From an optimization exercise on the open Yosys and OpenROAD flow, aimed at small area; shortcuts taken in it are not production practice.
At most, simulation tests tie the RTL to the original design; equivalence was not proved.
Some runs may be left out. An edit can pass the tests and still lose a function that they never use.
For runs 2, 3, 5 and 7, only the layout was checked, not whether the RTL still works.
Power figures rest on the tool's default switching activity, not on a simulated workload.

$ cat flow/design.v
module usb_rx (
    input logic clk,
    input logic n_rst,
    input logic dplus_in,
    input logic dminus_in,
    input logic [6:0] buffer_occupancy,
    output logic [2:0] rx_packet,
    output logic rx_data_ready,
    output logic rx_transfer_active,
    output logic rx_error,
    output logic flush,
    output logic store_rx_packet_data,
    output logic [7:0] rx_packet_data
);
    localparam logic [3:0] S_IDLE = 4'd0, S_SYNC_WAIT = 4'd1, S_MATCH = 4'd2, S_TOKEN = 4'd3,
                           S_MATCH_ERR = 4'd4, S_HS = 4'd5, S_DATA = 4'd6, S_INOUT = 4'd7,
                           S_STORE = 4'd8, S_DATA_WAIT = 4'd9, S_EOP1 = 4'd10, S_EOP2 = 4'd11,
                           S_PACK = 4'd12, S_EOP_ERROR = 4'd13, S_ERROR = 4'd14;
    logic dp_meta, dp_s, dm_meta, dm_s, dp_prev, dec_prev;
    logic [2:0] q1;
    logic [3:0] c2;
    logic [3:0] cc;
    logic [3:0] state, nxt_state;
    logic [2:0] nxt_pid;
    logic active, shift_en, byte_received, d_edge, eop, d_orig;
    logic addr_en, eop_en, address_comp, eop_1_comp, eop_comp;
    assign shift_en = q1 == 3'd4;
    assign byte_received = c2[3];
    assign d_edge = dp_prev & !dp_s;
    assign eop = !dm_s & !dp_s;
    assign d_orig = !(dp_s ^ dec_prev);
    assign address_comp = cc == 4'd15 && q1 == 3'd3;
    assign eop_1_comp = cc == 4'd8;
    assign eop_comp = cc == 4'd0;
    always_ff @(posedge clk, negedge n_rst) begin
        if (!n_rst) begin
            dp_meta <= 1'b1;
            dp_s <= 1'b1;
            dm_meta <= 1'b0;
            dm_s <= 1'b0;
            dp_prev <= 1'b0;
            dec_prev <= 1'b1;
            rx_packet_data <= 8'hff;
            q1 <= 3'd0;
            c2 <= 4'd0;
            cc <= 4'd0;
            state <= S_IDLE;
            rx_packet <= 3'd0;
        end else begin
            dp_meta <= dplus_in;
            dp_s <= dp_meta;
            dm_meta <= dminus_in;
            dm_s <= dm_meta;
            dp_prev <= dp_s;
            if (!active) dec_prev <= 1'b1;
            else if (shift_en) dec_prev <= dp_s;
            if (shift_en) rx_packet_data <= {rx_packet_data[6:0], d_orig};
            q1 <= active ? q1 + 3'd1 : 3'd0;
            if (!active) c2 <= 4'd0;
            else if (shift_en) c2 <= c2[3] ? 4'd1 : c2 + 4'd1;
            if (!active || (addr_en && address_comp)) cc <= 4'd0;
            else if ((addr_en && shift_en) || eop_en) cc <= cc + 4'd1;
            state <= nxt_state;
            rx_packet <= nxt_pid;
        end
    end
    always_comb begin
        nxt_state = state;
        nxt_pid = 3'd0;
        active = 1'b1;
        flush = 1'b0;
        rx_error = 1'b0;
        store_rx_packet_data = 1'b0;
        rx_data_ready = 1'b0;
        addr_en = 1'b0;
        eop_en = 1'b0;
        case (state)
            S_IDLE: begin
                active = 1'b0;
                if (d_edge) nxt_state = S_SYNC_WAIT;
            end
            S_SYNC_WAIT: begin
                flush = 1'b1;
                if (byte_received) nxt_state = S_MATCH;
                else if (eop) nxt_state = S_ERROR;
            end
            S_MATCH: begin
                if (rx_packet_data == 8'b00000001) nxt_state = S_TOKEN;
                else begin
                    rx_error = 1'b1;
                    nxt_state = S_MATCH_ERR;
                end
            end
            S_TOKEN: begin
                case (rx_packet_data)
                    8'b00011110: begin nxt_state = S_INOUT; nxt_pid = 3'b010; end
                    8'b10010110: begin nxt_state = S_INOUT; nxt_pid = 3'b001; end
                    8'b00111100: begin nxt_state = S_DATA; nxt_pid = 3'b011; end
                    8'b10110100: begin nxt_state = S_DATA; nxt_pid = 3'b100; end
                    8'b00101101: begin nxt_state = S_HS; nxt_pid = 3'b101; end
                    8'b10100101: begin nxt_state = S_HS; nxt_pid = 3'b111; end
                    8'b11100001: begin nxt_state = S_HS; nxt_pid = 3'b000; end
                    default: begin
                        if (eop && !byte_received) begin
                            rx_error = 1'b1;
                            nxt_state = S_ERROR;
                        end else if (eop) nxt_state = S_EOP1;
                    end
                endcase
            end
            S_MATCH_ERR: begin
                rx_error = 1'b1;
                if (eop) nxt_state = S_EOP1;
            end
            S_HS: nxt_state = S_EOP1;
            S_DATA: begin
                if (eop || buffer_occupancy == 7'd64) nxt_state = S_ERROR;
                else if (byte_received) nxt_state = S_STORE;
            end
            S_INOUT: begin
                addr_en = 1'b1;
                if (address_comp) nxt_state = S_EOP1;
                else if (eop) nxt_state = S_ERROR;
            end
            S_STORE: begin
                store_rx_packet_data = 1'b1;
                if (eop) nxt_state = S_EOP1;
                else if (buffer_occupancy == 7'd64) nxt_state = S_ERROR;
                else nxt_state = S_DATA_WAIT;
            end
            S_DATA_WAIT: begin
                if (byte_received) nxt_state = S_STORE;
                else if (eop) nxt_state = S_EOP1;
            end
            S_EOP1: begin
                eop_en = 1'b1;
                if (eop_1_comp) nxt_state = eop ? S_EOP2 : S_EOP_ERROR;
            end
            S_EOP2: begin
                eop_en = 1'b1;
                if (eop_comp && eop) nxt_state = S_PACK;
            end
            S_PACK: begin
                rx_data_ready = 1'b1;
                nxt_state = S_IDLE;
            end
            S_EOP_ERROR: begin
                active = 1'b0;
                rx_error = 1'b1;
                if (d_edge) nxt_state = S_MATCH;
            end
            S_ERROR: begin
                active = 1'b0;
                rx_error = 1'b1;
                flush = 1'b1;
                if (d_edge) nxt_state = S_MATCH;
            end
            default: ;
        endcase
    end
    assign rx_transfer_active = active;
endmodule
module usb_tx (
    input logic clk,
    input logic n_rst,
    input logic [2:0] tx_packet,
    input logic [7:0] tx_packet_data,
    input logic [6:0] buffer_occupancy,
    output logic tx_transfer_active,
    output logic tx_error,
    output logic get_tx_packet_data,
    output logic dplus_out,
    output logic dminus_out
);
    localparam logic [3:0] IDLE = 4'd0, SYNC = 4'd1, ID = 4'd2, DATA = 4'd3, CRC1 = 4'd4,
                           CRC2 = 4'd5, EOP1 = 4'd6, EOP2 = 4'd7, EEOP1 = 4'd8;
    localparam logic [1:0] T_IDLE = 2'd0, T_SHORT1 = 2'd1, T_SHORT2 = 2'd2, T_LONG = 2'd3;
    logic [3:0] state, next_state;
    logic [1:0] tstate;
    logic [3:0] c1, c2;
    logic en_reg, next_load_enable_reg, shift_encoder;
    logic [2:0] tx_packet_reg, tx_packet_sync;
    logic [7:0] sr, parallel_data;
    logic active, shift_strobe, packet_done, next_load_enable, load_enable, next_eop;
    logic occ0, next_d_plus;
    assign occ0 = buffer_occupancy == 7'd0;
    assign active = state != IDLE;
    assign tx_transfer_active = active;
    assign tx_error = state == EEOP1;
    assign next_eop = state == EOP1 || state == EOP2 || state == EEOP1;
    assign shift_strobe = c1[3] && (c1[0] == (tstate == T_LONG));
    assign packet_done = c2[3] && shift_strobe;
    assign next_load_enable = tx_packet == 3'd1 || tx_packet == 3'd2 || tx_packet == 3'd3 || tx_packet == 3'd4;
    assign load_enable = next_load_enable && !next_load_enable_reg && !active;
    assign tx_packet_sync = active ? tx_packet_reg : tx_packet;
    assign get_tx_packet_data = packet_done &&
        ((state == ID && tx_packet_sync == 3'd1) || (state == DATA && !occ0));
    assign next_d_plus = !active ? 1'b1 : (shift_encoder && !sr[0]) ? !dplus_out : dplus_out;
    always_ff @(posedge clk, negedge n_rst) begin
        if (!n_rst) begin
            state <= IDLE;
            tstate <= T_IDLE;
            c1 <= 4'd0;
            c2 <= 4'd0;
            en_reg <= 1'b0;
            next_load_enable_reg <= 1'b0;
            shift_encoder <= 1'b0;
            tx_packet_reg <= 3'd0;
            sr <= 8'hff;
            dplus_out <= 1'b1;
            dminus_out <= 1'b0;
        end else begin
            state <= next_state;
            en_reg <= active;
            next_load_enable_reg <= next_load_enable;
            shift_encoder <= shift_strobe || load_enable;
            tx_packet_reg <= tx_packet_sync;
            if (!active) begin
                tstate <= T_IDLE;
                c1 <= 4'd0;
                c2 <= 4'd0;
            end else begin
                case (tstate)
                    T_IDLE: tstate <= T_SHORT1;
                    T_SHORT1: if (shift_strobe) tstate <= T_SHORT2;
                    T_SHORT2: if (shift_strobe) tstate <= T_LONG;
                    default: if (shift_strobe) tstate <= T_SHORT1;
                endcase
                c1 <= shift_strobe ? 4'd1 : c1 + 4'd1;
                if (shift_strobe || !en_reg) c2 <= c2[3] ? 4'd1 : c2 + 4'd1;
            end
            if (load_enable || packet_done) sr <= parallel_data;
            else if (shift_strobe) sr <= {1'b1, sr[7:1]};
            if (next_eop) begin
                dplus_out <= 1'b0;
                dminus_out <= 1'b0;
            end else begin
                dplus_out <= next_d_plus;
                dminus_out <= !next_d_plus;
            end
        end
    end
    always_comb begin
        next_state = state;
        case (state)
            IDLE: if (tx_packet != 3'd0) next_state = SYNC;
            SYNC: if (packet_done) next_state = ID;
            ID: if (packet_done) begin
                    if (tx_packet_sync == 3'd1) next_state = occ0 ? EEOP1 : DATA;
                    else next_state = EOP1;
                end
            DATA: if (packet_done && occ0) next_state = CRC1;
            CRC1: if (packet_done) next_state = CRC2;
            CRC2: if (packet_done) next_state = EOP1;
            EOP1: if (shift_strobe) next_state = EOP2;
            EOP2: if (shift_strobe) next_state = IDLE;
            EEOP1: if (shift_strobe) next_state = EOP2;
            default: ;
        endcase
    end
    always_comb begin
        parallel_data = 8'hff;
        case (state)
            IDLE: parallel_data = 8'b10000000;
            SYNC: case (tx_packet_sync)
                    3'd1: parallel_data = 8'b11000011;
                    3'd2: parallel_data = 8'b11010010;
                    3'd3: parallel_data = 8'b01011010;
                    3'd4: parallel_data = 8'b00011110;
                    default: ;
                endcase
            ID: parallel_data = tx_packet_data;
            DATA: parallel_data = occ0 ? 8'b10011111 : tx_packet_data;
            CRC1: parallel_data = 8'b00100010;
            default: ;
        endcase
    end
endmodule
module data_buffer (
    input logic clk,
    input logic n_rst,
    input logic get_rx_data,
    input logic store_tx_data,
    input logic [7:0] tx_data,
    input logic clear,
    input logic get_tx_packet_data,
    input logic [7:0] rx_packet_data,
    input logic store_rx_packet_data,
    input logic flush,
    output logic [6:0] buffer_occupancy,
    output logic [7:0] rx_data,
    output logic [7:0] tx_packet_data
);
logic [7:0] mem [0:62];
logic [5:0] w_addr, r_addr;
logic st, gt, occ64, occ0, wr_ok, rd_ok, w63, r63, w0, r0;
logic [5:0] wslot, rslot;
logic do_write, do_read_tx, do_read_rx, wr_any, rd_clr, fl;
logic [7:0] wd, rd;
logic [62:0] wsel, rsel;
assign st = store_rx_packet_data | store_tx_data;
assign gt = get_rx_data | get_tx_packet_data;
assign occ64 = buffer_occupancy[6];
assign occ0 = buffer_occupancy == 7'd0;
assign wr_ok = !occ64 && buffer_occupancy[5:0] != 6'd63;
assign rd_ok = buffer_occupancy[6:1] != 6'd0;
assign w63 = w_addr == 6'd63;
assign r63 = r_addr == 6'd63;
assign w0 = w_addr == 6'd0;
assign r0 = r_addr == 6'd0;
assign wslot = w63 ? 6'd0 : w_addr;
assign rslot = r63 ? 6'd0 : r_addr;
assign wr_any = st && wr_ok;
assign do_write = wr_any && (store_rx_packet_data || !w63 || !r0);
assign do_read_tx = !st && get_tx_packet_data && rd_ok && !(r63 && w0);
assign rd_clr = !st && get_tx_packet_data && rd_ok && r63 && w0;
assign do_read_rx = !st && !get_tx_packet_data && get_rx_data && rd_ok && (r_addr != w_addr);
assign fl = !st && !gt && (flush || clear);
assign wd = store_rx_packet_data ? rx_packet_data : tx_data;
always_ff @(posedge clk, negedge n_rst) begin
    if (!n_rst) begin
        buffer_occupancy <= 7'd0;
        w_addr <= 6'd0;
        r_addr <= 6'd0;
    end else begin
        if (st) begin
            if (!occ64) buffer_occupancy <= buffer_occupancy + 7'd1;
        end else if (gt) begin
            if (!occ0) buffer_occupancy <= buffer_occupancy - 7'd1;
        end else if (flush || clear) begin
            buffer_occupancy <= 7'd0;
        end
        if (fl) begin
            w_addr <= 6'd0;
            r_addr <= 6'd0;
            end else begin
            if (wr_any) w_addr <= do_write ? wslot + 6'd1 : 6'd0;
            if (do_read_tx || do_read_rx) r_addr <= rslot + 6'd1;
            else if (rd_clr) r_addr <= 6'd0;
        end
    end
end
fifo_dec wdec (.en(do_write), .a(w_addr), .sel(wsel));
fifo_dec rdec (.en(1'b1), .a(r_addr), .sel(rsel));
genvar s, b;
generate
    for (s = 0; s < 63; s = s + 1) begin : g_slot
        always_ff @(posedge clk) begin
            if (wsel[s]) mem[s] <= wd;
        end
    end
    for (b = 0; b < 8; b = b + 1) begin : g_bit
        logic [62:0] col;
        for (s = 0; s < 63; s = s + 1) begin : g_col
            assign col[s] = mem[s][b];
        end
        fifo_rdbit rb (.sel(rsel), .d(col), .y(rd[b]));
    end
endgenerate
assign tx_packet_data = do_read_tx ? rd : 8'd0;
assign rx_data = do_read_rx ? rd : 8'd0;
endmodule
module fifo_dec (
    input logic en,
    input logic [5:0] a,
    output logic [62:0] sel
);
logic [7:0] hi_n, lo_n;
fifo_predec ph (.en(en), .a(a[5:3]), .y_n(hi_n));
fifo_predec pl (.en(1'b1), .a(a[2:0]), .y_n(lo_n));
always_comb begin
    for (int k = 0; k < 63; k++) sel[k] = !(hi_n[k / 8] | lo_n[k % 8]);
    sel[0] = !((hi_n[0] | lo_n[0]) & (hi_n[7] | lo_n[7]));
end
endmodule
module fifo_predec (
    input logic en,
    input logic [2:0] a,
    output logic [7:0] y_n
);
always_comb
    for (int k = 0; k < 8; k++) y_n[k] = !(en && a == k);
endmodule
module fifo_rdbit (
    input logic [62:0] sel,
    input logic [62:0] d,
    output logic y
);
logic [20:0] part_n;
genvar g;
generate
    for (g = 0; g < 21; g = g + 1) begin : g_aoi
        fifo_aoi3 u (.a(sel[3 * g +: 3]), .b(d[3 * g +: 3]), .y(part_n[g]));
    end
endgenerate
assign y = !(&part_n);
endmodule
module fifo_aoi3 (
    input logic [2:0] a,
    input logic [2:0] b,
    output logic y
);
assign y = !((a[0] & b[0]) | (a[1] & b[1]) | (a[2] & b[2]));
endmodule
module ahb_lite_slave_cdl (
    input logic clk,
    input logic n_rst,
    input logic [2:0] rx_packet,
    input logic rx_data_ready,
    input logic rx_transfer_active,
    input logic rx_error,
    input logic [6:0] buffer_occupancy,
    input logic tx_transfer_active,
    input logic tx_error,
    input logic [7:0] rx_data,
    output logic get_rx_data,
    output logic store_tx_data,
    output logic [7:0] tx_data,
    output logic clear,
    output logic [2:0] tx_packet,
    output logic d_mode,
    input logic hsel,
    input logic [7:0] haddr,
    input logic [1:0] hsize,
    input logic [1:0] htrans,
    input logic [2:0] hburst,
    input logic hwrite,
    input logic [31:0] hwdata,
    output logic [31:0] hrdata,
    output logic hresp,
    output logic hready
);
    localparam logic [3:0] IDLE = 4'd0, LOAD2 = 4'd1, LOAD3 = 4'd2, LOAD4 = 4'd3, DONE = 4'd4,
                           HOLD = 4'd5, STORE1 = 4'd6, STORE2 = 4'd7, STORE3 = 4'd8, STORE4 = 4'd9;
    logic write;
    logic [3:0] addr;
    logic [1:0] size;
    logic [31:0] db, db1;
    logic [3:0] state, nstate;
    logic [31:0] n_hrdata;
    logic [3:0] db_we;       
    logic [3:0] db1_we;      
    logic n_clear, tp_we;
    logic a_lo, a0, a1, a2, a3, rd, rd_start;
    assign a_lo = haddr[7:2] == 6'd0;
    assign a0 = a_lo && haddr[1:0] == 2'd0;
    assign a1 = a_lo && haddr[1:0] == 2'd1;
    assign a2 = a_lo && haddr[1:0] == 2'd2;
    assign a3 = a_lo && haddr[1:0] == 2'd3;
    assign rd = hsel && !hwrite;
    assign rd_start = rd && htrans == 2'd2 && a_lo && hsize != 2'd3;
    assign hresp = (hwrite && (haddr == 8'd4 || haddr == 8'd5 || haddr == 8'd6 || haddr == 8'd7 || haddr == 8'd8)) ||
                   haddr == 8'd9 || haddr == 8'd10 || haddr == 8'd11 || haddr > 8'd13;
    assign d_mode = tx_transfer_active;
    always_ff @(posedge clk, negedge n_rst) begin
        if (!n_rst) begin
            hrdata <= 32'd0;
            addr <= 4'd0;
            write <= 1'b0;
            size <= 2'd0;
            db <= 32'd0;
            state <= IDLE;
            tx_packet <= 3'd0;
            clear <= 1'b0;
            db1 <= 32'd0;
        end else begin
            hrdata <= n_hrdata;
            addr <= haddr[3:0];
            if (a0 && htrans == 2'd2) size <= hsize;
            write <= hwrite;
            for (int k = 0; k < 4; k++) begin
                if (db_we[k]) db[8 * k +: 8] <= rx_data;
                if (db1_we[k]) db1[8 * k +: 8] <= hwdata[8 * k +: 8];
            end
            state <= nstate;
            if (tp_we) tx_packet <= hwdata[2:0];
            else if (tx_transfer_active) tx_packet <= 3'd0;
            clear <= n_clear;
        end
    end
    logic wr_go;
    assign wr_go = write && hsel && addr[3:2] == 2'b00 && size != 2'd3;
    always_comb begin
        nstate = state;
        hready = 1'b1;
        get_rx_data = 1'b0;
        store_tx_data = 1'b0;
        db_we = 4'd0;
        tx_data = 8'd0;
        case (state)
            IDLE: begin
                if (rd_start) begin
                    hready = 1'b0;
                    get_rx_data = 1'b1;
                    case (hsize)
                        2'd0: begin
                            nstate = DONE;
                            db_we[haddr[1:0]] = 1'b1;
                        end
                        2'd1: begin
                            nstate = haddr[1] ? LOAD4 : LOAD2;
                            db_we = haddr[1] ? 4'b0100 : 4'b0001;
                        end
                        default: begin
                            nstate = LOAD2;
                            db_we = 4'b0001;
                        end
                    endcase
                end
                if (wr_go) begin
                    case (size)
                        2'd0: case (addr[1:0])
                                2'd0: nstate = STORE1;
                                2'd1: nstate = STORE2;
                                2'd2: nstate = STORE3;
                                default: nstate = STORE4;
                            endcase
                        2'd1: nstate = addr[1] ? STORE3 : STORE1;
                        default: nstate = STORE1;
                    endcase
                end
            end
            LOAD2: begin
                hready = 1'b0;
                get_rx_data = 1'b1;
                db_we = 4'b0010;
                nstate = size == 2'd2 ? LOAD3 : DONE;
            end
            LOAD3: begin
                hready = 1'b0;
                get_rx_data = 1'b1;
                db_we = 4'b0100;
                nstate = LOAD4;
            end
            LOAD4: begin
                hready = 1'b0;
                get_rx_data = 1'b1;
                db_we = 4'b1000;
                nstate = DONE;
            end
            DONE: nstate = HOLD;
            HOLD: nstate = IDLE;
            STORE1: begin
                hready = 1'b0;
                store_tx_data = 1'b1;
                tx_data = db1[7:0];
                nstate = (size == 2'd1 || size == 2'd2) ? STORE2 : IDLE;
            end
            STORE2: begin
                hready = 1'b0;
                store_tx_data = 1'b1;
                tx_data = db1[15:8];
                nstate = size == 2'd2 ? STORE3 : IDLE;
            end
            STORE3: begin
                hready = 1'b0;
                store_tx_data = 1'b1;
                tx_data = db1[23:16];
                nstate = (size == 2'd1 || size == 2'd2) ? STORE4 : IDLE;
            end
            STORE4: begin
                hready = 1'b0;
                store_tx_data = 1'b1;
                tx_data = db1[31:24];
                nstate = IDLE;
            end
            default: ;
        endcase
    end
    logic wdp;
    assign wdp = hsel && write;
    always_comb begin
        db1_we = 4'd0;
        n_clear = 1'b0;
        tp_we = 1'b0;
        if (wdp && size != 2'd3) begin
            if (addr[3:2] == 2'b00) begin
                case (size)
                    2'd0: db1_we[addr[1:0]] = 1'b1;
                    2'd1: db1_we = addr[1] ? 4'b1100 : 4'b0011;
                    default: db1_we = 4'b1111;
                endcase
            end
            if (addr == 4'd12) tp_we = hwdata <= 32'd4;
            if (addr == 4'd13) n_clear = hwdata[0];
        end
    end
    logic [4:0] pid_bits;
    assign pid_bits = {rx_packet == 3'b111, rx_packet == 3'b110, rx_packet == 3'b010, rx_packet == 3'b001, rx_data_ready};
    always_comb begin
        n_hrdata = hrdata;
        if (rd) begin
            case (hsize)
                2'd0: begin
                    if (a0) n_hrdata[7:0] = db[7:0];
                    if (a1) n_hrdata[15:8] = db[15:8];
                    if (a2) n_hrdata[23:16] = db[23:16];
                    if (a3) n_hrdata[31:24] = db[31:24];
                    case (haddr)
                        8'd4: begin
                            n_hrdata[0] = rx_data_ready;
                            n_hrdata[4:1] = hrdata[4:1] | pid_bits[4:1];
                        end
                        8'd5: n_hrdata[9:8] = {tx_transfer_active, rx_transfer_active};
                        8'd6: n_hrdata[0] = rx_error;
                        8'd7: n_hrdata[8] = tx_error;
                        8'd8: n_hrdata = {25'd0, buffer_occupancy};
                        8'd12: n_hrdata = {29'd0, tx_packet};
                        8'd13: n_hrdata = {31'd0, clear};
                        default: ;
                    endcase
                end
                2'd1: begin
                    if (a0 || a1) n_hrdata[15:0] = db[15:0];
                    if (a2 || a3) n_hrdata[31:16] = db[31:16];
                    case (haddr)
                        8'd4, 8'd5: begin
                            n_hrdata[0] = rx_data_ready;
                            n_hrdata[4:1] = hrdata[4:1] | pid_bits[4:1];
                            n_hrdata[9:8] = {tx_transfer_active, rx_transfer_active};
                        end
                        8'd6, 8'd7: n_hrdata = {23'd0, tx_error, 7'd0, rx_error};
                        8'd8: n_hrdata = {25'd0, buffer_occupancy};
                        8'd12, 8'd13: n_hrdata = {23'd0, clear, 5'd0, tx_packet};
                        default: ;
                    endcase
                end
                2'd2: begin
                    if (a_lo) n_hrdata = db;
                    case (haddr)
                        8'd4, 8'd5, 8'd6, 8'd7:
                            n_hrdata = {7'd0, tx_error, 7'd0, rx_error,
                                        6'd0, tx_transfer_active, rx_transfer_active, 3'd0, pid_bits};
                        8'd8: n_hrdata = {25'd0, buffer_occupancy};
                        8'd12, 8'd13: n_hrdata = {23'd0, clear, 5'd0, tx_packet};
                        default: ;
                    endcase
                end
                default: ;
            endcase
        end
    end
endmodule
module usb_cdl(
    input logic clk,
    input logic n_rst,
    input logic hsel,
    input logic [7:0] haddr,
    input logic [1:0] hsize,
    input logic [1:0] htrans,
    input logic [2:0] hburst,
    input logic hwrite,
    input logic [31:0] hwdata,
    output logic [31:0] hrdata,
    output logic hresp,
    output logic hready,
    input logic dplus_in,
    input logic dminus_in,
    output logic dplus_out,
    output logic dminus_out,
    output logic d_mode
);
    logic [2:0] rx_packet;
    logic rx_data_ready, rx_transfer_active, rx_error, flush, store_rx_packet_data;
    logic [2:0] tx_packet;
    logic tx_data_ready, tx_transfer_active, tx_error, get_tx_packet_data;
    logic get_rx_data, store_rx_data, get_tx_data, store_tx_data, clear;
    logic [6:0] buffer_occupancy;
    logic [7:0] rx_data, tx_data, tx_packet_data, rx_packet_data;
    ahb_lite_slave_cdl DUT1(
		.clk(clk), .n_rst(n_rst),
        .rx_packet(rx_packet),
        .rx_data_ready(rx_data_ready),
        .rx_transfer_active(rx_transfer_active),
        .rx_error(rx_error),
        .buffer_occupancy(buffer_occupancy),
        .tx_transfer_active(tx_transfer_active),
        .tx_error(tx_error),
        .rx_data(rx_data),
        .get_rx_data(get_rx_data),
        .store_tx_data(store_tx_data),
        .tx_data(tx_data),
        .clear(clear),
        .tx_packet(tx_packet),
        .d_mode(d_mode),
        .hsel(hsel),
        .haddr(haddr),
        .hsize(hsize),
        .htrans(htrans),
        .hburst(hburst),
        .hwrite(hwrite),
        .hwdata(hwdata),
        .hrdata(hrdata),
        .hresp(hresp),
        .hready(hready)
    );
    usb_rx DUT2 (
		.clk(clk), .n_rst(n_rst),
        .dplus_in(dplus_in),
        .dminus_in(dminus_in),
        .buffer_occupancy(buffer_occupancy),
        .rx_packet(rx_packet),
        .rx_data_ready(rx_data_ready),
        .rx_transfer_active(rx_transfer_active),
        .rx_error(rx_error),
        .flush(flush),
        .store_rx_packet_data(store_rx_packet_data),
        .rx_packet_data(rx_packet_data)
    );
    usb_tx DUT3 (
		.clk(clk), .n_rst(n_rst),
        .tx_packet(tx_packet),
        .tx_packet_data(tx_packet_data),
        .buffer_occupancy(buffer_occupancy),
        .tx_transfer_active(tx_transfer_active),
        .tx_error(tx_error),
        .get_tx_packet_data(get_tx_packet_data),
        .dplus_out(dplus_out),
        .dminus_out(dminus_out)
    );
    data_buffer DUT4 (
		.clk(clk), .n_rst(n_rst),
        .buffer_occupancy(buffer_occupancy),
        .rx_data(rx_data),
        .get_rx_data(get_rx_data),
        .store_tx_data(store_tx_data),
        .tx_data(tx_data),
        .clear(clear),
        .tx_packet_data(tx_packet_data),
        .get_tx_packet_data(get_tx_packet_data),
        .rx_packet_data(rx_packet_data),
        .store_rx_packet_data(store_rx_packet_data),
        .flush(flush)
    );
endmodule
$ cat flow/config.mk
export PLATFORM = sky130hd
export DESIGN_NAME = usb_cdl
export DESIGN_NICKNAME = usb_cdl
export VERILOG_FILES = /design/flow/design.v
export SDC_FILE = /design/flow/constraint.sdc
export NUM_CORES = 4
export LEC_CHECK = 0
export CAP_MARGIN = 20
export CORE_MARGIN = 2
export CORE_UTILIZATION = 65
export CTS_BUF_LIST = sky130_fd_sc_hd__clkbuf_8
export CTS_CLUSTER_DIAMETER = 50
export CTS_CLUSTER_SIZE = 16
export SLEW_MARGIN = 20
export SYNTH_HIERARCHICAL = 1
$ cat flow/constraint.sdc
create_clock -name core_clock -period 10.0 [get_ports {clk}]
set_input_delay 2.0000 -clock core_clock [delete_from_list [all_inputs] [get_ports {clk}]]
set_output_delay 2.0000 -clock core_clock [all_outputs]
set_load 0.01 [all_outputs]
$ cat flow/run.sh
#!/bin/bash
# synth_recipe.tcl (not shown) runs the flow's synth.tcl, then flattens the netlist and writes it again
# the make line also repeats each setting of config.mk as NAME=value (left out here)
make -C /OpenROAD-flow-scripts/flow DESIGN_CONFIG=/design/flow/config.mk WORK_HOME=/design/flow/orfs CLKGATE_MAP_FILE= SYNTH_SCRIPT=/design/flow/synth_recipe.tcl finish
==> impl_metrics.yaml, run 1 <==
setup_path:
  path_cells: "clkdlybuf4s50_1 > or4_4 > nor3_4 > and3_4 > o31a_1 > nor2_1 > clkdlybuf4s50_1"
  cp.required_ns: 8.00
  ff2ff_setup_slack_ns: 5.43
power_and_ir_drop:
  p_seq_frac: 0.581
  powerClk_mw: 1.64
drt:
  vias: 19570
  met2WireLength_mm: 33.74
  wl_per_cell_um: 25.05
  routed.top_layer: "met5"
  wl_met1_mm: 29.63
  routed_wl_mm: 71.91
  drc: 0
  first_pass_iters: 8
synth:
  synth_xor_area_frac: 0.006094
  yosysMostFrequentCell: "edfxtp_1"
  synth_area_um2: 29970
  syn_avg_cell_area_um2: 13.92
  ys_seq_area_frac: 0.6660
  synth_area_leaders: "edfxtp_1 (50%), dfrtp_1 (14%), a222oi_1 (5.6%)"
cells_and_area:
  num-nets-final: 2320
  diodes: 0
  multi_input_area_share: 0.2892
  largest_reg_flops: 504
  fillers: 3074
  layout_commonest_cell: "edfxtp_1"
  nMultiInputCombCells: 1325
  area_growth_pct: 8.357
  inverters: 56
  instances_no_fill: 2871
timing:
  rsz0062_at_grt: "no"
  period_share: 0.6518
  holdWs_ns: 0.3441
  fin_setup_tns_ns: 0
clock_tree:
  postCtsSetupBuffers: 0
  cts.sinks: 696
  cts_tree: "yes"
  clk_latency_ns: 0.72
placement:
  gp_congestion: 0.9550
  hpwl_mm: 47.30
  dp_cells: 2778
global_route:
  use_met3: 0.04008
  grt_pass1_wl_mm: 109.4
  grt.total_usage: 0.3012
  use_met2: 0.4793
hold_path:
  hp-class: "register to register"
  min_from: "DUT2.dm_meta"
  worst_hold_path.endpoint: "DUT2.dm_s"
outcome:
  status: "finished clean"
==> run 1: worst max-delay path by stage <==
stage / startpoint / endpoint / slack [ns] / cells past startpoint
5_1_grt: haddr[2] / hready / 3.39 / 6
6_report: haddr[6] / hready / 3.48 / 7
4_1_cts: haddr[6] / hready / 3.51 / 7
2_1_floorplan: haddr[6] / hready / 4.69 / 6
3_3_place_gp: haddr[6] / hready / 3.55 / 7
3_5_place_dp: haddr[6] / hready / 3.52 / 7
==> run 1: critical path: cells and delay by family <==
family	cells	cell delay, ns
AOI/OAI and AO/OA	1	0.26
buffers and inverters	2	0.95
and+or+nand+nor	4	1.28
==> run 1: Yosys stat by module, one instance, submodules excluded, excerpt <==
module | flops+latches | area [um^2] | copies in the design
usb_rx | 32 | 2131 | 1
fifo_dec | 0 | 345.3 | 2
fifo_predec | 0 | 76.32 | 4
ahb_lite_slave_cdl | 111 | 6133 | 1
fifo_aoi3 | 0 | 10.01 | 168
usb_tx | 30 | 1832 | 1
fifo_rdbit | 0 | 47.55 | 8
data_buffer | 523 | 16820 | 1
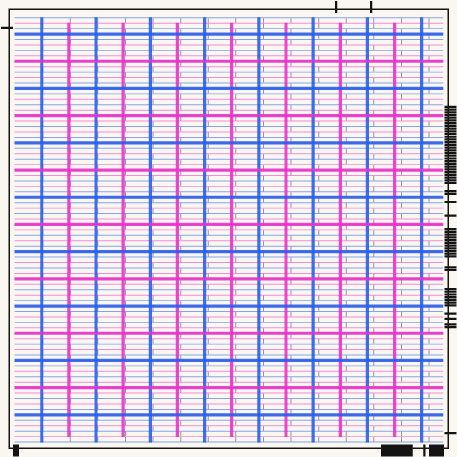
**Above:** run 1 (power grid).
Drawn at 2 px/um. Pins as bars on the die edge. Tap cells in grey.
legend:
  magenta:
    net: VDD
  blue:
    net: VSS
signal pins: 90
met4 straps: 15

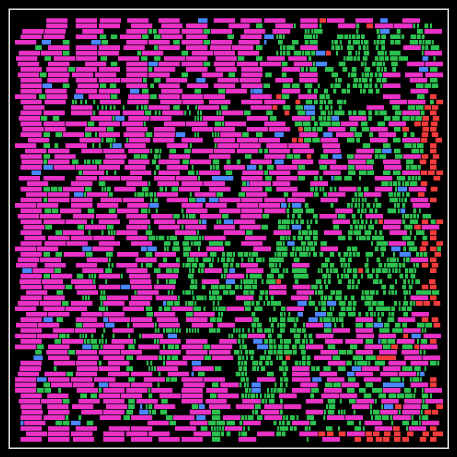
**Above:** run 1 (placed cells, one colour a class).
Drawn at 2 px/um.
legend:
  blue:
    class: clock drivers and dummy loads
    cells: 92
    share_of_their_area: 3.6%
  red:
    class: other buffers and delay cells
    cells: 102
    share_of_their_area: 3.2%
  magenta:
    class: flops
    cells: 696
    share_of_their_area: 63%
  green:
    class: all other logic
    cells: 1381
    share_of_their_area: 30%
row count: 78
fin util: 0.7142
total core area: 45480 um^2
fin area: 32480 um^2
fraction of area in registers: 0.6147

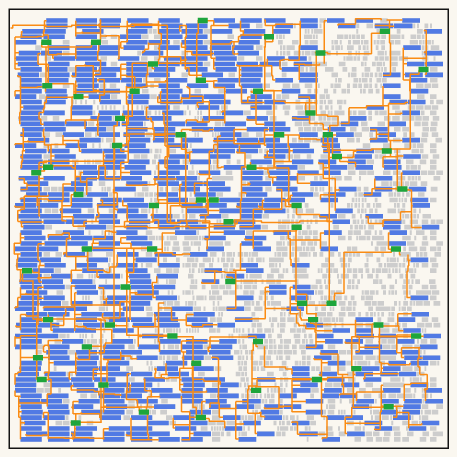
**Above:** run 1 (clock wires, drivers and flops).
Drawn at 2 px/um.
legend:
  blue:
    item: flip-flops
    count: 696
  green:
    item: cells driving clock nets
    count: 59
  orange:
    item: clock wires
    length: 7440 um
routed clock nets: 60
flops lie: spread over the die

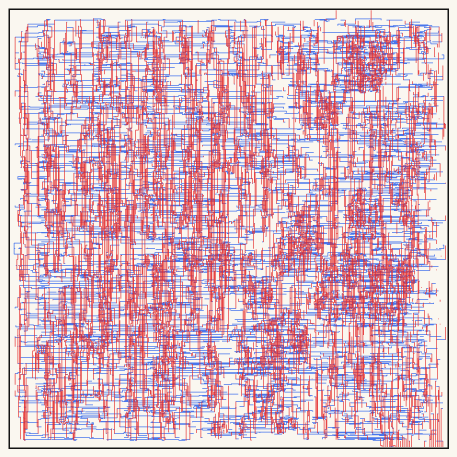
**Above:** run 1 (wiring by layer).
Drawn at 2 px/um. Two of the layers only.
legend:
  red:
    layer: met2
    wire_length: 33.7 mm
  blue:
    layer: met1
    wire_length: 29.6 mm

## Run 2: what changed since run 1
--- a/flow/design.v
+++ b/flow/design.v
@@ -294,4 +294,5 @@
 logic [7:0] mem [0:62];
 logic [5:0] w_addr, r_addr;
+logic wrapped;
 logic st, gt, occ64, occ0, wr_ok, rd_ok, w63, r63, w0, r0;
 logic [5:0] wslot, rslot;
@@ -323,4 +324,5 @@
         w_addr <= 6'd0;
         r_addr <= 6'd0;
+        wrapped <= 1'b0;
     end else begin
         if (st) begin
@@ -334,8 +336,10 @@
             w_addr <= 6'd0;
             r_addr <= 6'd0;
-            end else begin
+            wrapped <= 1'b0;
+        end else begin
             if (wr_any) w_addr <= do_write ? wslot + 6'd1 : 6'd0;
             if (do_read_tx || do_read_rx) r_addr <= rslot + 6'd1;
             else if (rd_clr) r_addr <= 6'd0;
+            if (w63) wrapped <= 1'b1;
         end
     end
@@ -358,6 +362,8 @@
     end
 endgenerate
-assign tx_packet_data = do_read_tx ? rd : 8'd0;
-assign rx_data = do_read_rx ? rd : 8'd0;
+logic valid;
+assign valid = wrapped || rslot < w_addr;
+assign tx_packet_data = (do_read_tx && valid) ? rd : 8'd0;
+assign rx_data = (do_read_rx && valid) ? rd : 8'd0;
 endmodule
 module fifo_dec (
--- a/flow/config.mk
+++ b/flow/config.mk
@@ -9,7 +9,5 @@
 export CORE_MARGIN = 2
 export CORE_UTILIZATION = 65
-export CTS_BUF_LIST = sky130_fd_sc_hd__clkbuf_8
-export CTS_CLUSTER_DIAMETER = 50
-export CTS_CLUSTER_SIZE = 16
+export CTS_BUF_LIST = sky130_fd_sc_hd__clkbuf_4 sky130_fd_sc_hd__clkbuf_8
 export SLEW_MARGIN = 20
 export SYNTH_HIERARCHICAL = 1
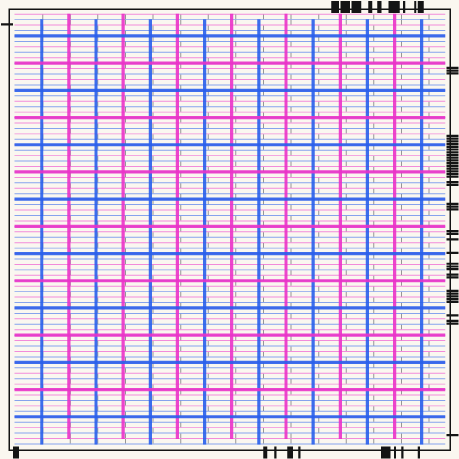
**Above:** run 2 (power grid).
Drawn at 2 px/um. Pins as bars on the die edge. Tap cells in grey.
legend:
  magenta:
    net: VDD
  blue:
    net: VSS
rows: 79
met5 straps: 15
tap cells: 607
met1 rails: 80
Die Wd: 219.7 um
total core area: 46260 um^2
Die Ht: 219.7 um
VDD IR max: 164.2 uV

==> run 2 against run 1 <==
Net effect: register-to-register slack gained 0.06 ns; area after synthesis increased by 0.89%; global-route usage increased by 1.8 points; largest power group unchanged; sequential cell count grew 1; routed wire length is 7.0% higher.
==> impl_metrics.yaml, run 2 <==
outcome:
  status: "finished clean"
timing:
  rsz0062_at_grt: "no"
  holdWs_ns: 0.3563
  period_share: 0.6699
  slew_viol_final: 0
  fin_setup_tns_ns: 0
hold_path:
  hp-class: "register to register"
  worst_hold_path.endpoint: "DUT2.dp_s"
  min_from: "DUT2.dp_meta"
drt:
  drc: 0
  vias: 20280
  first_pass_iters: 9
  wl_per_cell_um: 25.56
  routed_wl_mm: 76.95
power_and_ir_drop:
  powerClk_mw: 2.41
  leakage_nw: 12.41
  pwr-share-clk: 0.370
  pg_comb_uw: 761
  p_seq_frac: 0.514
cells_and_area:
  area_growth_pct: 11.75
  diodes: 0
  largest_reg_flops: 504
  post-route-util: 0.7306
  instances_no_fill: 3010
  fillers: 3024
  postLayoutCellArea_um2: 33800
  num-nets-final: 2405
  layout_commonest_cell: "edfxtp_1"
setup_path:
  cp-start-kind: "input port"
  startpoint: "haddr[6]"
  slowest_delay_ns: 0.65
  path_cells: "clkdlybuf4s50_1 > or4_4 > nor3_4 > and3_4 > o31a_1 > nor2_1 > clkdlybuf4s50_1"
  ff2ff_setup_slack_ns: 5.49
  cp-endpoint: "hready"
  cp.required_ns: 8.00
  reg2reg_from: "DUT4.r_addr[1]"
placement:
  hpwl_mm: 49.83
  gp_congestion: 0.8920
  dp_cells: 2816
clock_tree:
  cts_tree: "yes"
  cts.sinks: 697
  clk_latency_ns: 0.72
  cts_buffers: 107
  postCtsSetupBuffers: 0
  htree_levels: 3
die:
  rows: 79
  dieArea_um2: 48270
global_route:
  use_met2: 0.5142
  use_met3: 0.06046
  grt_pass1_wl_mm: 115.6
  grt.total_usage: 0.3196
synth:
  syn_avg_cell_area_um2: 13.85
  synth_top_family_by_area: "compound AO/OA/AOI/OAI gates"
  synth_area_um2: 30240
  yosysMostFrequentCell: "edfxtp_1"
  ys_seq_elements: 697
  ys_seq_area_frac: 0.6610
  synth_xor_area_frac: 0.006040
  synth_area_leaders: "edfxtp_1 (50%), dfrtp_1 (14%), a222oi_1 (5.6%)"
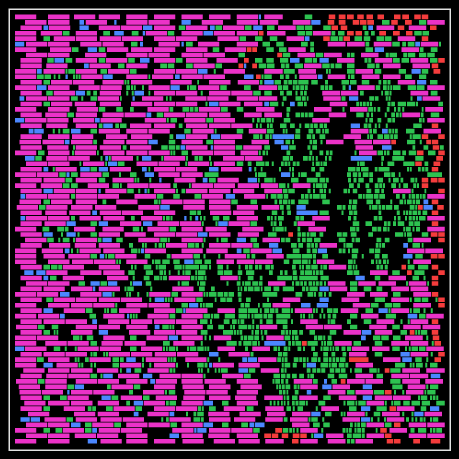
**Above:** run 2 (placed cells, one colour a class).
Drawn at 2 px/um.
legend:
  blue:
    class: clock drivers and dummy loads
    cells: 192
    share_of_their_area: 6.6%
  red:
    class: other buffers and delay cells
    cells: 105
    share_of_their_area: 3.1%
  magenta:
    class: flops
    cells: 697
    share_of_their_area: 61%
  green:
    class: all other logic
    cells: 1409
    share_of_their_area: 30%

[run 2: layout make-up]
| class | instances | area (um^2) | share of cell area |
|---|---|---|---|
| multi-input cells | 1348 | 9608 | 0.2843 |
| well taps | 607 | 759.5 | 0.02247 |
| clock inverters | 36 | 286.5 | 0.008478 |
| clock buffers | 156 | 1897 | 0.05613 |
| flip-flops and latches | 697 | 19990 | 0.5915 |
| repair buffers | 105 | 1027 | 0.03040 |
| inverters | 61 | 229.0 | 0.006775 |
[run 2: critical path, delay by kind of cell]
| family | cells | cell delay, ns |
|---|---|---|
| simple gates | 4 | 1.32 |
| compound gates | 1 | 0.39 |
| buf+inv | 2 | 0.98 |
[run 2: modules after synthesis, one instance, submodules excluded, excerpt]
module / flops+latches / cells inside / times used
fifo_dec: 0 / 80 / 2
data_buffer: 524 / 720 / 1
ahb_lite_slave_cdl: 111 / 587 / 1
usb_tx: 30 / 210 / 1
fifo_aoi3: 0 / 1 / 168
usb_rx: 32 / 234 / 1
fifo_rdbit: 0 / 9 / 8
fifo_predec: 0 / 8 / 4
[run 2: routing by layer]
metal | part of all wire | wire length, um
met1 | 0.39 | 29900
met2 | 0.48 | 36880
met3 | 0.088 | 6790
met4 | 0.044 | 3379
met5 | 0 | 0
## Run 3: what changed since run 2
--- a/flow/config.mk
+++ b/flow/config.mk
@@ -8,5 +8,5 @@
 export CAP_MARGIN = 20
 export CORE_MARGIN = 2
-export CORE_UTILIZATION = 65
+export CORE_UTILIZATION = 40
 export CTS_BUF_LIST = sky130_fd_sc_hd__clkbuf_4 sky130_fd_sc_hd__clkbuf_8
 export SLEW_MARGIN = 20
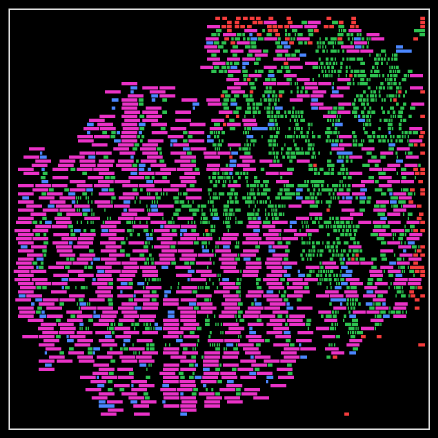
**Above:** run 3 (placed cells, one colour a class).
Drawn at 1.5 px/um.
total core area: 74700 um^2
row count: 100
fraction of area in registers: 0.5800

==> run 3 against run 2 <==
Net effect: die area is 61% higher; global-route usage down 12 points; clock-buffer cell count increased by 5; via count decreased by 1.8%; critical path depth is the same; maximum frequency grew 0.46%; largest cell class unchanged.
==> impl_metrics.yaml, run 3 <==
power_and_ir_drop:
  pg_comb_uw: 767
  pwr-share-clk: 0.385
  p_seq_frac: 0.500
  powerClk_mw: 2.58
  vdd_drop_max_uv: 151.3
  leakage_nw: 12.52
synth:
  synth_area_leaders: "edfxtp_1 (50%), dfrtp_1 (14%), a222oi_1 (5.6%)"
  yosysMostFrequentCell: "edfxtp_1"
  ys_seq_area_frac: 0.6610
  synth_area_um2: 30240
  ys_seq_elements: 697
  syn_avg_cell_area_um2: 13.85
timing:
  slew_viol_final: 0
  period_share: 0.6668
  rsz0062_at_grt: "no"
  fin_setup_tns_ns: 0
drt:
  routed_wl_mm: 78.48
  wl_per_cell_um: 23.18
  drc: 0
setup_path:
  path_cells: "clkdlybuf4s50_1 > or4_4 > nor3_4 > and3_4 > o31a_1 > nor2_1 > clkdlybuf4s50_1"
  slowest_delay_ns: 0.65
  startpoint: "haddr[6]"
  cp_top_family: "simple AND/OR/NAND/NOR gates"
  cp-endpoint: "hready"
  cp.required_ns: 8.00
  crit_cells: 7
  reg2reg_from: "DUT1.state[3]"
  cp-start-kind: "input port"
  timing.critical_path.buf_inv: 2
  ff2ff_setup_slack_ns: 5.64
clock_tree:
  postCtsSetupBuffers: 0
  htree_levels: 3
  cts.sinks: 697
  cts_tree: "yes"
  clk_latency_ns: 0.77
cells_and_area:
  layout_commonest_cell: "edfxtp_1"
  post-route-util: 0.4614
  num-nets-final: 2413
  largest_reg_flops: 504
hold_path:
  worst_hold_path.endpoint: "DUT2.dp_s"
  min_from: "DUT2.dp_meta"
  hp-class: "register to register"
die:
  dieWidth_um: 279.0
  die_h_um: 279.0
  dieArea_um2: 77820
placement:
  gp_congestion: 0.8995
  hpwl_mm: 50.82
global_route:
  use_met3: 0.03439
  grt_pass1_wl_mm: 118.8
  grt.total_usage: 0.1985
  use_met2: 0.3299
outcome:
  status: "finished clean"
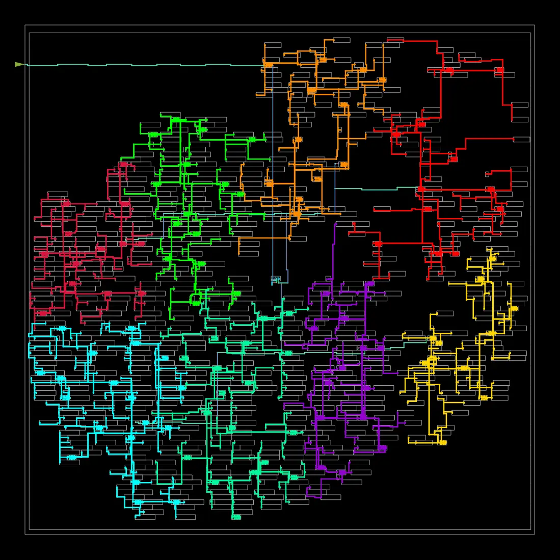
**Above:** run 3 (clock tree branches).
clock buffer count from CTS: 115
Root Driver: clkbuf_8

run 3: cell counts after synthesis:
No cell type changed its count.
run 3: per-layer routing:
layer,vias to the layer above,share of wire
met2,756,0.49
met1,10050,0.42
met5,-,0
met3,139,0.064
li1,8983,-
met4,0,0.026
run 3: layout make-up:
class                   instances  area [um^2]
multi-input cells            1348         9608
clock buffers                 161         2003
well taps                     969         1212
repair buffers                105         1027
flip-flops and latches        697        19990
diodes                          1        2.502
fillers                      6604        40230
clock inverters                43        391.6
inverters                      61        229.0
run 3: metrics by stage:
step	hold WS [ns]	setup slack [ns]	std cells	instance area [um^2]	power, mW
final	0.3646	3.332	3385	34460	6.704
after global routing	0.3675	3.280	3385	34460	6.964
after global placement	0.3394	3.357	3179	32040	4.144
after floorplan	0.3312	4.579	2204	30320	3.918
after CTS	0.3660	3.344	3383	34430	6.753
after detailed placement	0.3449	3.343	3179	32040	4.167
run 3: cell families after synthesis:
| group | synth area share |
|---|---|
| other | 0.0003723 |
| DFF | 0.6610 |
| adders and majority gates | 0.01361 |
| and+or+nand+nor | 0.1141 |
| muxes | 0.05002 |
| AOI/OAI and AO/OA | 0.1305 |
| xor gates and xnor gates | 0.006040 |
| buffers and inverters | 0.02437 |
## Run 4: what changed since run 3
--- a/flow/design.v
+++ b/flow/design.v
@@ -294,5 +294,4 @@
 logic [7:0] mem [0:62];
 logic [5:0] w_addr, r_addr;
-logic wrapped;
 logic st, gt, occ64, occ0, wr_ok, rd_ok, w63, r63, w0, r0;
 logic [5:0] wslot, rslot;
@@ -324,5 +323,4 @@
         w_addr <= 6'd0;
         r_addr <= 6'd0;
-        wrapped <= 1'b0;
     end else begin
         if (st) begin
@@ -336,10 +334,8 @@
             w_addr <= 6'd0;
             r_addr <= 6'd0;
-            wrapped <= 1'b0;
-        end else begin
+            end else begin
             if (wr_any) w_addr <= do_write ? wslot + 6'd1 : 6'd0;
             if (do_read_tx || do_read_rx) r_addr <= rslot + 6'd1;
             else if (rd_clr) r_addr <= 6'd0;
-            if (w63) wrapped <= 1'b1;
         end
     end
@@ -362,8 +358,6 @@
     end
 endgenerate
-logic valid;
-assign valid = wrapped || rslot < w_addr;
-assign tx_packet_data = (do_read_tx && valid) ? rd : 8'd0;
-assign rx_data = (do_read_rx && valid) ? rd : 8'd0;
+assign tx_packet_data = do_read_tx ? rd : 8'd0;
+assign rx_data = do_read_rx ? rd : 8'd0;
 endmodule
 module fifo_dec (
==> flow/flow/run.sh (new file) <==
#!/bin/bash
# Own layout flow: the standard flow with a smaller clock tree (no dummy
# loads), minimum-size port buffers and power recovery (downsizing).
set -e
cat >> config.mk <<'EOC'
export CTS_ARGS = -sink_clustering_enable -repair_clock_nets -sink_clustering_size 16 -sink_clustering_max_diameter 50 -buf_list sky130_fd_sc_hd__clkbuf_8 -dont_use_dummy_load
export BUFFER_PORTS_ARGS = -buffer_cell sky130_fd_sc_hd__buf_1
export RECOVER_POWER = 100
EOC
bash standard.sh > standard.log 2>&1
==> flow/standard.sh (new file) <==
#!/bin/bash
# synth_recipe.tcl (not shown) runs the flow's synth.tcl, then flattens the netlist and writes it again
# the make line also repeats each setting of config.mk as NAME=value (left out here)
make -C /OpenROAD-flow-scripts/flow DESIGN_CONFIG=/design/flow/config.mk WORK_HOME=/design/flow/orfs CLKGATE_MAP_FILE= SYNTH_SCRIPT=/design/flow/synth_recipe.tcl "${@:-finish}"
--- a/flow/config.mk
+++ b/flow/config.mk
@@ -8,6 +8,11 @@
 export CAP_MARGIN = 20
 export CORE_MARGIN = 2
-export CORE_UTILIZATION = 40
-export CTS_BUF_LIST = sky130_fd_sc_hd__clkbuf_4 sky130_fd_sc_hd__clkbuf_8
+export CORE_UTILIZATION = 65
+export CTS_BUF_LIST = sky130_fd_sc_hd__clkbuf_8
+export CTS_CLUSTER_DIAMETER = 50
+export CTS_CLUSTER_SIZE = 16
 export SLEW_MARGIN = 20
 export SYNTH_HIERARCHICAL = 1
+export CTS_ARGS = -sink_clustering_enable -repair_clock_nets -sink_clustering_size 16 -sink_clustering_max_diameter 50 -buf_list sky130_fd_sc_hd__clkbuf_8 -dont_use_dummy_load
+export BUFFER_PORTS_ARGS = -buffer_cell sky130_fd_sc_hd__buf_1
+export RECOVER_POWER = 100
removed: flow/run.sh
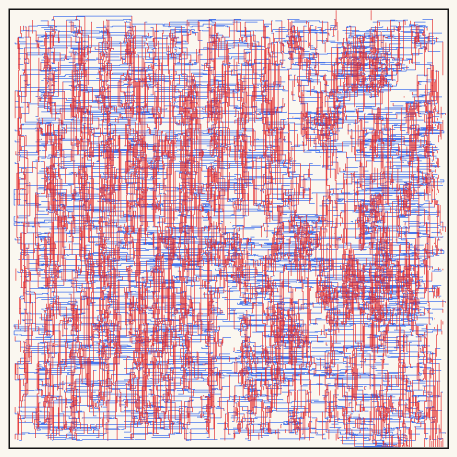
**Above:** run 4 (wiring by layer).
Drawn at 2 px/um. Two of the layers only.
legend:
  blue:
    layer: met1
    wire_length: 29.1 mm
  red:
    layer: met2
    wire_length: 33.9 mm
drt total wl: 71.74 mm
routed via count: 19490
GR Util All Layers: 0.2996
routed len/inst: 25.28 um

==> run 4 against run 3 <==
Net effect: the layout now fails its checks (capacitance limit, slew limit); sequential cell count shrank 1; non-clock buffer count shrank 1; register-to-register slack lost 1.0 ns; global-route usage grew 10 points; highest routed layer unchanged; hold slack is essentially flat; largest power group unchanged; critical endpoint unchanged; design area shrank 8.9%; clock-buffer cell count shrank 104; routed wire length shrank 8.6%; sequential power is essentially flat.
==> impl_metrics.yaml, run 4 <==
outcome:
  status: "failed layout checks"
  violations: "capacitance limit, slew limit"
cells_and_area:
  largest_reg_flops: 504
  diodes: 0
  postLayoutCellArea_um2: 31400
  area_growth_pct: 4.754
  instances_no_fill: 2838
  layout_commonest_cell: "edfxtp_1"
placement:
  place_ws_ns: 4.250
  dp_cells: 2780
  place_area_um2: 30780
hold_path:
  min_from: "DUT2.dp_meta"
  worst_hold_path.endpoint: "DUT2.dp_s"
synth:
  ys_seq_area_frac: 0.6660
  syn_avg_cell_area_um2: 13.92
  synth_area_um2: 29970
  ys_seq_elements: 696
  synth_area_leaders: "edfxtp_1 (50%), dfrtp_1 (14%), a222oi_1 (5.6%)"
  yosysMostFrequentCell: "edfxtp_1"
clock_tree:
  cts_root_buf: "clkbuf_8"
  cts_buffers: 57
  postCtsSetupBuffers: 0
  clk_latency_ns: 0.74
setup_path:
  crit_cells: 7
  slowest_delay_ns: 0.70
  cp-endpoint: "hready"
  timing.critical_path.buf_inv: 2
  reg2reg_from: "DUT2.state[0]"
  cp_top_family: "simple AND/OR/NAND/NOR gates"
  startpoint: "haddr[6]"
  path_cells: "buf_1 > or4_1 > nor3_1 > and3_1 > o31a_1 > nor2_1 > buf_1"
  cp-start-kind: "input port"
  cp.required_ns: 8.00
timing:
  slew_viol_final: 622
  rsz0062_at_grt: "no"
  fin_setup_tns_ns: 0
  worst_slack_ns: 3.728
  period_share: 0.6272
  holdWs_ns: 0.3643
run:
  maxCapViolations: 10
die:
  die_h_um: 218.7
  dieWidth_um: 218.7
  dieArea_um2: 47850
  rows: 78
power_and_ir_drop:
  finalPower_mw: 5.441
  leakage_nw: 11.11
  vdd_drop_max_uv: 157.8
global_route:
  grt_pass1_wl_mm: 108.9
drt:
  drc: 0
  first_pass_iters: 7
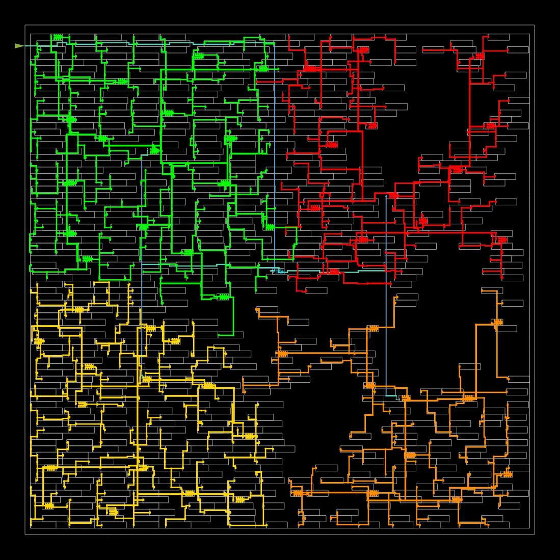
**Above:** run 4 (clock tree branches).
number of H-tree levels: 2
Seq cells: 696

==> run 4: power by group <==
part / leakage [nW] / switching [mW] / internal [mW]
clock network: 0.410 / 0.857 / 0.506
logic: 3.52 / 0.465 / 0.257
registers: 7.18 / 0.128 / 3.23
total: 11.1 / 1.45 / 3.99
==> run 4: cell type report <==
cell class / count / area, um^2
flip-flops and latches: 696 / 19960
fillers: 3196 / 14080
multi-input cells: 1325 / 9261
clock buffers: 57 / 784.5
well taps: 600 / 750.7
repair buffers: 104 / 429.2
inverters: 56 / 210.2
==> run 4: metal layers <==
metal	part of all wire	vias to the layer above	wire, um	global-route usage
met5	0	-	0	0
met4	0.038	0	2736	0.1133
met3	0.084	151	6026	0.03869
met2	0.47	920	33860	0.4756
met1	0.41	9739	29120	0.4288
li1	-	8679	-	-
==> run 4: logic make-up after synthesis <==
logic type / share of synthesized area
compound gates: 0.1274
xor+xnor: 0.006094
fa+ha+maj: 0.01165
buf+inv: 0.02375
flops: 0.6660
mux: 0.05080
other cells: 0.0003756
simple gates: 0.1139
## Run 5: what changed since run 4
--- a/flow/design.v
+++ b/flow/design.v
@@ -206,6 +206,4 @@
             next_load_enable_reg <= 1'b0;
             shift_encoder <= 1'b0;
-            tx_packet_reg <= 3'd0;
-            sr <= 8'hff;
             dplus_out <= 1'b1;
             dminus_out <= 1'b0;
@@ -215,5 +213,4 @@
             next_load_enable_reg <= next_load_enable;
             shift_encoder <= shift_strobe || load_enable;
-            tx_packet_reg <= tx_packet_sync;
             if (!active) begin
                 tstate <= T_IDLE;
@@ -230,6 +227,4 @@
                 if (shift_strobe || !en_reg) c2 <= c2[3] ? 4'd1 : c2 + 4'd1;
             end
-            if (load_enable || packet_done) sr <= parallel_data;
-            else if (shift_strobe) sr <= {1'b1, sr[7:1]};
             if (next_eop) begin
                 dplus_out <= 1'b0;
@@ -241,4 +236,9 @@
         end
     end
+    always_ff @(posedge clk) begin
+        tx_packet_reg <= tx_packet_sync;
+        if (load_enable || packet_done) sr <= parallel_data;
+        else if (shift_strobe) sr <= {1'b1, sr[7:1]};
+    end
     always_comb begin
         next_state = state;
@@ -456,5 +456,4 @@
         if (!n_rst) begin
             hrdata <= 32'd0;
-            addr <= 4'd0;
             write <= 1'b0;
             size <= 2'd0;
@@ -466,5 +465,4 @@
         end else begin
             hrdata <= n_hrdata;
-            addr <= haddr[3:0];
             if (a0 && htrans == 2'd2) size <= hsize;
             write <= hwrite;
@@ -479,4 +477,5 @@
         end
     end
+    always_ff @(posedge clk) addr <= haddr[3:0];
     logic wr_go;
     assign wr_go = write && hsel && addr[3:2] == 2'b00 && size != 2'd3;
==> flow/flow/run.sh (replaced) <==
#!/bin/bash
# Own layout flow: the standard flow (standard.sh) with a smaller clock
# tree (sink clusters of up to 14 flip-flops under clkbuf_8 leaf buffers, no
# dummy loads) and minimum-size port buffers. Each tool's log stays under
# orfs/logs; standard.sh's own output goes to standard.log.
set -e
cat >> config.mk <<'EOC'
export CTS_ARGS = -sink_clustering_enable -repair_clock_nets -sink_clustering_size 14 -sink_clustering_max_diameter 50 -buf_list sky130_fd_sc_hd__clkbuf_8 -dont_use_dummy_load
export BUFFER_PORTS_ARGS = -buffer_cell sky130_fd_sc_hd__buf_1
EOC
bash standard.sh > standard.log 2>&1
--- a/flow/config.mk
+++ b/flow/config.mk
@@ -14,5 +14,4 @@
 export SLEW_MARGIN = 20
 export SYNTH_HIERARCHICAL = 1
-export CTS_ARGS = -sink_clustering_enable -repair_clock_nets -sink_clustering_size 16 -sink_clustering_max_diameter 50 -buf_list sky130_fd_sc_hd__clkbuf_8 -dont_use_dummy_load
+export CTS_ARGS = -sink_clustering_enable -repair_clock_nets -sink_clustering_size 14 -sink_clustering_max_diameter 50 -buf_list sky130_fd_sc_hd__clkbuf_8 -dont_use_dummy_load
 export BUFFER_PORTS_ARGS = -buffer_cell sky130_fd_sc_hd__buf_1
-export RECOVER_POWER = 100
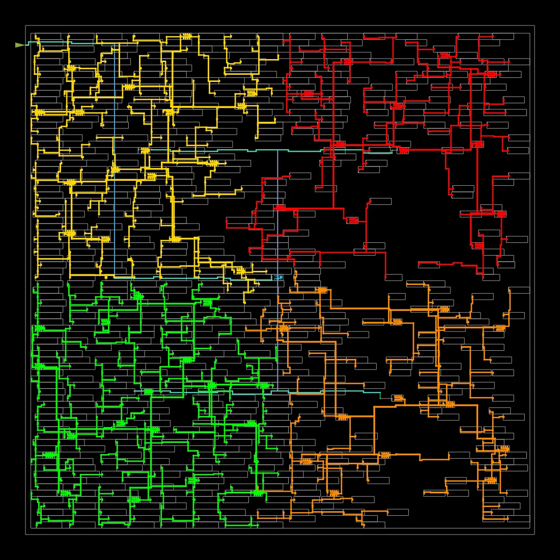
**Above:** run 5 (clock tree branches).
clock buffer count from CTS: 61
Clock Sink Count: 696

==> run 5 against run 4 <==
Net effect: largest power group unchanged; critical path depth stayed put; synthesized cell count is 0.93% lower; highest routed layer unchanged; design area is 0.55% higher; maximum frequency is 3.9% higher; now clean on timing, DRC and antenna.
==> impl_metrics.yaml, run 5 <==
power_and_ir_drop:
  p_seq_frac: 0.565
  power_leader: "sequential cells"
  pwr-share-clk: 0.220
  powerClk_mw: 1.41
  swShare: 0.3122
  power.switching_mw: 2.006
drt:
  first_pass_iters: 9
  routed_wl_mm: 74.62
  drc: 0
timing:
  period_share: 0.6034
  worst_slack_ns: 3.966
  rsz0062_at_grt: "no"
  slew_viol_final: 0
cells_and_area:
  instances_no_fill: 2836
  num-nets-final: 2318
  largest_reg_flops: 504
hold_path:
  hp-class: "register to register"
clock_tree:
  htree_levels: 2
  cts_root_buf: "clkbuf_8"
  clk_latency_ns: 0.74
global_route:
  grt_busiest_layer: "met2"
  use_met1: 0.4438
synth:
  synth_area_um2: 29820
  ys_seq_elements: 696
  synth_area_leaders: "edfxtp_1 (52%), dfrtp_1 (14%), a222oi_1 (5.6%)"
placement:
  dp_cells: 2774
  hpwl_mm: 48.72
  place_ws_ns: 4.031
setup_path:
  path_cells: "buf_1 > or4_4 > nor4_4 > nor3_1 > nor2_1 > nor2_1 > buf_1"
  timing.critical_path.buf_inv: 2
  slowest_delay_ns: 0.66
die:
  dieArea_um2: 47610
outcome:
  status: "finished clean"
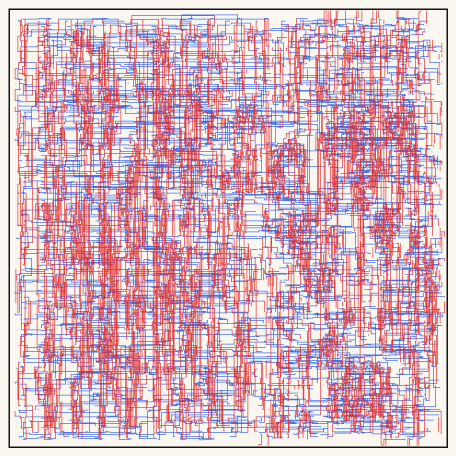
**Above:** run 5 (wiring by layer).
Drawn at 2 px/um. Two of the layers only.
legend:
  red:
    layer: met2
    wire_length: 34.9 mm
  blue:
    layer: met1
    wire_length: 29.7 mm
routed len/inst: 26.31 um
GR Util All Layers: 0.3156
routed via count: 19650

run 5: logic make-up after synthesis:
group / synth area share
multiplexers: 0.05018
buffers and inverters: 0.02194
AND/OR/NAND/NOR: 0.1160
AO/OA/AOI/OAI: 0.1250
flip-flops: 0.6692
other: 0.0003776
XOR/XNOR: 0.005538
adder cells (fa/ha/maj): 0.01170
run 5: routing by layer:
layer | routed length, um | vias to the layer above | share of wire
li1 | - | 8689 | -
met1 | 29730 | 9716 | 0.40
met2 | 34910 | 1084 | 0.47
met3 | 6860 | 161 | 0.092
met4 | 3119 | 0 | 0.042
met5 | 0 | - | 0
run 5: final timing paths:
path	startpoint	to	slack (ns)	cells after the start
max	haddr[6]	hready	3.97	7
min	DUT2.dp_meta	DUT2.dp_s	0.36	0
max reg2reg	DUT4.r_addr[2]	DUT3.sr[0]	5.28	10
min reg2reg	DUT2.dp_meta	DUT2.dp_s	0.36	0
max in group asynchronous	n_rst	DUT1.size[0]	7.23	3
min in group asynchronous	n_rst	DUT1.db1[8]	1.29	1
run 5: area by class of cell:
class,count,area [um^2]
multi-input combinational,1315,9305
clock buffer,61,839.6
timing repair buffer,109,511.7
fill,3109,13810
tap,600,750.7
sequential,696,19960
inverter,55,206.4
## Run 6: what changed since run 5
--- a/flow/design.v
+++ b/flow/design.v
@@ -13,8 +13,19 @@
     output logic [7:0] rx_packet_data
 );
-    localparam logic [3:0] S_IDLE = 4'd0, S_SYNC_WAIT = 4'd1, S_MATCH = 4'd2, S_TOKEN = 4'd3,
-                           S_MATCH_ERR = 4'd4, S_HS = 4'd5, S_DATA = 4'd6, S_INOUT = 4'd7,
-                           S_STORE = 4'd8, S_DATA_WAIT = 4'd9, S_EOP1 = 4'd10, S_EOP2 = 4'd11,
-                           S_PACK = 4'd12, S_EOP_ERROR = 4'd13, S_ERROR = 4'd14;
+    localparam logic [3:0] S_IDLE = 4'd0,
+                           S_SYNC_WAIT = 4'd14,
+                           S_MATCH = 4'd6,
+                           S_TOKEN = 4'd10,
+                           S_MATCH_ERR = 4'd9,
+                           S_HS = 4'd4,
+                           S_DATA = 4'd12,
+                           S_INOUT = 4'd7,
+                           S_STORE = 4'd8,
+                           S_DATA_WAIT = 4'd13,
+                           S_EOP1 = 4'd3,
+                           S_EOP2 = 4'd11,
+                           S_PACK = 4'd15,
+                           S_EOP_ERROR = 4'd1,
+                           S_ERROR = 4'd2;
     logic dp_meta, dp_s, dm_meta, dm_s, dp_prev, dec_prev;
     logic [2:0] q1;
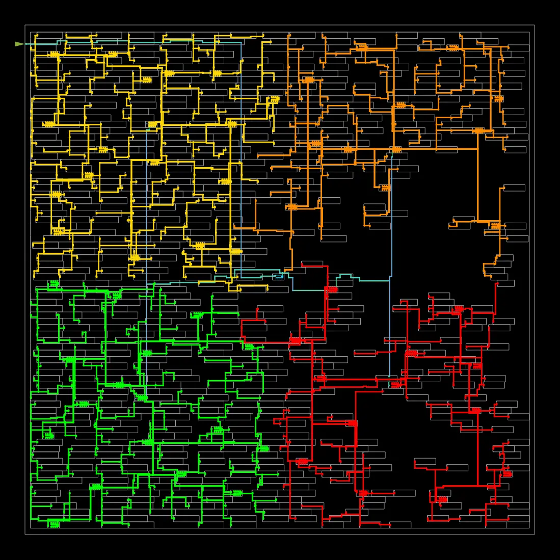
**Above:** run 6 (clock tree branches).

==> run 6 against run 5 <==
Net effect: setup slack better by 0.096 ns; sequential power hardly changed; first-iteration DRC count up 2.6%; clock power is essentially flat; largest cell class unchanged; largest power group unchanged.
==> impl_metrics.yaml, run 6 <==
setup_path:
  cp.required_ns: 8.00
  path_cells: "buf_1 > or4_4 > nor4_4 > nor3_1 > nor2_1 > nor2_1 > buf_1"
  reg2reg_from: "DUT4.r_addr[1]"
  slowest_delay_ns: 0.65
  reg2reg_to: "DUT3.sr[0]"
outcome:
  status: "finished clean"
die:
  dieWidth_um: 217.9
  rows: 78
  dieArea_um2: 47490
synth:
  ys_seq_elements: 696
  syn_avg_cell_area_um2: 13.98
  synth_xor_area_frac: 0.005594
  synth_top_family_by_area: "compound AO/OA/AOI/OAI gates"
power_and_ir_drop:
  pwr-share-clk: 0.220
  power_leader: "sequential cells"
  leakage_nw: 11.07
  seq-power_mw: 3.61
global_route:
  use_met1: 0.4179
hold_path:
  worst_hold_path.endpoint: "DUT2.dp_s"
  min_from: "DUT2.dp_meta"
  hold_depth: 0
timing:
  fin_setup_tns_ns: 0
  slew_viol_final: 0
  period_share: 0.5938
clock_tree:
  clk_latency_ns: 0.74
  htree_levels: 2
placement:
  hpwl_mm: 48.43
  gp_congestion: 0.9535
cells_and_area:
  instances_no_fill: 2828
  largest_reg_flops: 504
  final-seq-area_um2: 19960
  multi_input_area_um2: 9241
drt:
  wl_per_cell_um: 26.10
  wl_met1_mm: 28.62
  vias: 19680
  dr_wl_met3_mm: 6.244
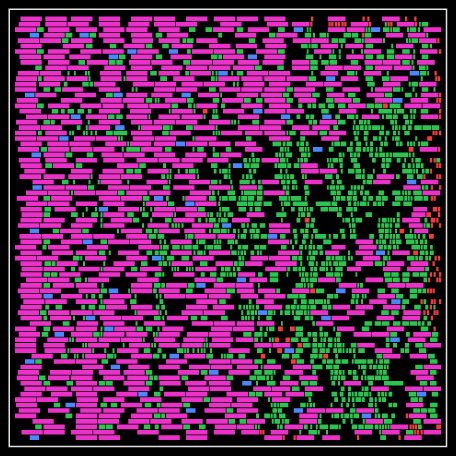
**Above:** run 6 (placed cells, one colour a class).
Drawn at 2 px/um.
legend:
  green:
    class: all other logic
    cells: 1364
    share_of_their_area: 31%
  red:
    class: other buffers and delay cells
    cells: 107
    share_of_their_area: 1.6%
  blue:
    class: cells driving clock nets
    cells: 61
    share_of_their_area: 2.7%
  magenta:
    class: flops
    cells: 696
    share_of_their_area: 65%
fin area: 31490 um^2
total core area: 45280 um^2
fin util: 0.6953
fraction of area in registers: 0.6339

-- run 6: cell count changes after synthesis, moves of 3 or more --
cell      change
buf_2         -4
nand3b_1      +3
a21oi_1       +4
o211ai_1      -3
o21ai_0       -3
a221o_1       +3
nand2_1       +3
nand3_1       -3
nor3_1        -3
clkbuf_1      +4
-- run 6: area by class of cell --
cell class / instances / area share
Sequential cell: 696 / 0.6339
Multi-Input combinational cell: 1308 / 0.2935
Tap cell: 600 / 0.02384
Inverter: 56 / 0.006676
Clock buffer: 61 / 0.02667
Timing Repair Buffer: 107 / 0.01538
-- run 6: worst max path at each step --
| stage | from | to | slack (ns) | depth (start not counted) |
|---|---|---|---|---|
| finish | haddr[6] | hready | 4.06 | 7 |
| global route | haddr[6] | hready | 3.91 | 7 |
| CTS | haddr[6] | hready | 4.10 | 7 |
| detailed placement | haddr[6] | hready | 4.11 | 7 |
| global placement | haddr[6] | hready | 4.12 | 7 |
| floorplan | haddr[6] | hready | 4.70 | 5 |
-- run 6: worst max-delay path, delay by kind of cell --
kind | cells | cell delay (ns)
buf+inv | 2 | 0.25
simple gates | 5 | 1.68
## Run 7: what changed since run 6
--- a/flow/design.v
+++ b/flow/design.v
@@ -596,59 +596,93 @@
         end
     end
+    logic s0, s1, s2, a4, a5, a6, a7, a8, a12, a13;
+    logic [3:0] ld_db;
+    logic f_occ, f_tp0, f_clr0, f_tpc, f_err1, f_st2, full;
+    logic p0_4, p0_5, p0_6, p0_7, p1_45;
+    logic [31:0] fv, n_simple;
     logic [4:0] pid_bits;
     assign pid_bits = {rx_packet == 3'b111, rx_packet == 3'b110, rx_packet == 3'b010, rx_packet == 3'b001, rx_data_ready};
+    assign s0 = rd && hsize == 2'd0;
+    assign s1 = rd && hsize == 2'd1;
+    assign s2 = rd && hsize == 2'd2;
+    assign a4 = haddr == 8'd4;
+    assign a5 = haddr == 8'd5;
+    assign a6 = haddr == 8'd6;
+    assign a7 = haddr == 8'd7;
+    assign a8 = haddr == 8'd8;
+    assign a12 = haddr == 8'd12;
+    assign a13 = haddr == 8'd13;
+    assign ld_db[0] = (s0 && a0) || (s1 && (a0 || a1)) || (s2 && a_lo);
+    assign ld_db[1] = (s0 && a1) || (s1 && (a0 || a1)) || (s2 && a_lo);
+    assign ld_db[2] = (s0 && a2) || (s1 && (a2 || a3)) || (s2 && a_lo);
+    assign ld_db[3] = (s0 && a3) || (s1 && (a2 || a3)) || (s2 && a_lo);
+    assign f_occ = (s0 || s1 || s2) && a8;
+    assign f_tp0 = s0 && a12;
+    assign f_clr0 = s0 && a13;
+    assign f_tpc = (s1 || s2) && (a12 || a13);
+    assign f_err1 = s1 && (a6 || a7);
+    assign f_st2 = s2 && (a4 || a5 || a6 || a7);
+    assign full = f_occ || f_tp0 || f_clr0 || f_tpc || f_err1 || f_st2;
+    assign p0_4 = s0 && a4;
+    assign p0_5 = s0 && a5;
+    assign p0_6 = s0 && a6;
+    assign p0_7 = s0 && a7;
+    assign p1_45 = s1 && (a4 || a5);
     always_comb begin
-        n_hrdata = hrdata;
-        if (rd) begin
-            case (hsize)
-                2'd0: begin
-                    if (a0) n_hrdata[7:0] = db[7:0];
-                    if (a1) n_hrdata[15:8] = db[15:8];
-                    if (a2) n_hrdata[23:16] = db[23:16];
-                    if (a3) n_hrdata[31:24] = db[31:24];
-                    case (haddr)
-                        8'd4: begin
-                            n_hrdata[0] = rx_data_ready;
-                            n_hrdata[4:1] = hrdata[4:1] | pid_bits[4:1];
-                        end
-                        8'd5: n_hrdata[9:8] = {tx_transfer_active, rx_transfer_active};
-                        8'd6: n_hrdata[0] = rx_error;
-                        8'd7: n_hrdata[8] = tx_error;
-                        8'd8: n_hrdata = {25'd0, buffer_occupancy};
-                        8'd12: n_hrdata = {29'd0, tx_packet};
-                        8'd13: n_hrdata = {31'd0, clear};
-                        default: ;
-                    endcase
-                end
-                2'd1: begin
-                    if (a0 || a1) n_hrdata[15:0] = db[15:0];
-                    if (a2 || a3) n_hrdata[31:16] = db[31:16];
-                    case (haddr)
-                        8'd4, 8'd5: begin
-                            n_hrdata[0] = rx_data_ready;
-                            n_hrdata[4:1] = hrdata[4:1] | pid_bits[4:1];
-                            n_hrdata[9:8] = {tx_transfer_active, rx_transfer_active};
-                        end
-                        8'd6, 8'd7: n_hrdata = {23'd0, tx_error, 7'd0, rx_error};
-                        8'd8: n_hrdata = {25'd0, buffer_occupancy};
-                        8'd12, 8'd13: n_hrdata = {23'd0, clear, 5'd0, tx_packet};
-                        default: ;
-                    endcase
-                end
-                2'd2: begin
-                    if (a_lo) n_hrdata = db;
-                    case (haddr)
-                        8'd4, 8'd5, 8'd6, 8'd7:
-                            n_hrdata = {7'd0, tx_error, 7'd0, rx_error,
-                                        6'd0, tx_transfer_active, rx_transfer_active, 3'd0, pid_bits};
-                        8'd8: n_hrdata = {25'd0, buffer_occupancy};
-                        8'd12, 8'd13: n_hrdata = {23'd0, clear, 5'd0, tx_packet};
-                        default: ;
-                    endcase
-                end
-                default: ;
-            endcase
+        fv = 32'd0;
+        if (f_occ) fv[6:0] = buffer_occupancy;
+        if (f_tp0 || f_tpc) fv[2:0] = tx_packet;
+        if (f_clr0) fv[0] = clear;
+        if (f_tpc) fv[8] = clear;
+        if (f_err1 || f_st2) begin
+            fv[0] = f_err1 ? rx_error : pid_bits[0];
+            fv[8] = f_err1 ? tx_error : rx_transfer_active;
+        end
+        if (f_st2) begin
+            fv[4:1] = pid_bits[4:1];
+            fv[9] = tx_transfer_active;
+            fv[16] = rx_error;
+            fv[24] = tx_error;
         end
     end
+    genvar b;
+    generate
+        for (b = 0; b < 32; b = b + 1) begin : g_hr
+            if (b <= 6 || b == 8 || b == 9 || b == 16 || b == 24) begin : g_v
+                ahb_hr_bit u (.ld(ld_db[b / 8]), .d(db[b]), .full(full), .fv(fv[b]), .hold(hrdata[b]), .y(n_simple[b]));
+            end else begin : g_z
+                ahb_hr_bitz u (.ld(ld_db[b / 8]), .d(db[b]), .full_n(!full), .hold(hrdata[b]), .y(n_simple[b]));
+            end
+        end
+    endgenerate
+    always_comb begin
+        n_hrdata = n_simple;
+        if (p0_4 || p1_45) begin
+            n_hrdata[0] = rx_data_ready;
+            n_hrdata[4:1] = hrdata[4:1] | pid_bits[4:1];
+        end
+        if (p0_5 || p1_45) n_hrdata[9:8] = {tx_transfer_active, rx_transfer_active};
+        if (p0_6) n_hrdata[0] = rx_error;
+        if (p0_7) n_hrdata[8] = tx_error;
+    end
+endmodule
+module ahb_hr_bit (
+    input logic ld,
+    input logic d,
+    input logic full,
+    input logic fv,
+    input logic hold,
+    output logic y
+);
+    assign y = ld ? d : full ? fv : hold;
+endmodule
+module ahb_hr_bitz (
+    input logic ld,
+    input logic d,
+    input logic full_n,
+    input logic hold,
+    output logic y
+);
+    assign y = ld ? d : hold & full_n;
 endmodule
 module usb_cdl(
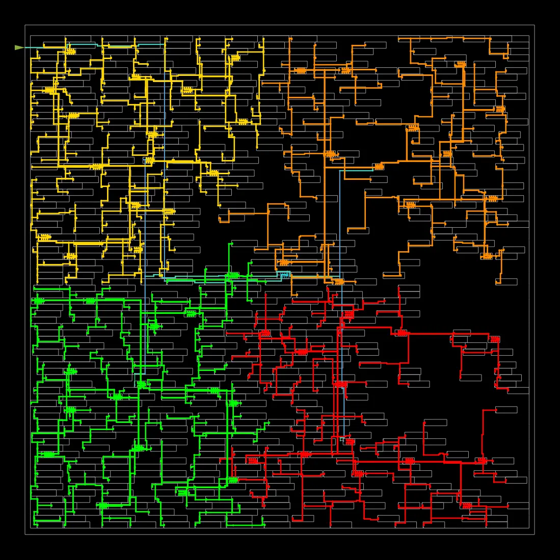
**Above:** run 7 (clock tree branches).
clock buffer count from CTS: 59

==> run 7 against run 6 <==
Net effect: global-route usage shrank 0.76 points; design area shrank 1.3%; sequential cell count is the same; non-clock buffer count shrank 7; register-to-register slack lost 0.23 ns; cell count shrank 2.5%; routed wire length shrank 4.0%; clock-buffer cell count shrank 2.
==> impl_metrics.yaml, run 7 <==
drt:
  routed.top_layer: "met4"
  wl_met1_mm: 28.03
  drc: 0
  vias: 19000
timing:
  fin_setup_tns_ns: 0
  slew_viol_final: 0
setup_path:
  reg2reg_to: "DUT4.mem[3][3]"
  startpoint: "haddr[2]"
  cp-endpoint: "hready"
  crit_cells: 6
  path_cells: "buf_1 > or4b_4 > or4_4 > a21oi_1 > a21oi_1 > buf_1"
  ff2ff_setup_slack_ns: 5.12
  cp.required_ns: 8.00
  cp-start-kind: "input port"
die:
  dieArea_um2: 46950
  rows: 77
run:
  maxCapViolations: 0
synth:
  synth_area_leaders: "edfxtp_1 (52%), dfrtp_1 (14%), a222oi_1 (5.7%)"
  yosysMostFrequentCell: "edfxtp_1"
  syn_avg_cell_area_um2: 14.24
outcome:
  status: "finished clean"
global_route:
  use_met3: 0.05151
clock_tree:
  cts.sinks: 696
  htree_levels: 2
  cts_tree: "yes"
cells_and_area:
  num-nets-final: 2241
  largest_reg_flops: 504
  postLayoutCellArea_um2: 31060
  area_growth_pct: 5.665
  instances_no_fill: 2757
hold_path:
  hold_depth: 0
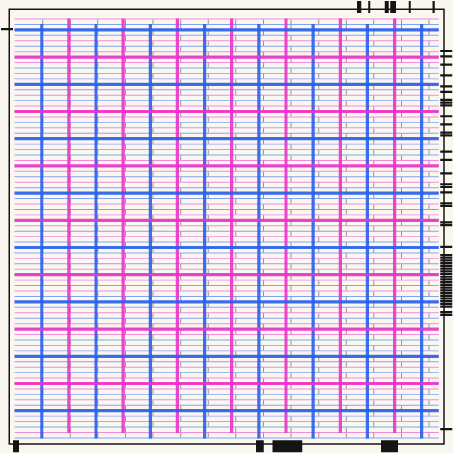
**Above:** run 7 (power grid).
Drawn at 2 px/um. Pins as bars on the die edge. Tap cells in grey.
legend:
  magenta:
    net: VDD
  blue:
    net: VSS
met5 straps: 15
met4 straps: 15
rows: 77
met1 rails: 78
signal pins: 90
total core area: 44410 um^2
Die Wd: 216.7 um
Die Ht: 216.7 um
VDD IR max: 173.8 uV

run 7: cell types whose count changed in the layout (fill, tap and decap cells not counted), sizes merged, moves of 6 or more:
cell	delta
a21oi	-12
a22oi	+17
a32oi	+6
buf	-7
inv	-23
mux2i	-29
nand2	+12
nand3	-8
nor3	-11
nor4	+7
o21ai	+25
o22ai	-8
run 7: cell type report:
cell class                 count  area, um^2
timing repair buffer         100       435.4
antenna                        1       2.502
clock buffer                  59       812.0
inverter                      33       123.9
fill                        3115       13350
tap                          592       740.7
multi-input combinational   1276        8990
sequential                   696       19960
run 7: cells by family (layout without fill, tap and decap cells):
kind of cell | count (synthesis) | count (layout) | synth area share
flops | 696 | 696 | 0.6789
simple gates | 658 | 658 | 0.1196
compound gates | 439 | 439 | 0.1241
mux | 114 | 114 | 0.04307
buf+inv | 114 | 192 | 0.01873
fa+ha+maj | 22 | 22 | 0.009363
xor+xnor | 19 | 19 | 0.005916
other cells | 3 | 25 | 0.0003830
run 7: power breakdown:
group | switching (mW) | internal [mW] | total (mW)
Combinational | 0.683 | 0.410 | 1.09
Sequential | 0.213 | 3.28 | 3.49
Clock | 0.863 | 0.524 | 1.39
Total | 1.76 | 4.21 | 5.97
## Run 8: what changed since run 7
--- a/flow/design.v
+++ b/flow/design.v
@@ -30,6 +30,5 @@
     logic dp_meta, dp_s, dm_meta, dm_s, dp_prev, dec_prev;
     logic [2:0] q1;
-    logic [3:0] c2;
-    logic [3:0] cc;
+    logic [3:0] cnt;
     logic [3:0] state, nxt_state;
     logic [2:0] nxt_pid;
@@ -37,11 +36,11 @@
     logic addr_en, eop_en, address_comp, eop_1_comp, eop_comp;
     assign shift_en = q1 == 3'd4;
-    assign byte_received = c2[3];
+    assign byte_received = cnt[3];
     assign d_edge = dp_prev & !dp_s;
     assign eop = !dm_s & !dp_s;
     assign d_orig = !(dp_s ^ dec_prev);
-    assign address_comp = cc == 4'd15 && q1 == 3'd3;
-    assign eop_1_comp = cc == 4'd8;
-    assign eop_comp = cc == 4'd0;
+    assign address_comp = cnt == 4'd15 && q1 == 3'd3;
+    assign eop_1_comp = cnt == 4'd8;
+    assign eop_comp = cnt == 4'd0;
     always_ff @(posedge clk, negedge n_rst) begin
         if (!n_rst) begin
@@ -54,6 +53,5 @@
             rx_packet_data <= 8'hff;
             q1 <= 3'd0;
-            c2 <= 4'd0;
-            cc <= 4'd0;
+            cnt <= 4'd0;
             state <= S_IDLE;
             rx_packet <= 3'd0;
@@ -68,8 +66,10 @@
             if (shift_en) rx_packet_data <= {rx_packet_data[6:0], d_orig};
             q1 <= active ? q1 + 3'd1 : 3'd0;
-            if (!active) c2 <= 4'd0;
-            else if (shift_en) c2 <= c2[3] ? 4'd1 : c2 + 4'd1;
-            if (!active || (addr_en && address_comp)) cc <= 4'd0;
-            else if ((addr_en && shift_en) || eop_en) cc <= cc + 4'd1;
+            if (!active || (nxt_state == S_INOUT && !addr_en) || (nxt_state == S_EOP1 && state != S_EOP1))
+                cnt <= 4'd0;
+            else if (addr_en) begin
+                if (shift_en) cnt <= cnt + 4'd1;
+            end else if (eop_en) cnt <= cnt + 4'd1;
+            else if (shift_en) cnt <= cnt[3] ? 4'd1 : cnt + 4'd1;
             state <= nxt_state;
             rx_packet <= nxt_pid;
@@ -186,9 +186,9 @@
     localparam logic [3:0] IDLE = 4'd0, SYNC = 4'd1, ID = 4'd2, DATA = 4'd3, CRC1 = 4'd4,
                            CRC2 = 4'd5, EOP1 = 4'd6, EOP2 = 4'd7, EEOP1 = 4'd8;
-    localparam logic [1:0] T_IDLE = 2'd0, T_SHORT1 = 2'd1, T_SHORT2 = 2'd2, T_LONG = 2'd3;
+    localparam logic [1:0] T_SHORT1 = 2'd0, T_SHORT2 = 2'd1, T_LONG = 2'd2;
     logic [3:0] state, next_state;
     logic [1:0] tstate;
     logic [3:0] c1, c2;
-    logic en_reg, next_load_enable_reg, shift_encoder;
+    logic next_load_enable_reg, shift_encoder;
     logic [2:0] tx_packet_reg, tx_packet_sync;
     logic [7:0] sr, parallel_data;
@@ -211,8 +211,7 @@
         if (!n_rst) begin
             state <= IDLE;
-            tstate <= T_IDLE;
+            tstate <= T_SHORT1;
             c1 <= 4'd0;
             c2 <= 4'd0;
-            en_reg <= 1'b0;
             next_load_enable_reg <= 1'b0;
             shift_encoder <= 1'b0;
@@ -221,20 +220,20 @@
         end else begin
             state <= next_state;
-            en_reg <= active;
             next_load_enable_reg <= next_load_enable;
             shift_encoder <= shift_strobe || load_enable;
             if (!active) begin
-                tstate <= T_IDLE;
+                tstate <= T_SHORT1;
                 c1 <= 4'd0;
                 c2 <= 4'd0;
             end else begin
-                case (tstate)
-                    T_IDLE: tstate <= T_SHORT1;
-                    T_SHORT1: if (shift_strobe) tstate <= T_SHORT2;
-                    T_SHORT2: if (shift_strobe) tstate <= T_LONG;
-                    default: if (shift_strobe) tstate <= T_SHORT1;
-                endcase
+                if (shift_strobe) begin
+                    case (tstate)
+                        T_SHORT1: tstate <= T_SHORT2;
+                        T_SHORT2: tstate <= T_LONG;
+                        default: tstate <= T_SHORT1;
+                    endcase
+                end
                 c1 <= shift_strobe ? 4'd1 : c1 + 4'd1;
-                if (shift_strobe || !en_reg) c2 <= c2[3] ? 4'd1 : c2 + 4'd1;
+                if (shift_strobe || c1 == 4'd0) c2 <= c2[3] ? 4'd1 : c2 + 4'd1;
             end
             if (next_eop) begin
@@ -352,6 +351,11 @@
     end
 end
-fifo_dec wdec (.en(do_write), .a(w_addr), .sel(wsel));
-fifo_dec rdec (.en(1'b1), .a(r_addr), .sel(rsel));
+logic [7:0] whi_n, wlo_n, rhi_n, rlo_n;
+fifo_predec_en pwh (.en(do_write), .a(w_addr[5:3]), .y_n(whi_n));
+fifo_predec pwl (.a(w_addr[2:0]), .y_n(wlo_n));
+fifo_predec prh (.a(r_addr[5:3]), .y_n(rhi_n));
+fifo_predec prl (.a(r_addr[2:0]), .y_n(rlo_n));
+fifo_sel wdec (.hi_n(whi_n), .lo_n(wlo_n), .sel(wsel));
+fifo_sel rdec (.hi_n(rhi_n), .lo_n(rlo_n), .sel(rsel));
 genvar s, b;
 generate
@@ -372,12 +376,9 @@
 assign rx_data = do_read_rx ? rd : 8'd0;
 endmodule
-module fifo_dec (
-    input logic en,
-    input logic [5:0] a,
+module fifo_sel (
+    input logic [7:0] hi_n,
+    input logic [7:0] lo_n,
     output logic [62:0] sel
 );
-logic [7:0] hi_n, lo_n;
-fifo_predec ph (.en(en), .a(a[5:3]), .y_n(hi_n));
-fifo_predec pl (.en(1'b1), .a(a[2:0]), .y_n(lo_n));
 always_comb begin
     for (int k = 0; k < 63; k++) sel[k] = !(hi_n[k / 8] | lo_n[k % 8]);
@@ -386,4 +387,11 @@
 endmodule
 module fifo_predec (
+    input logic [2:0] a,
+    output logic [7:0] y_n
+);
+always_comb
+    for (int k = 0; k < 8; k++) y_n[k] = a != k;
+endmodule
+module fifo_predec_en (
     input logic en,
     input logic [2:0] a,
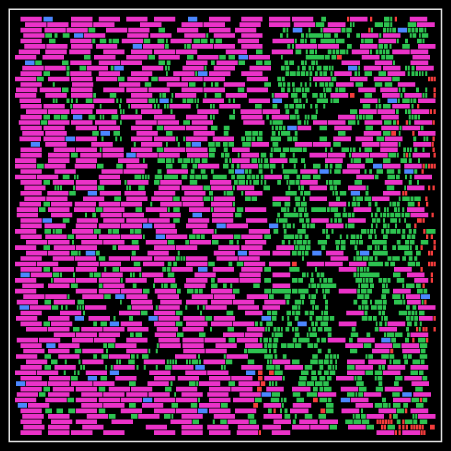
**Above:** run 8 (placed cells, one colour a class).
Drawn at 2 px/um.
legend:
  blue:
    class: cells driving clock nets
    cells: 60
    share_of_their_area: 2.8%
  green:
    class: all other logic
    cells: 1265
    share_of_their_area: 30%
  red:
    class: other buffers and delay cells
    cells: 100
    share_of_their_area: 1.4%
  magenta:
    class: flops
    cells: 691
    share_of_their_area: 66%

==> run 8 against run 7 <==
Net effect: clock skew grew 0.027 ns; combinational power grew 14%; clock-buffer cell count up 1; sequential power fell by 1%; sequential cell count fell by 5.
==> impl_metrics.yaml, run 8 <==
setup_path:
  ff2ff_setup_slack_ns: 5.49
  path_cells: "buf_1 > or4b_4 > or4_4 > a21oi_1 > a21oi_1 > buf_1"
  reg2reg_to: "DUT4.mem[14][4]"
  cp-endpoint: "hready"
  crit_cells: 6
  slowest_delay_ns: 0.60
timing:
  period_share: 0.5784
  rsz0062_at_grt: "no"
  worst_slack_ns: 4.216
clock_tree:
  postCtsSetupBuffers: 0
  cts_root_buf: "clkbuf_8"
  htree_levels: 2
  cts_buffers: 60
  cts.sinks: 691
drt:
  vias: 18690
  first_pass_iters: 9
  drc: 0
  routed_wl_mm: 70.11
power_and_ir_drop:
  leakage_nw: 10.08
  power.switching_mw: 1.849
  combPwrFrac: 0.204
  pwr-share-clk: 0.228
  seq-power_mw: 3.45
  power_leader: "sequential cells"
  p_int_mw: 4.226
cells_and_area:
  num-nets-final: 2189
  largest_reg_flops: 504
  area_growth_pct: 5.535
  layout_commonest_cell: "edfxtp_1"
  fillers: 3108
  diodes: 0
run:
  maxCapViolations: 0
placement:
  dp_cells: 2646
  place_ws_ns: 4.213
hold_path:
  worst_hold_path.endpoint: "DUT2.dm_s"
  min_from: "DUT2.dm_meta"
outcome:
  status: "finished clean"
die:
  core_um2: 44120
synth:
  synth_area_leaders: "edfxtp_1 (53%), dfrtp_1 (14%), a222oi_1 (5.8%)"
  synth_area_um2: 29050
  yosysMostFrequentCell: "edfxtp_1"
global_route:
  grt_pass1_wl_mm: 107.1
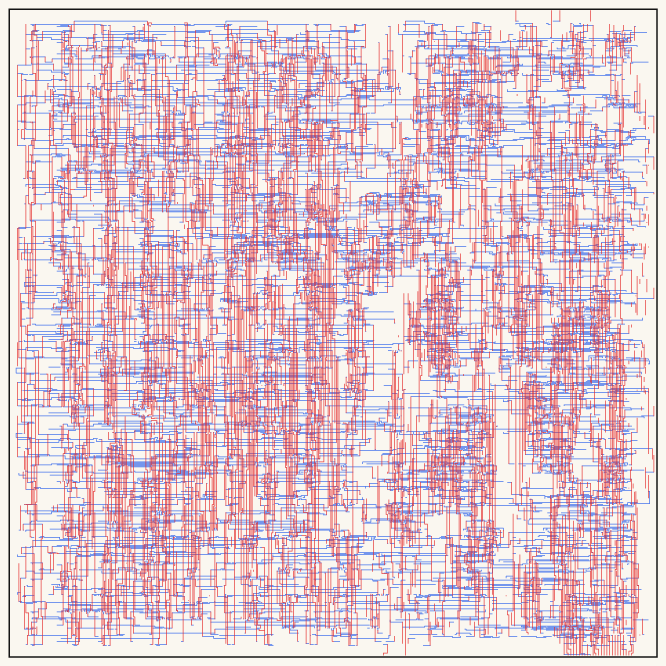
**Above:** run 8 (wiring by layer).
Drawn at 3 px/um. Two of the layers only.
legend:
  blue:
    layer: met1
    wire_length: 27.9 mm
  red:
    layer: met2
    wire_length: 33.5 mm

[run 8: cell types whose count changed after synthesis, sizes merged, moves of 9 or more]
cell    change
nand4b      -9
nand3b     +10
o21ai      -13
buf        -10
nor2       -14
[run 8: layer usage]
| layer | vias up | global-route usage | routed length (um) |
|---|---|---|---|
| met5 | - | 0 | 0 |
| met4 | 0 | 0.1131 | 2675 |
| met3 | 162 | 0.04567 | 5999 |
| met2 | 915 | 0.4910 | 33530 |
| met1 | 9335 | 0.4228 | 27910 |
| li1 | 8277 | - | - |
[run 8: cell type report]
type	count	area [um^2]	share of cell area
Sequential cell	691	19830	0.6470
Multi-Input combinational cell	1228	8687	0.2834
Clock buffer	60	825.8	0.02694
Tap cell	592	740.7	0.02416
Timing Repair Buffer	100	429.2	0.01400
Inverter	37	138.9	0.004530
[run 8: logic make-up after synthesis]
kind of cell | count (synthesis) | synth area share
flip-flops | 691 | 0.6828
AND/OR/NAND/NOR | 647 | 0.1163
AO/OA/AOI/OAI | 436 | 0.1274
buffers and inverters | 113 | 0.01839
multiplexers | 110 | 0.04221
adder cells (fa/ha/maj) | 18 | 0.007753
XOR/XNOR | 17 | 0.005126
## Run 9: what changed since run 8
--- a/flow/design.v
+++ b/flow/design.v
@@ -450,6 +450,14 @@
     output logic hready
 );
-    localparam logic [3:0] IDLE = 4'd0, LOAD2 = 4'd1, LOAD3 = 4'd2, LOAD4 = 4'd3, DONE = 4'd4,
-                           HOLD = 4'd5, STORE1 = 4'd6, STORE2 = 4'd7, STORE3 = 4'd8, STORE4 = 4'd9;
+    localparam logic [3:0] IDLE = 4'd0,
+                           LOAD2 = 4'd11,
+                           LOAD3 = 4'd10,
+                           LOAD4 = 4'd1,
+                           DONE = 4'd14,
+                           HOLD = 4'd12,
+                           STORE1 = 4'd7,
+                           STORE2 = 4'd13,
+                           STORE3 = 4'd4,
+                           STORE4 = 4'd9;
     logic write;
     logic [3:0] addr;
==> flow/flow/run.sh (replaced) <==
#!/bin/bash
# Own layout flow: the standard flow (standard.sh) with
# - synthesis by flow/area_synth.tcl: the standard flow's synthesis script with an
#   area-oriented ABC mapping script (flow/area.abc);
# - a smaller clock tree: sink clusters of up to 14 flip-flops under clkbuf_8
#   leaf buffers, no dummy loads;
# - minimum-size (buf_1) port buffers.
# Each step's log is under orfs/logs/; standard.sh's output is in standard.log.
set -e
cat >> config.mk <<EOC
export AREA_ABC_SCRIPT = $PWD/flow/area.abc
export CTS_ARGS = -sink_clustering_enable -repair_clock_nets -sink_clustering_size 14 -sink_clustering_max_diameter 50 -buf_list sky130_fd_sc_hd__clkbuf_8 -dont_use_dummy_load
export BUFFER_PORTS_ARGS = -buffer_cell sky130_fd_sc_hd__buf_1
EOC
bash standard.sh SYNTH_SCRIPT=$PWD/flow/area_synth.tcl finish > standard.log 2>&1
==> flow/flow/area.abc (new file) <==
strash
&get -n
&fraig -x
&put
scorr
dc2
strash
&get -n
&dch -f
&nf -R 1000 -p -F 8 -A 4
&put
==> flow/flow/area_synth.tcl (new file) <==
# The standard flow's synthesis script (synth_recipe.tcl) with one change: ABC maps the
# logic with an area-oriented script (flow/area.abc, given by AREA_ABC_SCRIPT)
# instead of ORFS's delay-oriented one. Registers are mapped before ABC runs,
# so they are the same as in the standard synthesis.
proc synth {args} { yosys synth -nofsm -noshare {*}$args }
proc abc {args} {
  set i [lsearch -exact $args -script]
  if {$i >= 0} { set args [lreplace $args $i [expr {$i + 1}] -script $::env(AREA_ABC_SCRIPT)] }
  yosys abc {*}$args
}
source $::env(SCRIPTS_DIR)/synth.tcl
# left out here: clear keep_hierarchy, flatten, clean up, hide names made inside functions, write 1_2_yosys.v
--- a/flow/config.mk
+++ b/flow/config.mk
@@ -14,4 +14,5 @@
 export SLEW_MARGIN = 20
 export SYNTH_HIERARCHICAL = 1
+export AREA_ABC_SCRIPT = /design/flow/flow/area.abc
 export CTS_ARGS = -sink_clustering_enable -repair_clock_nets -sink_clustering_size 14 -sink_clustering_max_diameter 50 -buf_list sky130_fd_sc_hd__clkbuf_8 -dont_use_dummy_load
 export BUFFER_PORTS_ARGS = -buffer_cell sky130_fd_sc_hd__buf_1
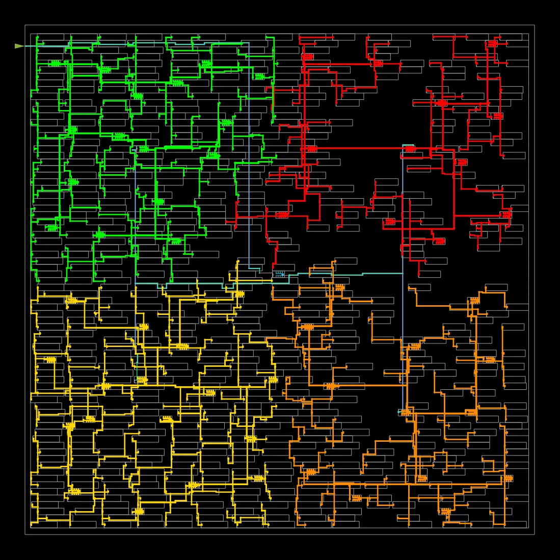
**Above:** run 9 (clock tree branches).
Seq cells: 691
Clock Sink Count: 691

==> run 9 against run 8 <==
Net effect: combinational power up 9%; maximum frequency down 6.5%; clock-buffer cell count down 1; first-iteration DRC count up 14%; sequential share of layout area up 2.3 points; critical endpoint unchanged; highest routed layer unchanged.
==> impl_metrics.yaml, run 9 <==
outcome:
  status: "finished clean"
drt:
  dr_wl_met3_mm: 6.186
  routed_wl_mm: 67.42
  wl_per_cell_um: 25.74
cells_and_area:
  nMultiInputCombCells: 1195
  diodes: 0
  num-nets-final: 2153
  buf_share: 0.01559
  signal_buffers: 104
  clkbuf_count: 59
  final-seq-area_um2: 19830
  sh_seq_area: 0.6699
  final-clk-cell-share: 0.02743
  post-route-util: 0.7058
  dominant-cell-class: "registers"
  fillers: 2879
placement:
  place_ws_ns: 3.879
  hpwl_mm: 43.34
  place_area_um2: 28790
  gp_congestion: 0.9001
clock_tree:
  cts_root_buf: "clkbuf_8"
  clk_latency_ns: 0.73
hold_path:
  hold_depth: 0
setup_path:
  reg2reg_from: "DUT3.state[1]"
  ff2ff_setup_slack_ns: 4.74
  r2r_cells: 15
power_and_ir_drop:
  seq-power_mw: 3.62
  power_leader: "sequential cells"
  pg_comb_mw: 1.35
synth:
  yosysMostFrequentCell: "edfxtp_1"
  ys_seq_elements: 691
  synth_area_um2: 27670
global_route:
  use_met1: 0.4209
  grt_pass1_wl_mm: 100.9
die:
  dieWidth_um: 210.3
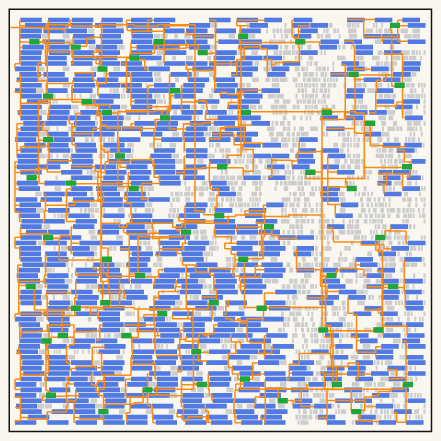
**Above:** run 9 (clock wires, drivers and flops).
Drawn at 2 px/um.
legend:
  blue:
    item: flip-flops
    count: 691
  green:
    item: cells driving clock nets
    count: 59
  orange:
    item: clock wires
    length: 6970 um
routed clock nets: 60
flops lie: spread over the die
Final Skew: 0.09641 ns
Clock Power: 1.37 mW
share of total power in the clock network: 0.216

==> run 9: critical path: cells and delay by family <==
family                 cells  cell delay [ns]
buffers and inverters      2             0.23
AND/OR/NAND/NOR            7             1.96
==> run 9: cell families after synthesis <==
kind of cell	Yosys count	share of synthesized area
compound gates	395	0.1110
fa+ha+maj	18	0.008139
mux	95	0.03798
simple gates	667	0.1151
xor+xnor	20	0.006330
flops	691	0.7167
buf+inv	33	0.004747
==> run 9: how the worst max path moves through the flow <==
stage | from | endpoint | slack, ns | depth (start not counted)
2_1_floorplan | haddr[5] | hready | 4.55 | 7
3_3_place_gp | haddr[5] | hready | 3.99 | 9
3_5_place_dp | haddr[5] | hready | 3.88 | 9
4_1_cts | haddr[5] | hready | 3.86 | 9
5_1_grt | haddr[5] | hready | 3.61 | 9
6_report | haddr[5] | hready | 3.81 | 9
==> run 9: Yosys stat by module, one instance, submodules excluded, excerpt <==
module,times used,flops+latches,cells
fifo_rdbit,8,0,7
data_buffer,1,523,681
fifo_predec_en,1,0,12
fifo_aoi3,168,0,1
fifo_sel,2,0,63
usb_tx,1,29,168
usb_rx,1,28,190
ahb_hr_bit,11,0,3
## Run 10: what changed since run 9
--- a/flow/design.v
+++ b/flow/design.v
@@ -50,8 +50,6 @@
             dm_s <= 1'b0;
             dp_prev <= 1'b0;
-            dec_prev <= 1'b1;
             rx_packet_data <= 8'hff;
             q1 <= 3'd0;
-            cnt <= 4'd0;
             state <= S_IDLE;
             rx_packet <= 3'd0;
@@ -62,18 +60,20 @@
             dm_s <= dm_meta;
             dp_prev <= dp_s;
-            if (!active) dec_prev <= 1'b1;
-            else if (shift_en) dec_prev <= dp_s;
             if (shift_en) rx_packet_data <= {rx_packet_data[6:0], d_orig};
             q1 <= active ? q1 + 3'd1 : 3'd0;
-            if (!active || (nxt_state == S_INOUT && !addr_en) || (nxt_state == S_EOP1 && state != S_EOP1))
-                cnt <= 4'd0;
-            else if (addr_en) begin
-                if (shift_en) cnt <= cnt + 4'd1;
-            end else if (eop_en) cnt <= cnt + 4'd1;
-            else if (shift_en) cnt <= cnt[3] ? 4'd1 : cnt + 4'd1;
             state <= nxt_state;
             rx_packet <= nxt_pid;
         end
     end
+    always_ff @(posedge clk) begin
+        if (!active) dec_prev <= 1'b1;
+        else if (shift_en) dec_prev <= dp_s;
+        if (!active || (nxt_state == S_INOUT && !addr_en) || (nxt_state == S_EOP1 && state != S_EOP1))
+            cnt <= 4'd0;
+        else if (addr_en) begin
+            if (shift_en) cnt <= cnt + 4'd1;
+        end else if (eop_en) cnt <= cnt + 4'd1;
+        else if (shift_en) cnt <= cnt[3] ? 4'd1 : cnt + 4'd1;
+    end
     always_comb begin
         nxt_state = state;
@@ -211,30 +211,8 @@
         if (!n_rst) begin
             state <= IDLE;
-            tstate <= T_SHORT1;
-            c1 <= 4'd0;
-            c2 <= 4'd0;
-            next_load_enable_reg <= 1'b0;
-            shift_encoder <= 1'b0;
             dplus_out <= 1'b1;
             dminus_out <= 1'b0;
         end else begin
             state <= next_state;
-            next_load_enable_reg <= next_load_enable;
-            shift_encoder <= shift_strobe || load_enable;
-            if (!active) begin
-                tstate <= T_SHORT1;
-                c1 <= 4'd0;
-                c2 <= 4'd0;
-            end else begin
-                if (shift_strobe) begin
-                    case (tstate)
-                        T_SHORT1: tstate <= T_SHORT2;
-                        T_SHORT2: tstate <= T_LONG;
-                        default: tstate <= T_SHORT1;
-                    endcase
-                end
-                c1 <= shift_strobe ? 4'd1 : c1 + 4'd1;
-                if (shift_strobe || c1 == 4'd0) c2 <= c2[3] ? 4'd1 : c2 + 4'd1;
-            end
             if (next_eop) begin
                 dplus_out <= 1'b0;
@@ -247,4 +225,21 @@
     end
     always_ff @(posedge clk) begin
+        next_load_enable_reg <= next_load_enable;
+        shift_encoder <= shift_strobe || load_enable;
+        if (!active) begin
+            tstate <= T_SHORT1;
+            c1 <= 4'd0;
+            c2 <= 4'd0;
+        end else begin
+            if (shift_strobe) begin
+                case (tstate)
+                    T_SHORT1: tstate <= T_SHORT2;
+                    T_SHORT2: tstate <= T_LONG;
+                    default: tstate <= T_SHORT1;
+                endcase
+            end
+            c1 <= shift_strobe ? 4'd1 : c1 + 4'd1;
+            if (shift_strobe || c1 == 4'd0) c2 <= c2[3] ? 4'd1 : c2 + 4'd1;
+        end
         tx_packet_reg <= tx_packet_sync;
         if (load_enable || packet_done) sr <= parallel_data;
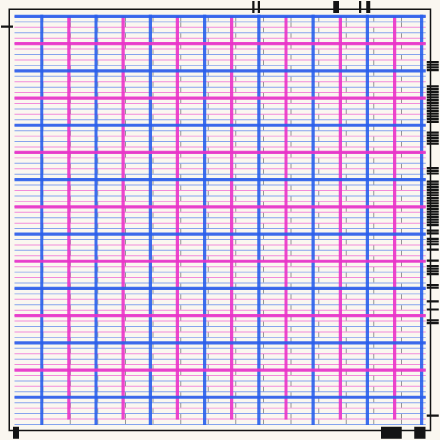
**Above:** run 10 (power grid).
Drawn at 2 px/um. Pins as bars on the die edge. Tap cells in grey.
legend:
  blue:
    net: VSS
  magenta:
    net: VDD
rows: 75
signal pins: 90
met5 straps: 15

==> run 10 against run 9 <==
Net effect: critical path depth did not move; critical endpoint unchanged; register-to-register slack improved by 0.58 ns; non-clock buffer count fell by 1; design area fell by 0.35%; synthesized cell count fell by 0.42%; core utilization fell by 0.25 points; die area fell by 0.38%; still clean on timing, DRC and antenna; highest routed layer unchanged; power fell by 0.35%; largest power group unchanged; sequential cell count did not move; clock skew fell by 0.034 ns; area after synthesis fell by 0.38%; hold slack improved by 0.00075 ns.
==> impl_metrics.yaml, run 10 <==
drt:
  first_pass_iters: 7
  routed_wl_mm: 66.68
  wl_per_cell_um: 25.55
  wl_met1_mm: 26.31
  routed.top_layer: "met4"
  dr_wl_met3_mm: 5.693
  met2WireLength_mm: 32.51
outcome:
  status: "finished clean"
global_route:
  grt_pass1_wl_mm: 101.7
  use_met3: 0.04693
  use_met1: 0.4174
  use_met2: 0.5056
  grt_busiest_layer: "met2"
cells_and_area:
  dominant-cell-class: "registers"
  multi_input_area_share: 0.2613
  diodes: 0
  instances_no_fill: 2610
  layout_commonest_cell: "edfxtp_1"
  area_growth_pct: 7.021
  num-nets-final: 2144
  clkbuf_count: 59
  largest_reg_flops: 504
  multi_input_area_um2: 7709
timing:
  clock_skew_ns: 0.06265
  worst_slack_ns: 3.804
  holdWs_ns: 0.3530
  slew_viol_final: 0
  fin_setup_tns_ns: 0
placement:
  gp_congestion: 0.9421
  hpwl_mm: 43.72
  dp_cells: 2551
  place_ws_ns: 3.880
synth:
  ys_seq_elements: 691
  synth_mux_area_frac: 0.03885
  synth-compound-area-share: 0.1129
  synth_area_um2: 27570
  synth_area_leaders: "edfxtp_1 (56%), dfrtp_1 (13%), a222oi_1 (6.1%)"
  yosysMostFrequentCell: "edfxtp_1"
  synth_top_family_by_area: "simple AND/OR/NAND/NOR gates"
clock_tree:
  cts_buffers: 59
  postCtsSetupBuffers: 0
power_and_ir_drop:
  finalPower_mw: 6.318
  vdd_drop_max_uv: 153.2
  leakage_nw: 10.03
setup_path:
  timing.critical_path.buf_inv: 2
  cp_top_family: "simple AND/OR/NAND/NOR gates"
  ff2ff_setup_slack_ns: 5.32
die:
  taps: 539
  die_h_um: 209.9
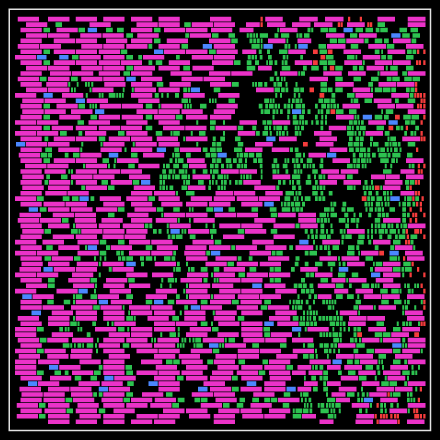
**Above:** run 10 (placed cells, one colour a class).
Drawn at 2 px/um.
total core area: 41950 um^2
fin area: 29500 um^2
fin util: 0.7033

run 10: per-module statistics from Yosys (local to each module, per instance), excerpt:
| module | cell area, um^2 | times used |
|---|---|---|
| fifo_rdbit | 45.04 | 8 |
| ahb_hr_bitz | 12.51 | 21 |
| ahb_lite_slave_cdl | 4731 | 1 |
| usb_tx | 1430 | 1 |
| fifo_aoi3 | 10.01 | 168 |
| fifo_predec | 58.81 | 3 |
| ahb_hr_bit | 18.77 | 11 |
| fifo_predec_en | 60.06 | 1 |
| data_buffer | 16580 | 1 |
| fifo_sel | 239.0 | 2 |
run 10: power by group:
group / leakage [nW] / switching, mW / internal [mW]
clock network: 0.424 / 0.850 / 0.524
registers: 6.94 / 0.176 / 3.45
logic: 2.67 / 0.936 / 0.387
run 10: final timing paths:
check	startpoint	end	cells past startpoint
max	haddr[5]	hready	9
min	DUT2.dm_meta	DUT2.dm_s	0
max reg2reg	DUT1.state[3]	DUT4.mem[0][6]	10
min reg2reg	DUT2.dm_meta	DUT2.dm_s	0
max in group asynchronous	n_rst	DUT2.q1[0]	3
min in group asynchronous	n_rst	DUT1.hrdata[19]	1
## Run 11: what changed since run 10
--- a/flow/design.v
+++ b/flow/design.v
@@ -459,4 +459,5 @@
     logic [1:0] size;
     logic [31:0] db, db1;
+    logic [3:0] db_v, db1_v;
     logic [3:0] state, nstate;
     logic [31:0] n_hrdata;
@@ -480,17 +481,15 @@
             write <= 1'b0;
             size <= 2'd0;
-            db <= 32'd0;
+            db_v <= 4'd0;
             state <= IDLE;
             tx_packet <= 3'd0;
             clear <= 1'b0;
-            db1 <= 32'd0;
+            db1_v <= 4'd0;
         end else begin
             hrdata <= n_hrdata;
             if (a0 && htrans == 2'd2) size <= hsize;
             write <= hwrite;
-            for (int k = 0; k < 4; k++) begin
-                if (db_we[k]) db[8 * k +: 8] <= rx_data;
-                if (db1_we[k]) db1[8 * k +: 8] <= hwdata[8 * k +: 8];
-            end
+            db_v <= db_v | db_we;
+            db1_v <= db1_v | db1_we;
             state <= nstate;
             if (tp_we) tx_packet <= hwdata[2:0];
@@ -499,5 +498,11 @@
         end
     end
-    always_ff @(posedge clk) addr <= haddr[3:0];
+    always_ff @(posedge clk) begin
+        addr <= haddr[3:0];
+        for (int k = 0; k < 4; k++) begin
+            if (db_we[k]) db[8 * k +: 8] <= rx_data;
+            if (db1_we[k]) db1[8 * k +: 8] <= hwdata[8 * k +: 8];
+        end
+    end
     logic wr_go;
     assign wr_go = write && hsel && addr[3:2] == 2'b00 && size != 2'd3;
@@ -565,5 +570,5 @@
                 hready = 1'b0;
                 store_tx_data = 1'b1;
-                tx_data = db1[7:0];
+                tx_data = db1_v[0] ? db1[7:0] : 8'd0;
                 nstate = (size == 2'd1 || size == 2'd2) ? STORE2 : IDLE;
             end
@@ -571,5 +576,5 @@
                 hready = 1'b0;
                 store_tx_data = 1'b1;
-                tx_data = db1[15:8];
+                tx_data = db1_v[1] ? db1[15:8] : 8'd0;
                 nstate = size == 2'd2 ? STORE3 : IDLE;
             end
@@ -577,5 +582,5 @@
                 hready = 1'b0;
                 store_tx_data = 1'b1;
-                tx_data = db1[23:16];
+                tx_data = db1_v[2] ? db1[23:16] : 8'd0;
                 nstate = (size == 2'd1 || size == 2'd2) ? STORE4 : IDLE;
             end
@@ -583,5 +588,5 @@
                 hready = 1'b0;
                 store_tx_data = 1'b1;
-                tx_data = db1[31:24];
+                tx_data = db1_v[3] ? db1[31:24] : 8'd0;
                 nstate = IDLE;
             end
@@ -635,4 +640,7 @@
     assign f_st2 = s2 && (a4 || a5 || a6 || a7);
     assign full = f_occ || f_tp0 || f_clr0 || f_tpc || f_err1 || f_st2;
+    logic [3:0] ld_v, full_l;
+    assign ld_v = ld_db & db_v;
+    assign full_l = {4{full}} | (ld_db & ~db_v);
     assign p0_4 = s0 && a4;
     assign p0_5 = s0 && a5;
@@ -661,7 +669,7 @@
         for (b = 0; b < 32; b = b + 1) begin : g_hr
             if (b <= 6 || b == 8 || b == 9 || b == 16 || b == 24) begin : g_v
-                ahb_hr_bit u (.ld(ld_db[b / 8]), .d(db[b]), .full(full), .fv(fv[b]), .hold(hrdata[b]), .y(n_simple[b]));
+                ahb_hr_bit u (.ld(ld_v[b / 8]), .d(db[b]), .full(full_l[b / 8]), .fv(fv[b]), .hold(hrdata[b]), .y(n_simple[b]));
             end else begin : g_z
-                ahb_hr_bitz u (.ld(ld_db[b / 8]), .d(db[b]), .full_n(!full), .hold(hrdata[b]), .y(n_simple[b]));
+                ahb_hr_bitz u (.ld(ld_v[b / 8]), .d(db[b]), .full_n(!full_l[b / 8]), .hold(hrdata[b]), .y(n_simple[b]));
             end
         end
==> flow/flow/run.sh (replaced) <==
#!/bin/bash
# Own layout flow: the standard flow (standard.sh) with
# - synthesis by flow/area_synth.tcl: the standard flow's synthesis script with an
#   area-oriented ABC mapping script (flow/area.abc);
# - a smaller clock tree: sink clusters of up to 18 flip-flops under clkbuf_8
#   leaf buffers, no dummy loads;
# - minimum-size (buf_1) port buffers.
# Each step's log is under orfs/logs/; standard.sh's output is in standard.log.
set -e
cat >> config.mk <<EOC
export AREA_ABC_SCRIPT = $PWD/flow/area.abc
export CTS_ARGS = -sink_clustering_enable -repair_clock_nets -sink_clustering_size 18 -sink_clustering_max_diameter 50 -buf_list sky130_fd_sc_hd__clkbuf_8 -dont_use_dummy_load
export BUFFER_PORTS_ARGS = -buffer_cell sky130_fd_sc_hd__buf_1
EOC
bash standard.sh SYNTH_SCRIPT=$PWD/flow/area_synth.tcl finish > standard.log 2>&1
==> flow/config.mk (replaced) <==
export PLATFORM = sky130hd
export DESIGN_NAME = usb_cdl
export DESIGN_NICKNAME = usb_cdl
export VERILOG_FILES = /design/flow/design.v
export SDC_FILE = /design/flow/constraint.sdc
export NUM_CORES = 4
export LEC_CHECK = 0
export CAP_MARGIN = 20
export CORE_MARGIN = 2
export CORE_UTILIZATION = 70
export CTS_BUF_LIST = sky130_fd_sc_hd__clkbuf_8
export CTS_CLUSTER_DIAMETER = 50
export CTS_CLUSTER_SIZE = 16
export SLEW_MARGIN = 20
export SYNTH_HIERARCHICAL = 1
export AREA_ABC_SCRIPT = /design/flow/flow/area.abc
export CTS_ARGS = -sink_clustering_enable -repair_clock_nets -sink_clustering_size 18 -sink_clustering_max_diameter 50 -buf_list sky130_fd_sc_hd__clkbuf_8 -dont_use_dummy_load
export BUFFER_PORTS_ARGS = -buffer_cell sky130_fd_sc_hd__buf_1
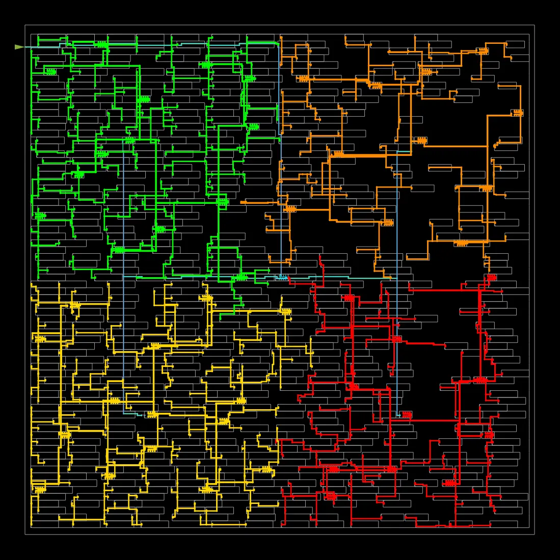
**Above:** run 11 (clock tree branches).
clock buffer count from CTS: 52
Seq cells: 699
Clock Sink Count: 699

==> run 11 against run 10 <==
Net effect: still clean on timing, DRC and antenna; sequential cell count grew 8; sequential share of layout area increased by 2.3 points; clock power down 5%; setup slack gained 0.027 ns; critical path depth did not move; synthesized cell count fell by 1.7%; global-route usage is 2.5 points higher; routed wire length rose by 0.21%; critical path type unchanged; highest routed layer unchanged.
==> impl_metrics.yaml, run 11 <==
cells_and_area:
  largest_reg_flops: 504
  instances_no_fill: 2547
  area_growth_pct: 6.515
  diodes: 0
  layout_commonest_cell: "edfxtp_1"
  post-route-util: 0.7562
synth:
  synth-compound-area-share: 0.1145
  synth_xor_area_frac: 0.006051
  synth_area_leaders: "edfxtp_1 (63%), dfrtp_1 (8.0%), a222oi_1 (6.2%)"
  synth_top_family_by_area: "simple AND/OR/NAND/NOR gates"
run:
  maxCapViolations: 0
hold_path:
  worst_hold_path.endpoint: "DUT2.dp_s"
  hold_depth: 0
setup_path:
  ff2ff_setup_slack_ns: 5.72
  crit_cells: 9
  startpoint: "haddr[5]"
  cp.required_ns: 8.00
  reg2reg_to: "DUT4.buffer_occupancy[0]"
  cp-start-kind: "input port"
  timing.critical_path.buf_inv: 2
global_route:
  grt_pass1_wl_mm: 100.9
  grt.total_usage: 0.3296
timing:
  period_share: 0.6169
  worst_slack_ns: 3.831
  clock_skew_ns: 0.1107
die:
  dieWidth_um: 202.2
  core_um2: 38740
clock_tree:
  cts_tree: "yes"
  cts_root_buf: "clkbuf_8"
power_and_ir_drop:
  vdd_drop_max_uv: 174.9
outcome:
  status: "finished clean"
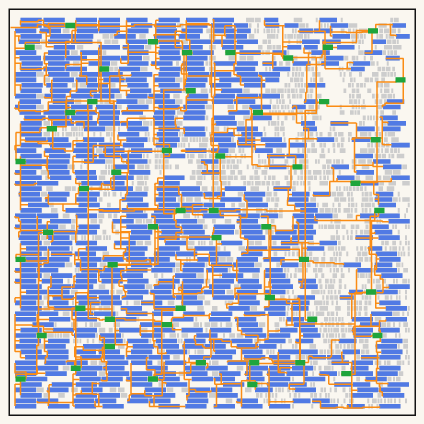
**Above:** run 11 (clock wires, drivers and flops).
Drawn at 2 px/um.
legend:
  blue:
    item: flip-flops
    count: 699
  green:
    item: cells driving clock nets
    count: 52
  orange:
    item: clock wires
    length: 6770 um
routed clock nets: 53
share of total power in the clock network: 0.254
Clock Power: 1.30 mW
Clock Latency Late Sink: 0.72 ns

run 11: cell types whose count changed after synthesis, sizes merged, moves of 3 or more:
cell / change
a211oi: +5
nor2b: +3
a22oi: -4
mux2: -64
or2: +9
dfrtp: -56
clkinv: +3
edfxtp: +64
nor2: +3
o2111ai: -4
run 11: cell families after synthesis:
family | count (synthesis)
DFF | 699
and+or+nand+nor | 671
AOI/OAI and AO/OA | 406
buffers and inverters | 33
muxes | 33
xor gates and xnor gates | 19
adders and majority gates | 18
run 11: layer usage:
layer | vias to the layer above | share of wire | wire length (um) | track usage
met2 | 1161 | 0.48 | 31750 | 0.5282
met5 | - | 0 | 0 | 0
li1 | 7922 | - | - | -
met1 | 8773 | 0.37 | 24990 | 0.4534
met4 | 0 | 0.049 | 3291 | 0.1535
met3 | 189 | 0.10 | 6785 | 0.05289
run 11: area by class of cell:
type	count	area [um^2]
repair buffers	100	431.7
multi-input cells	1147	7112
flip-flops and latches	699	20270
inverters	31	116.4
well taps	518	648.1
clock buffers	52	715.7
fillers	2420	9445
run 11: power breakdown:
group	switching [mW]	internal (mW)	total, mW
sequential	0.112	3.20	3.31
combinational	0.350	0.172	0.521
clock	0.838	0.464	1.30
## Run 12: what changed since run 11
--- a/flow/config.mk
+++ b/flow/config.mk
@@ -8,5 +8,5 @@
 export CAP_MARGIN = 20
 export CORE_MARGIN = 2
-export CORE_UTILIZATION = 70
+export CORE_UTILIZATION = 65
 export CTS_BUF_LIST = sky130_fd_sc_hd__clkbuf_8
 export CTS_CLUSTER_DIAMETER = 50
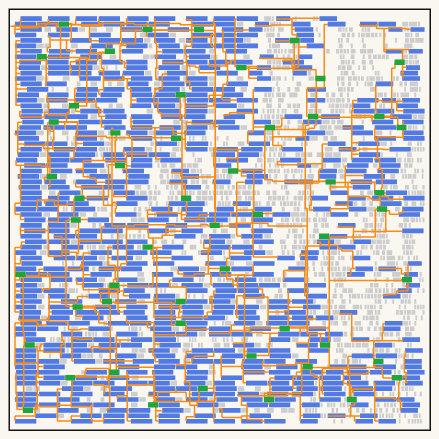
**Above:** run 12 (clock wires, drivers and flops).
Drawn at 2 px/um.
legend:
  orange:
    item: clock wires
    length: 6970 um
  blue:
    item: flip-flops
    count: 699
  green:
    item: cells driving clock nets
    count: 53
flops lie: spread over the die
routed clock nets: 54

==> run 12 against run 11 <==
Net effect: still clean on timing, DRC and antenna; sequential power is essentially flat; sequential cell count is the same; clock power is essentially flat; setup slack gained 0.15 ns; first-iteration DRC count shrank 8.6%; via count shrank 1.4%; cell count grew 0.94%; clock-buffer cell count grew 1; non-clock buffer count grew 2; critical endpoint unchanged.
==> impl_metrics.yaml, run 12 <==
outcome:
  status: "finished clean"
die:
  die_h_um: 209.7
  rows: 75
  dieWidth_um: 209.7
  dieArea_um2: 43970
global_route:
  use_met3: 0.04564
  use_met2: 0.5078
  grt_busiest_layer: "met2"
  grt_pass1_wl_mm: 101.4
  use_met1: 0.4290
cells_and_area:
  fillers: 2894
  nMultiInputCombCells: 1147
  diodes: 0
  dominant-cell-class: "registers"
  buf_share: 0.01522
  instances_no_fill: 2571
  postLayoutCellArea_um2: 29350
  post-route-util: 0.7012
  layout_commonest_cell: "edfxtp_1"
  clkbuf_count: 53
  largest_reg_flops: 504
  sh_seq_area: 0.6906
drt:
  met2WireLength_mm: 33.01
  dr_wl_met3_mm: 6.152
  routed.top_layer: "met4"
  drc: 0
  wl_met1_mm: 26.04
clock_tree:
  clk_latency_ns: 0.70
  cts_root_buf: "clkbuf_8"
  cts_buffers: 53
  cts_tree: "yes"
  htree_levels: 2
timing:
  rsz0062_at_grt: "no"
  fin_setup_tns_ns: 0
power_and_ir_drop:
  power_leader: "sequential cells"
  vdd_drop_max_uv: 163.8
  p_int_mw: 3.843
  powerClk_mw: 1.31
  pwr-share-clk: 0.255
  swShare: 0.2548
placement:
  dp_cells: 2517
setup_path:
  cp.required_ns: 8.00
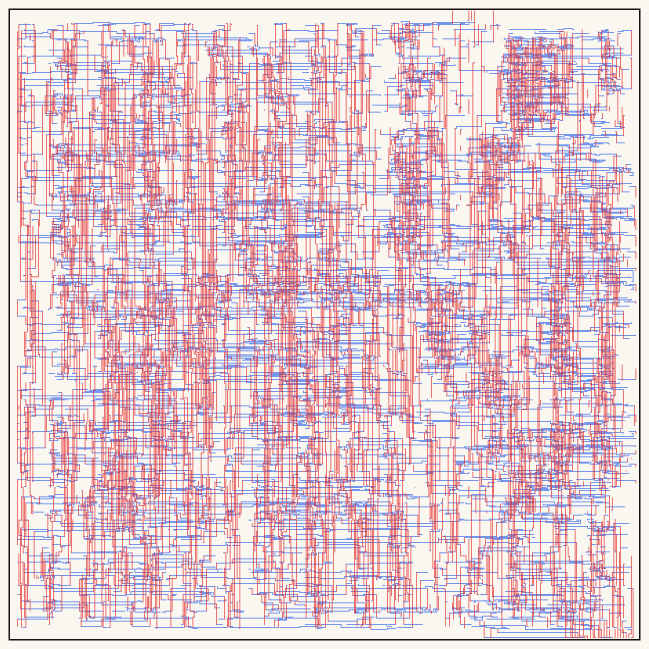
**Above:** run 12 (wiring by layer).
Drawn at 3 px/um. Two of the layers only.
routed via count: 17790
routed len/inst: 26.27 um
drt total wl: 67.55 mm
GR Util All Layers: 0.3096

-- run 12: path summary, 6_finish.rpt --
kind / from / end / slack, ns / depth (start not counted)
max in group asynchronous: n_rst / DUT2.dm_s / 7.36 / 2
worst max-delay path: haddr[5] / hready / 3.98 / 9
worst min-delay path: DUT2.dp_meta / DUT2.dp_s / 0.36 / 0
worst max register to register: DUT3.state[0] / DUT4.buffer_occupancy[0] / 5.51 / 14
min in group asynchronous: n_rst / DUT1.hrdata[28] / 1.45 / 1
worst min register to register: DUT2.dp_meta / DUT2.dp_s / 0.36 / 0
-- run 12: worst max-delay path: stages --
cell and delay (ns):
buf_1 0.08, or4_1 0.57, nor3_1 0.38, nand2_1 0.10, nor2_1 0.22, nand3_1 0.21
nand2_1 0.24, nor2_1 0.08, buf_1 0.14
-- run 12: kinds of logic after synthesis --
kind of cell    Yosys count  share of synthesized area
compound gates          406                     0.1145
fa+ha+maj                18                   0.008190
simple gates            671                     0.1167
buf+inv                  33                   0.004777
mux                      33                    0.01274
xor+xnor                 19                   0.006051
flops                   699                     0.7370

==> gallery <==
Power grid.
panel A
Drawn at 2 px/um. Pins as bars on the die edge. Tap cells in grey.
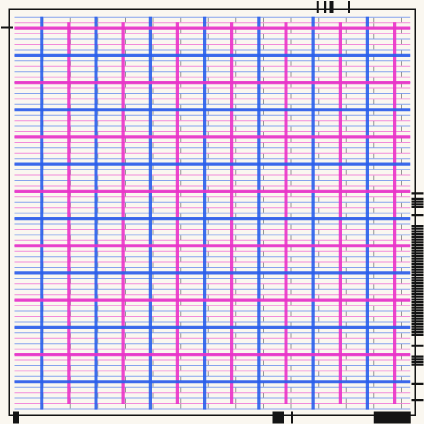
panel B
Drawn at 1.5 px/um. Pins as bars on the die edge. Tap cells in grey.
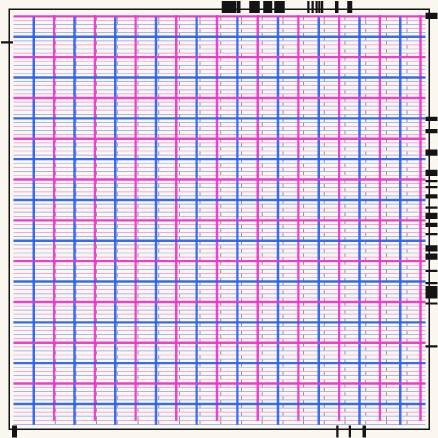
panel C
Drawn at 2 px/um. Pins as bars on the die edge. Tap cells in grey.
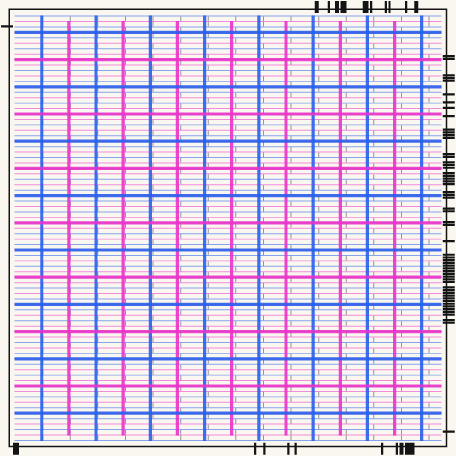
panel D
Drawn at 2 px/um. Pins as bars on the die edge. Tap cells in grey.
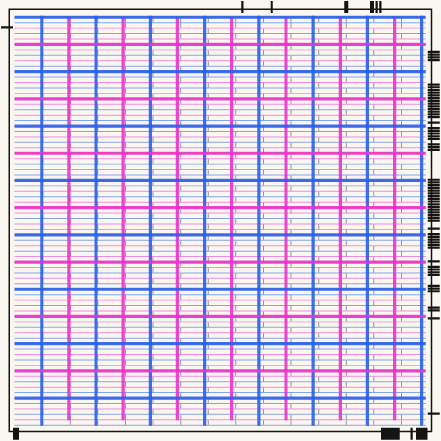
- largest die: panel B
For run 3, see panel B.
For run 6, see panel C.
For run 11, see panel A.
For run 9, see panel D.


==> layout pictures side by side <==
Power grid.
Drawn at 2 px/um. Pins as bars on the die edge. Tap cells in grey.
picture 1
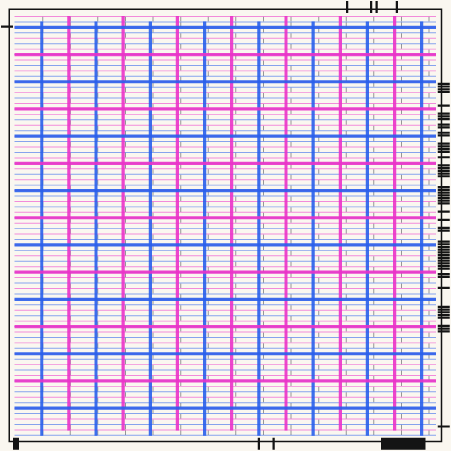
picture 2
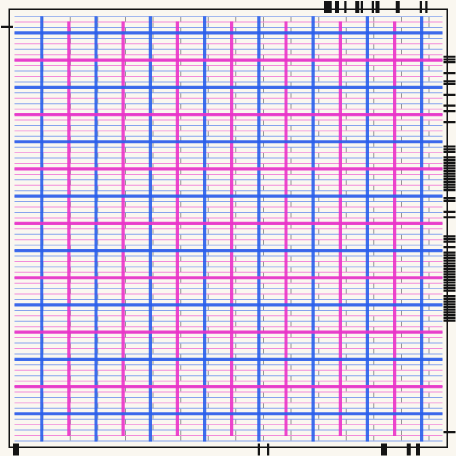
Picture 1 is run 8.
Picture 2 is run 5.

Key to picture 2:
legend:
  blue:
    net: VSS
  magenta:
    net: VDD
met5 straps: 15
tap cells: 600

static timing again, ports no longer ideal:
In the flow no input, the clock included, has a driving cell. The finished layouts below were timed again as built, in two steps.
Step 1 sets driving cells, clkbuf_16 on the clock port and buf_2 on the other inputs (assumed; they add their load-dependent delay and slew).
Step 2 also shifts input and output timing later by t, the mid clock arrival at the registers, as if the neighbouring blocks saw the same clock.
Slacks: no drivers / after step 1 / after step 2; pairs: no drivers / after step 1.
| run | shift t [ns] | slack for setup (ns) | hold WS [ns] | pins driven straight from the clock port |
|---|---|---|---|---|
| run 1 | 0.752 | 3.482 / 3.456 / 3.456 | 0.344 / 0.344 / 0.344 | 1 |
| run 2 | 0.760 | 3.301 / 3.269 / 3.269 | 0.356 / 0.356 / 0.356 | 1 |
| run 3 | 0.796 | 3.332 / 3.308 / 3.308 | 0.365 / 0.365 / 0.365 | 1 |
| run 4 | 0.726 | 3.728 / 3.704 / 3.631 | 0.364 / 0.364 / 0.364 | 1 |
| run 5 | 0.741 | 3.966 / 3.945 / 3.945 | 0.355 / 0.355 / 0.355 | 1 |
| run 6 | 0.738 | 4.062 / 4.042 / 4.042 | 0.366 / 0.366 / 0.366 | 1 |
| run 7 | 0.735 | 4.157 / 4.137 / 4.137 | 0.356 / 0.356 / 0.356 | 1 |
| run 8 | 0.736 | 4.216 / 4.195 / 4.195 | 0.355 / 0.355 / 0.355 | 1 |
| run 9 | 0.733 | 3.812 / 3.791 / 3.791 | 0.352 / 0.352 / 0.352 | 1 |
| run 10 | 0.708 | 3.804 / 3.784 / 3.784 | 0.353 / 0.353 / 0.353 | 1 |
| run 11 | 0.724 | 3.831 / 3.810 / 3.810 | 0.361 / 0.361 / 0.361 | 1 |
| run 12 | 0.709 | 3.982 / 3.963 / 3.963 | 0.362 / 0.362 / 0.362 | 1 |
The setup slack of run 4, which loses most, moves by -0.024 ns with the drivers and by -0.097 ns with both steps. Setup slack includes reset recovery checks.
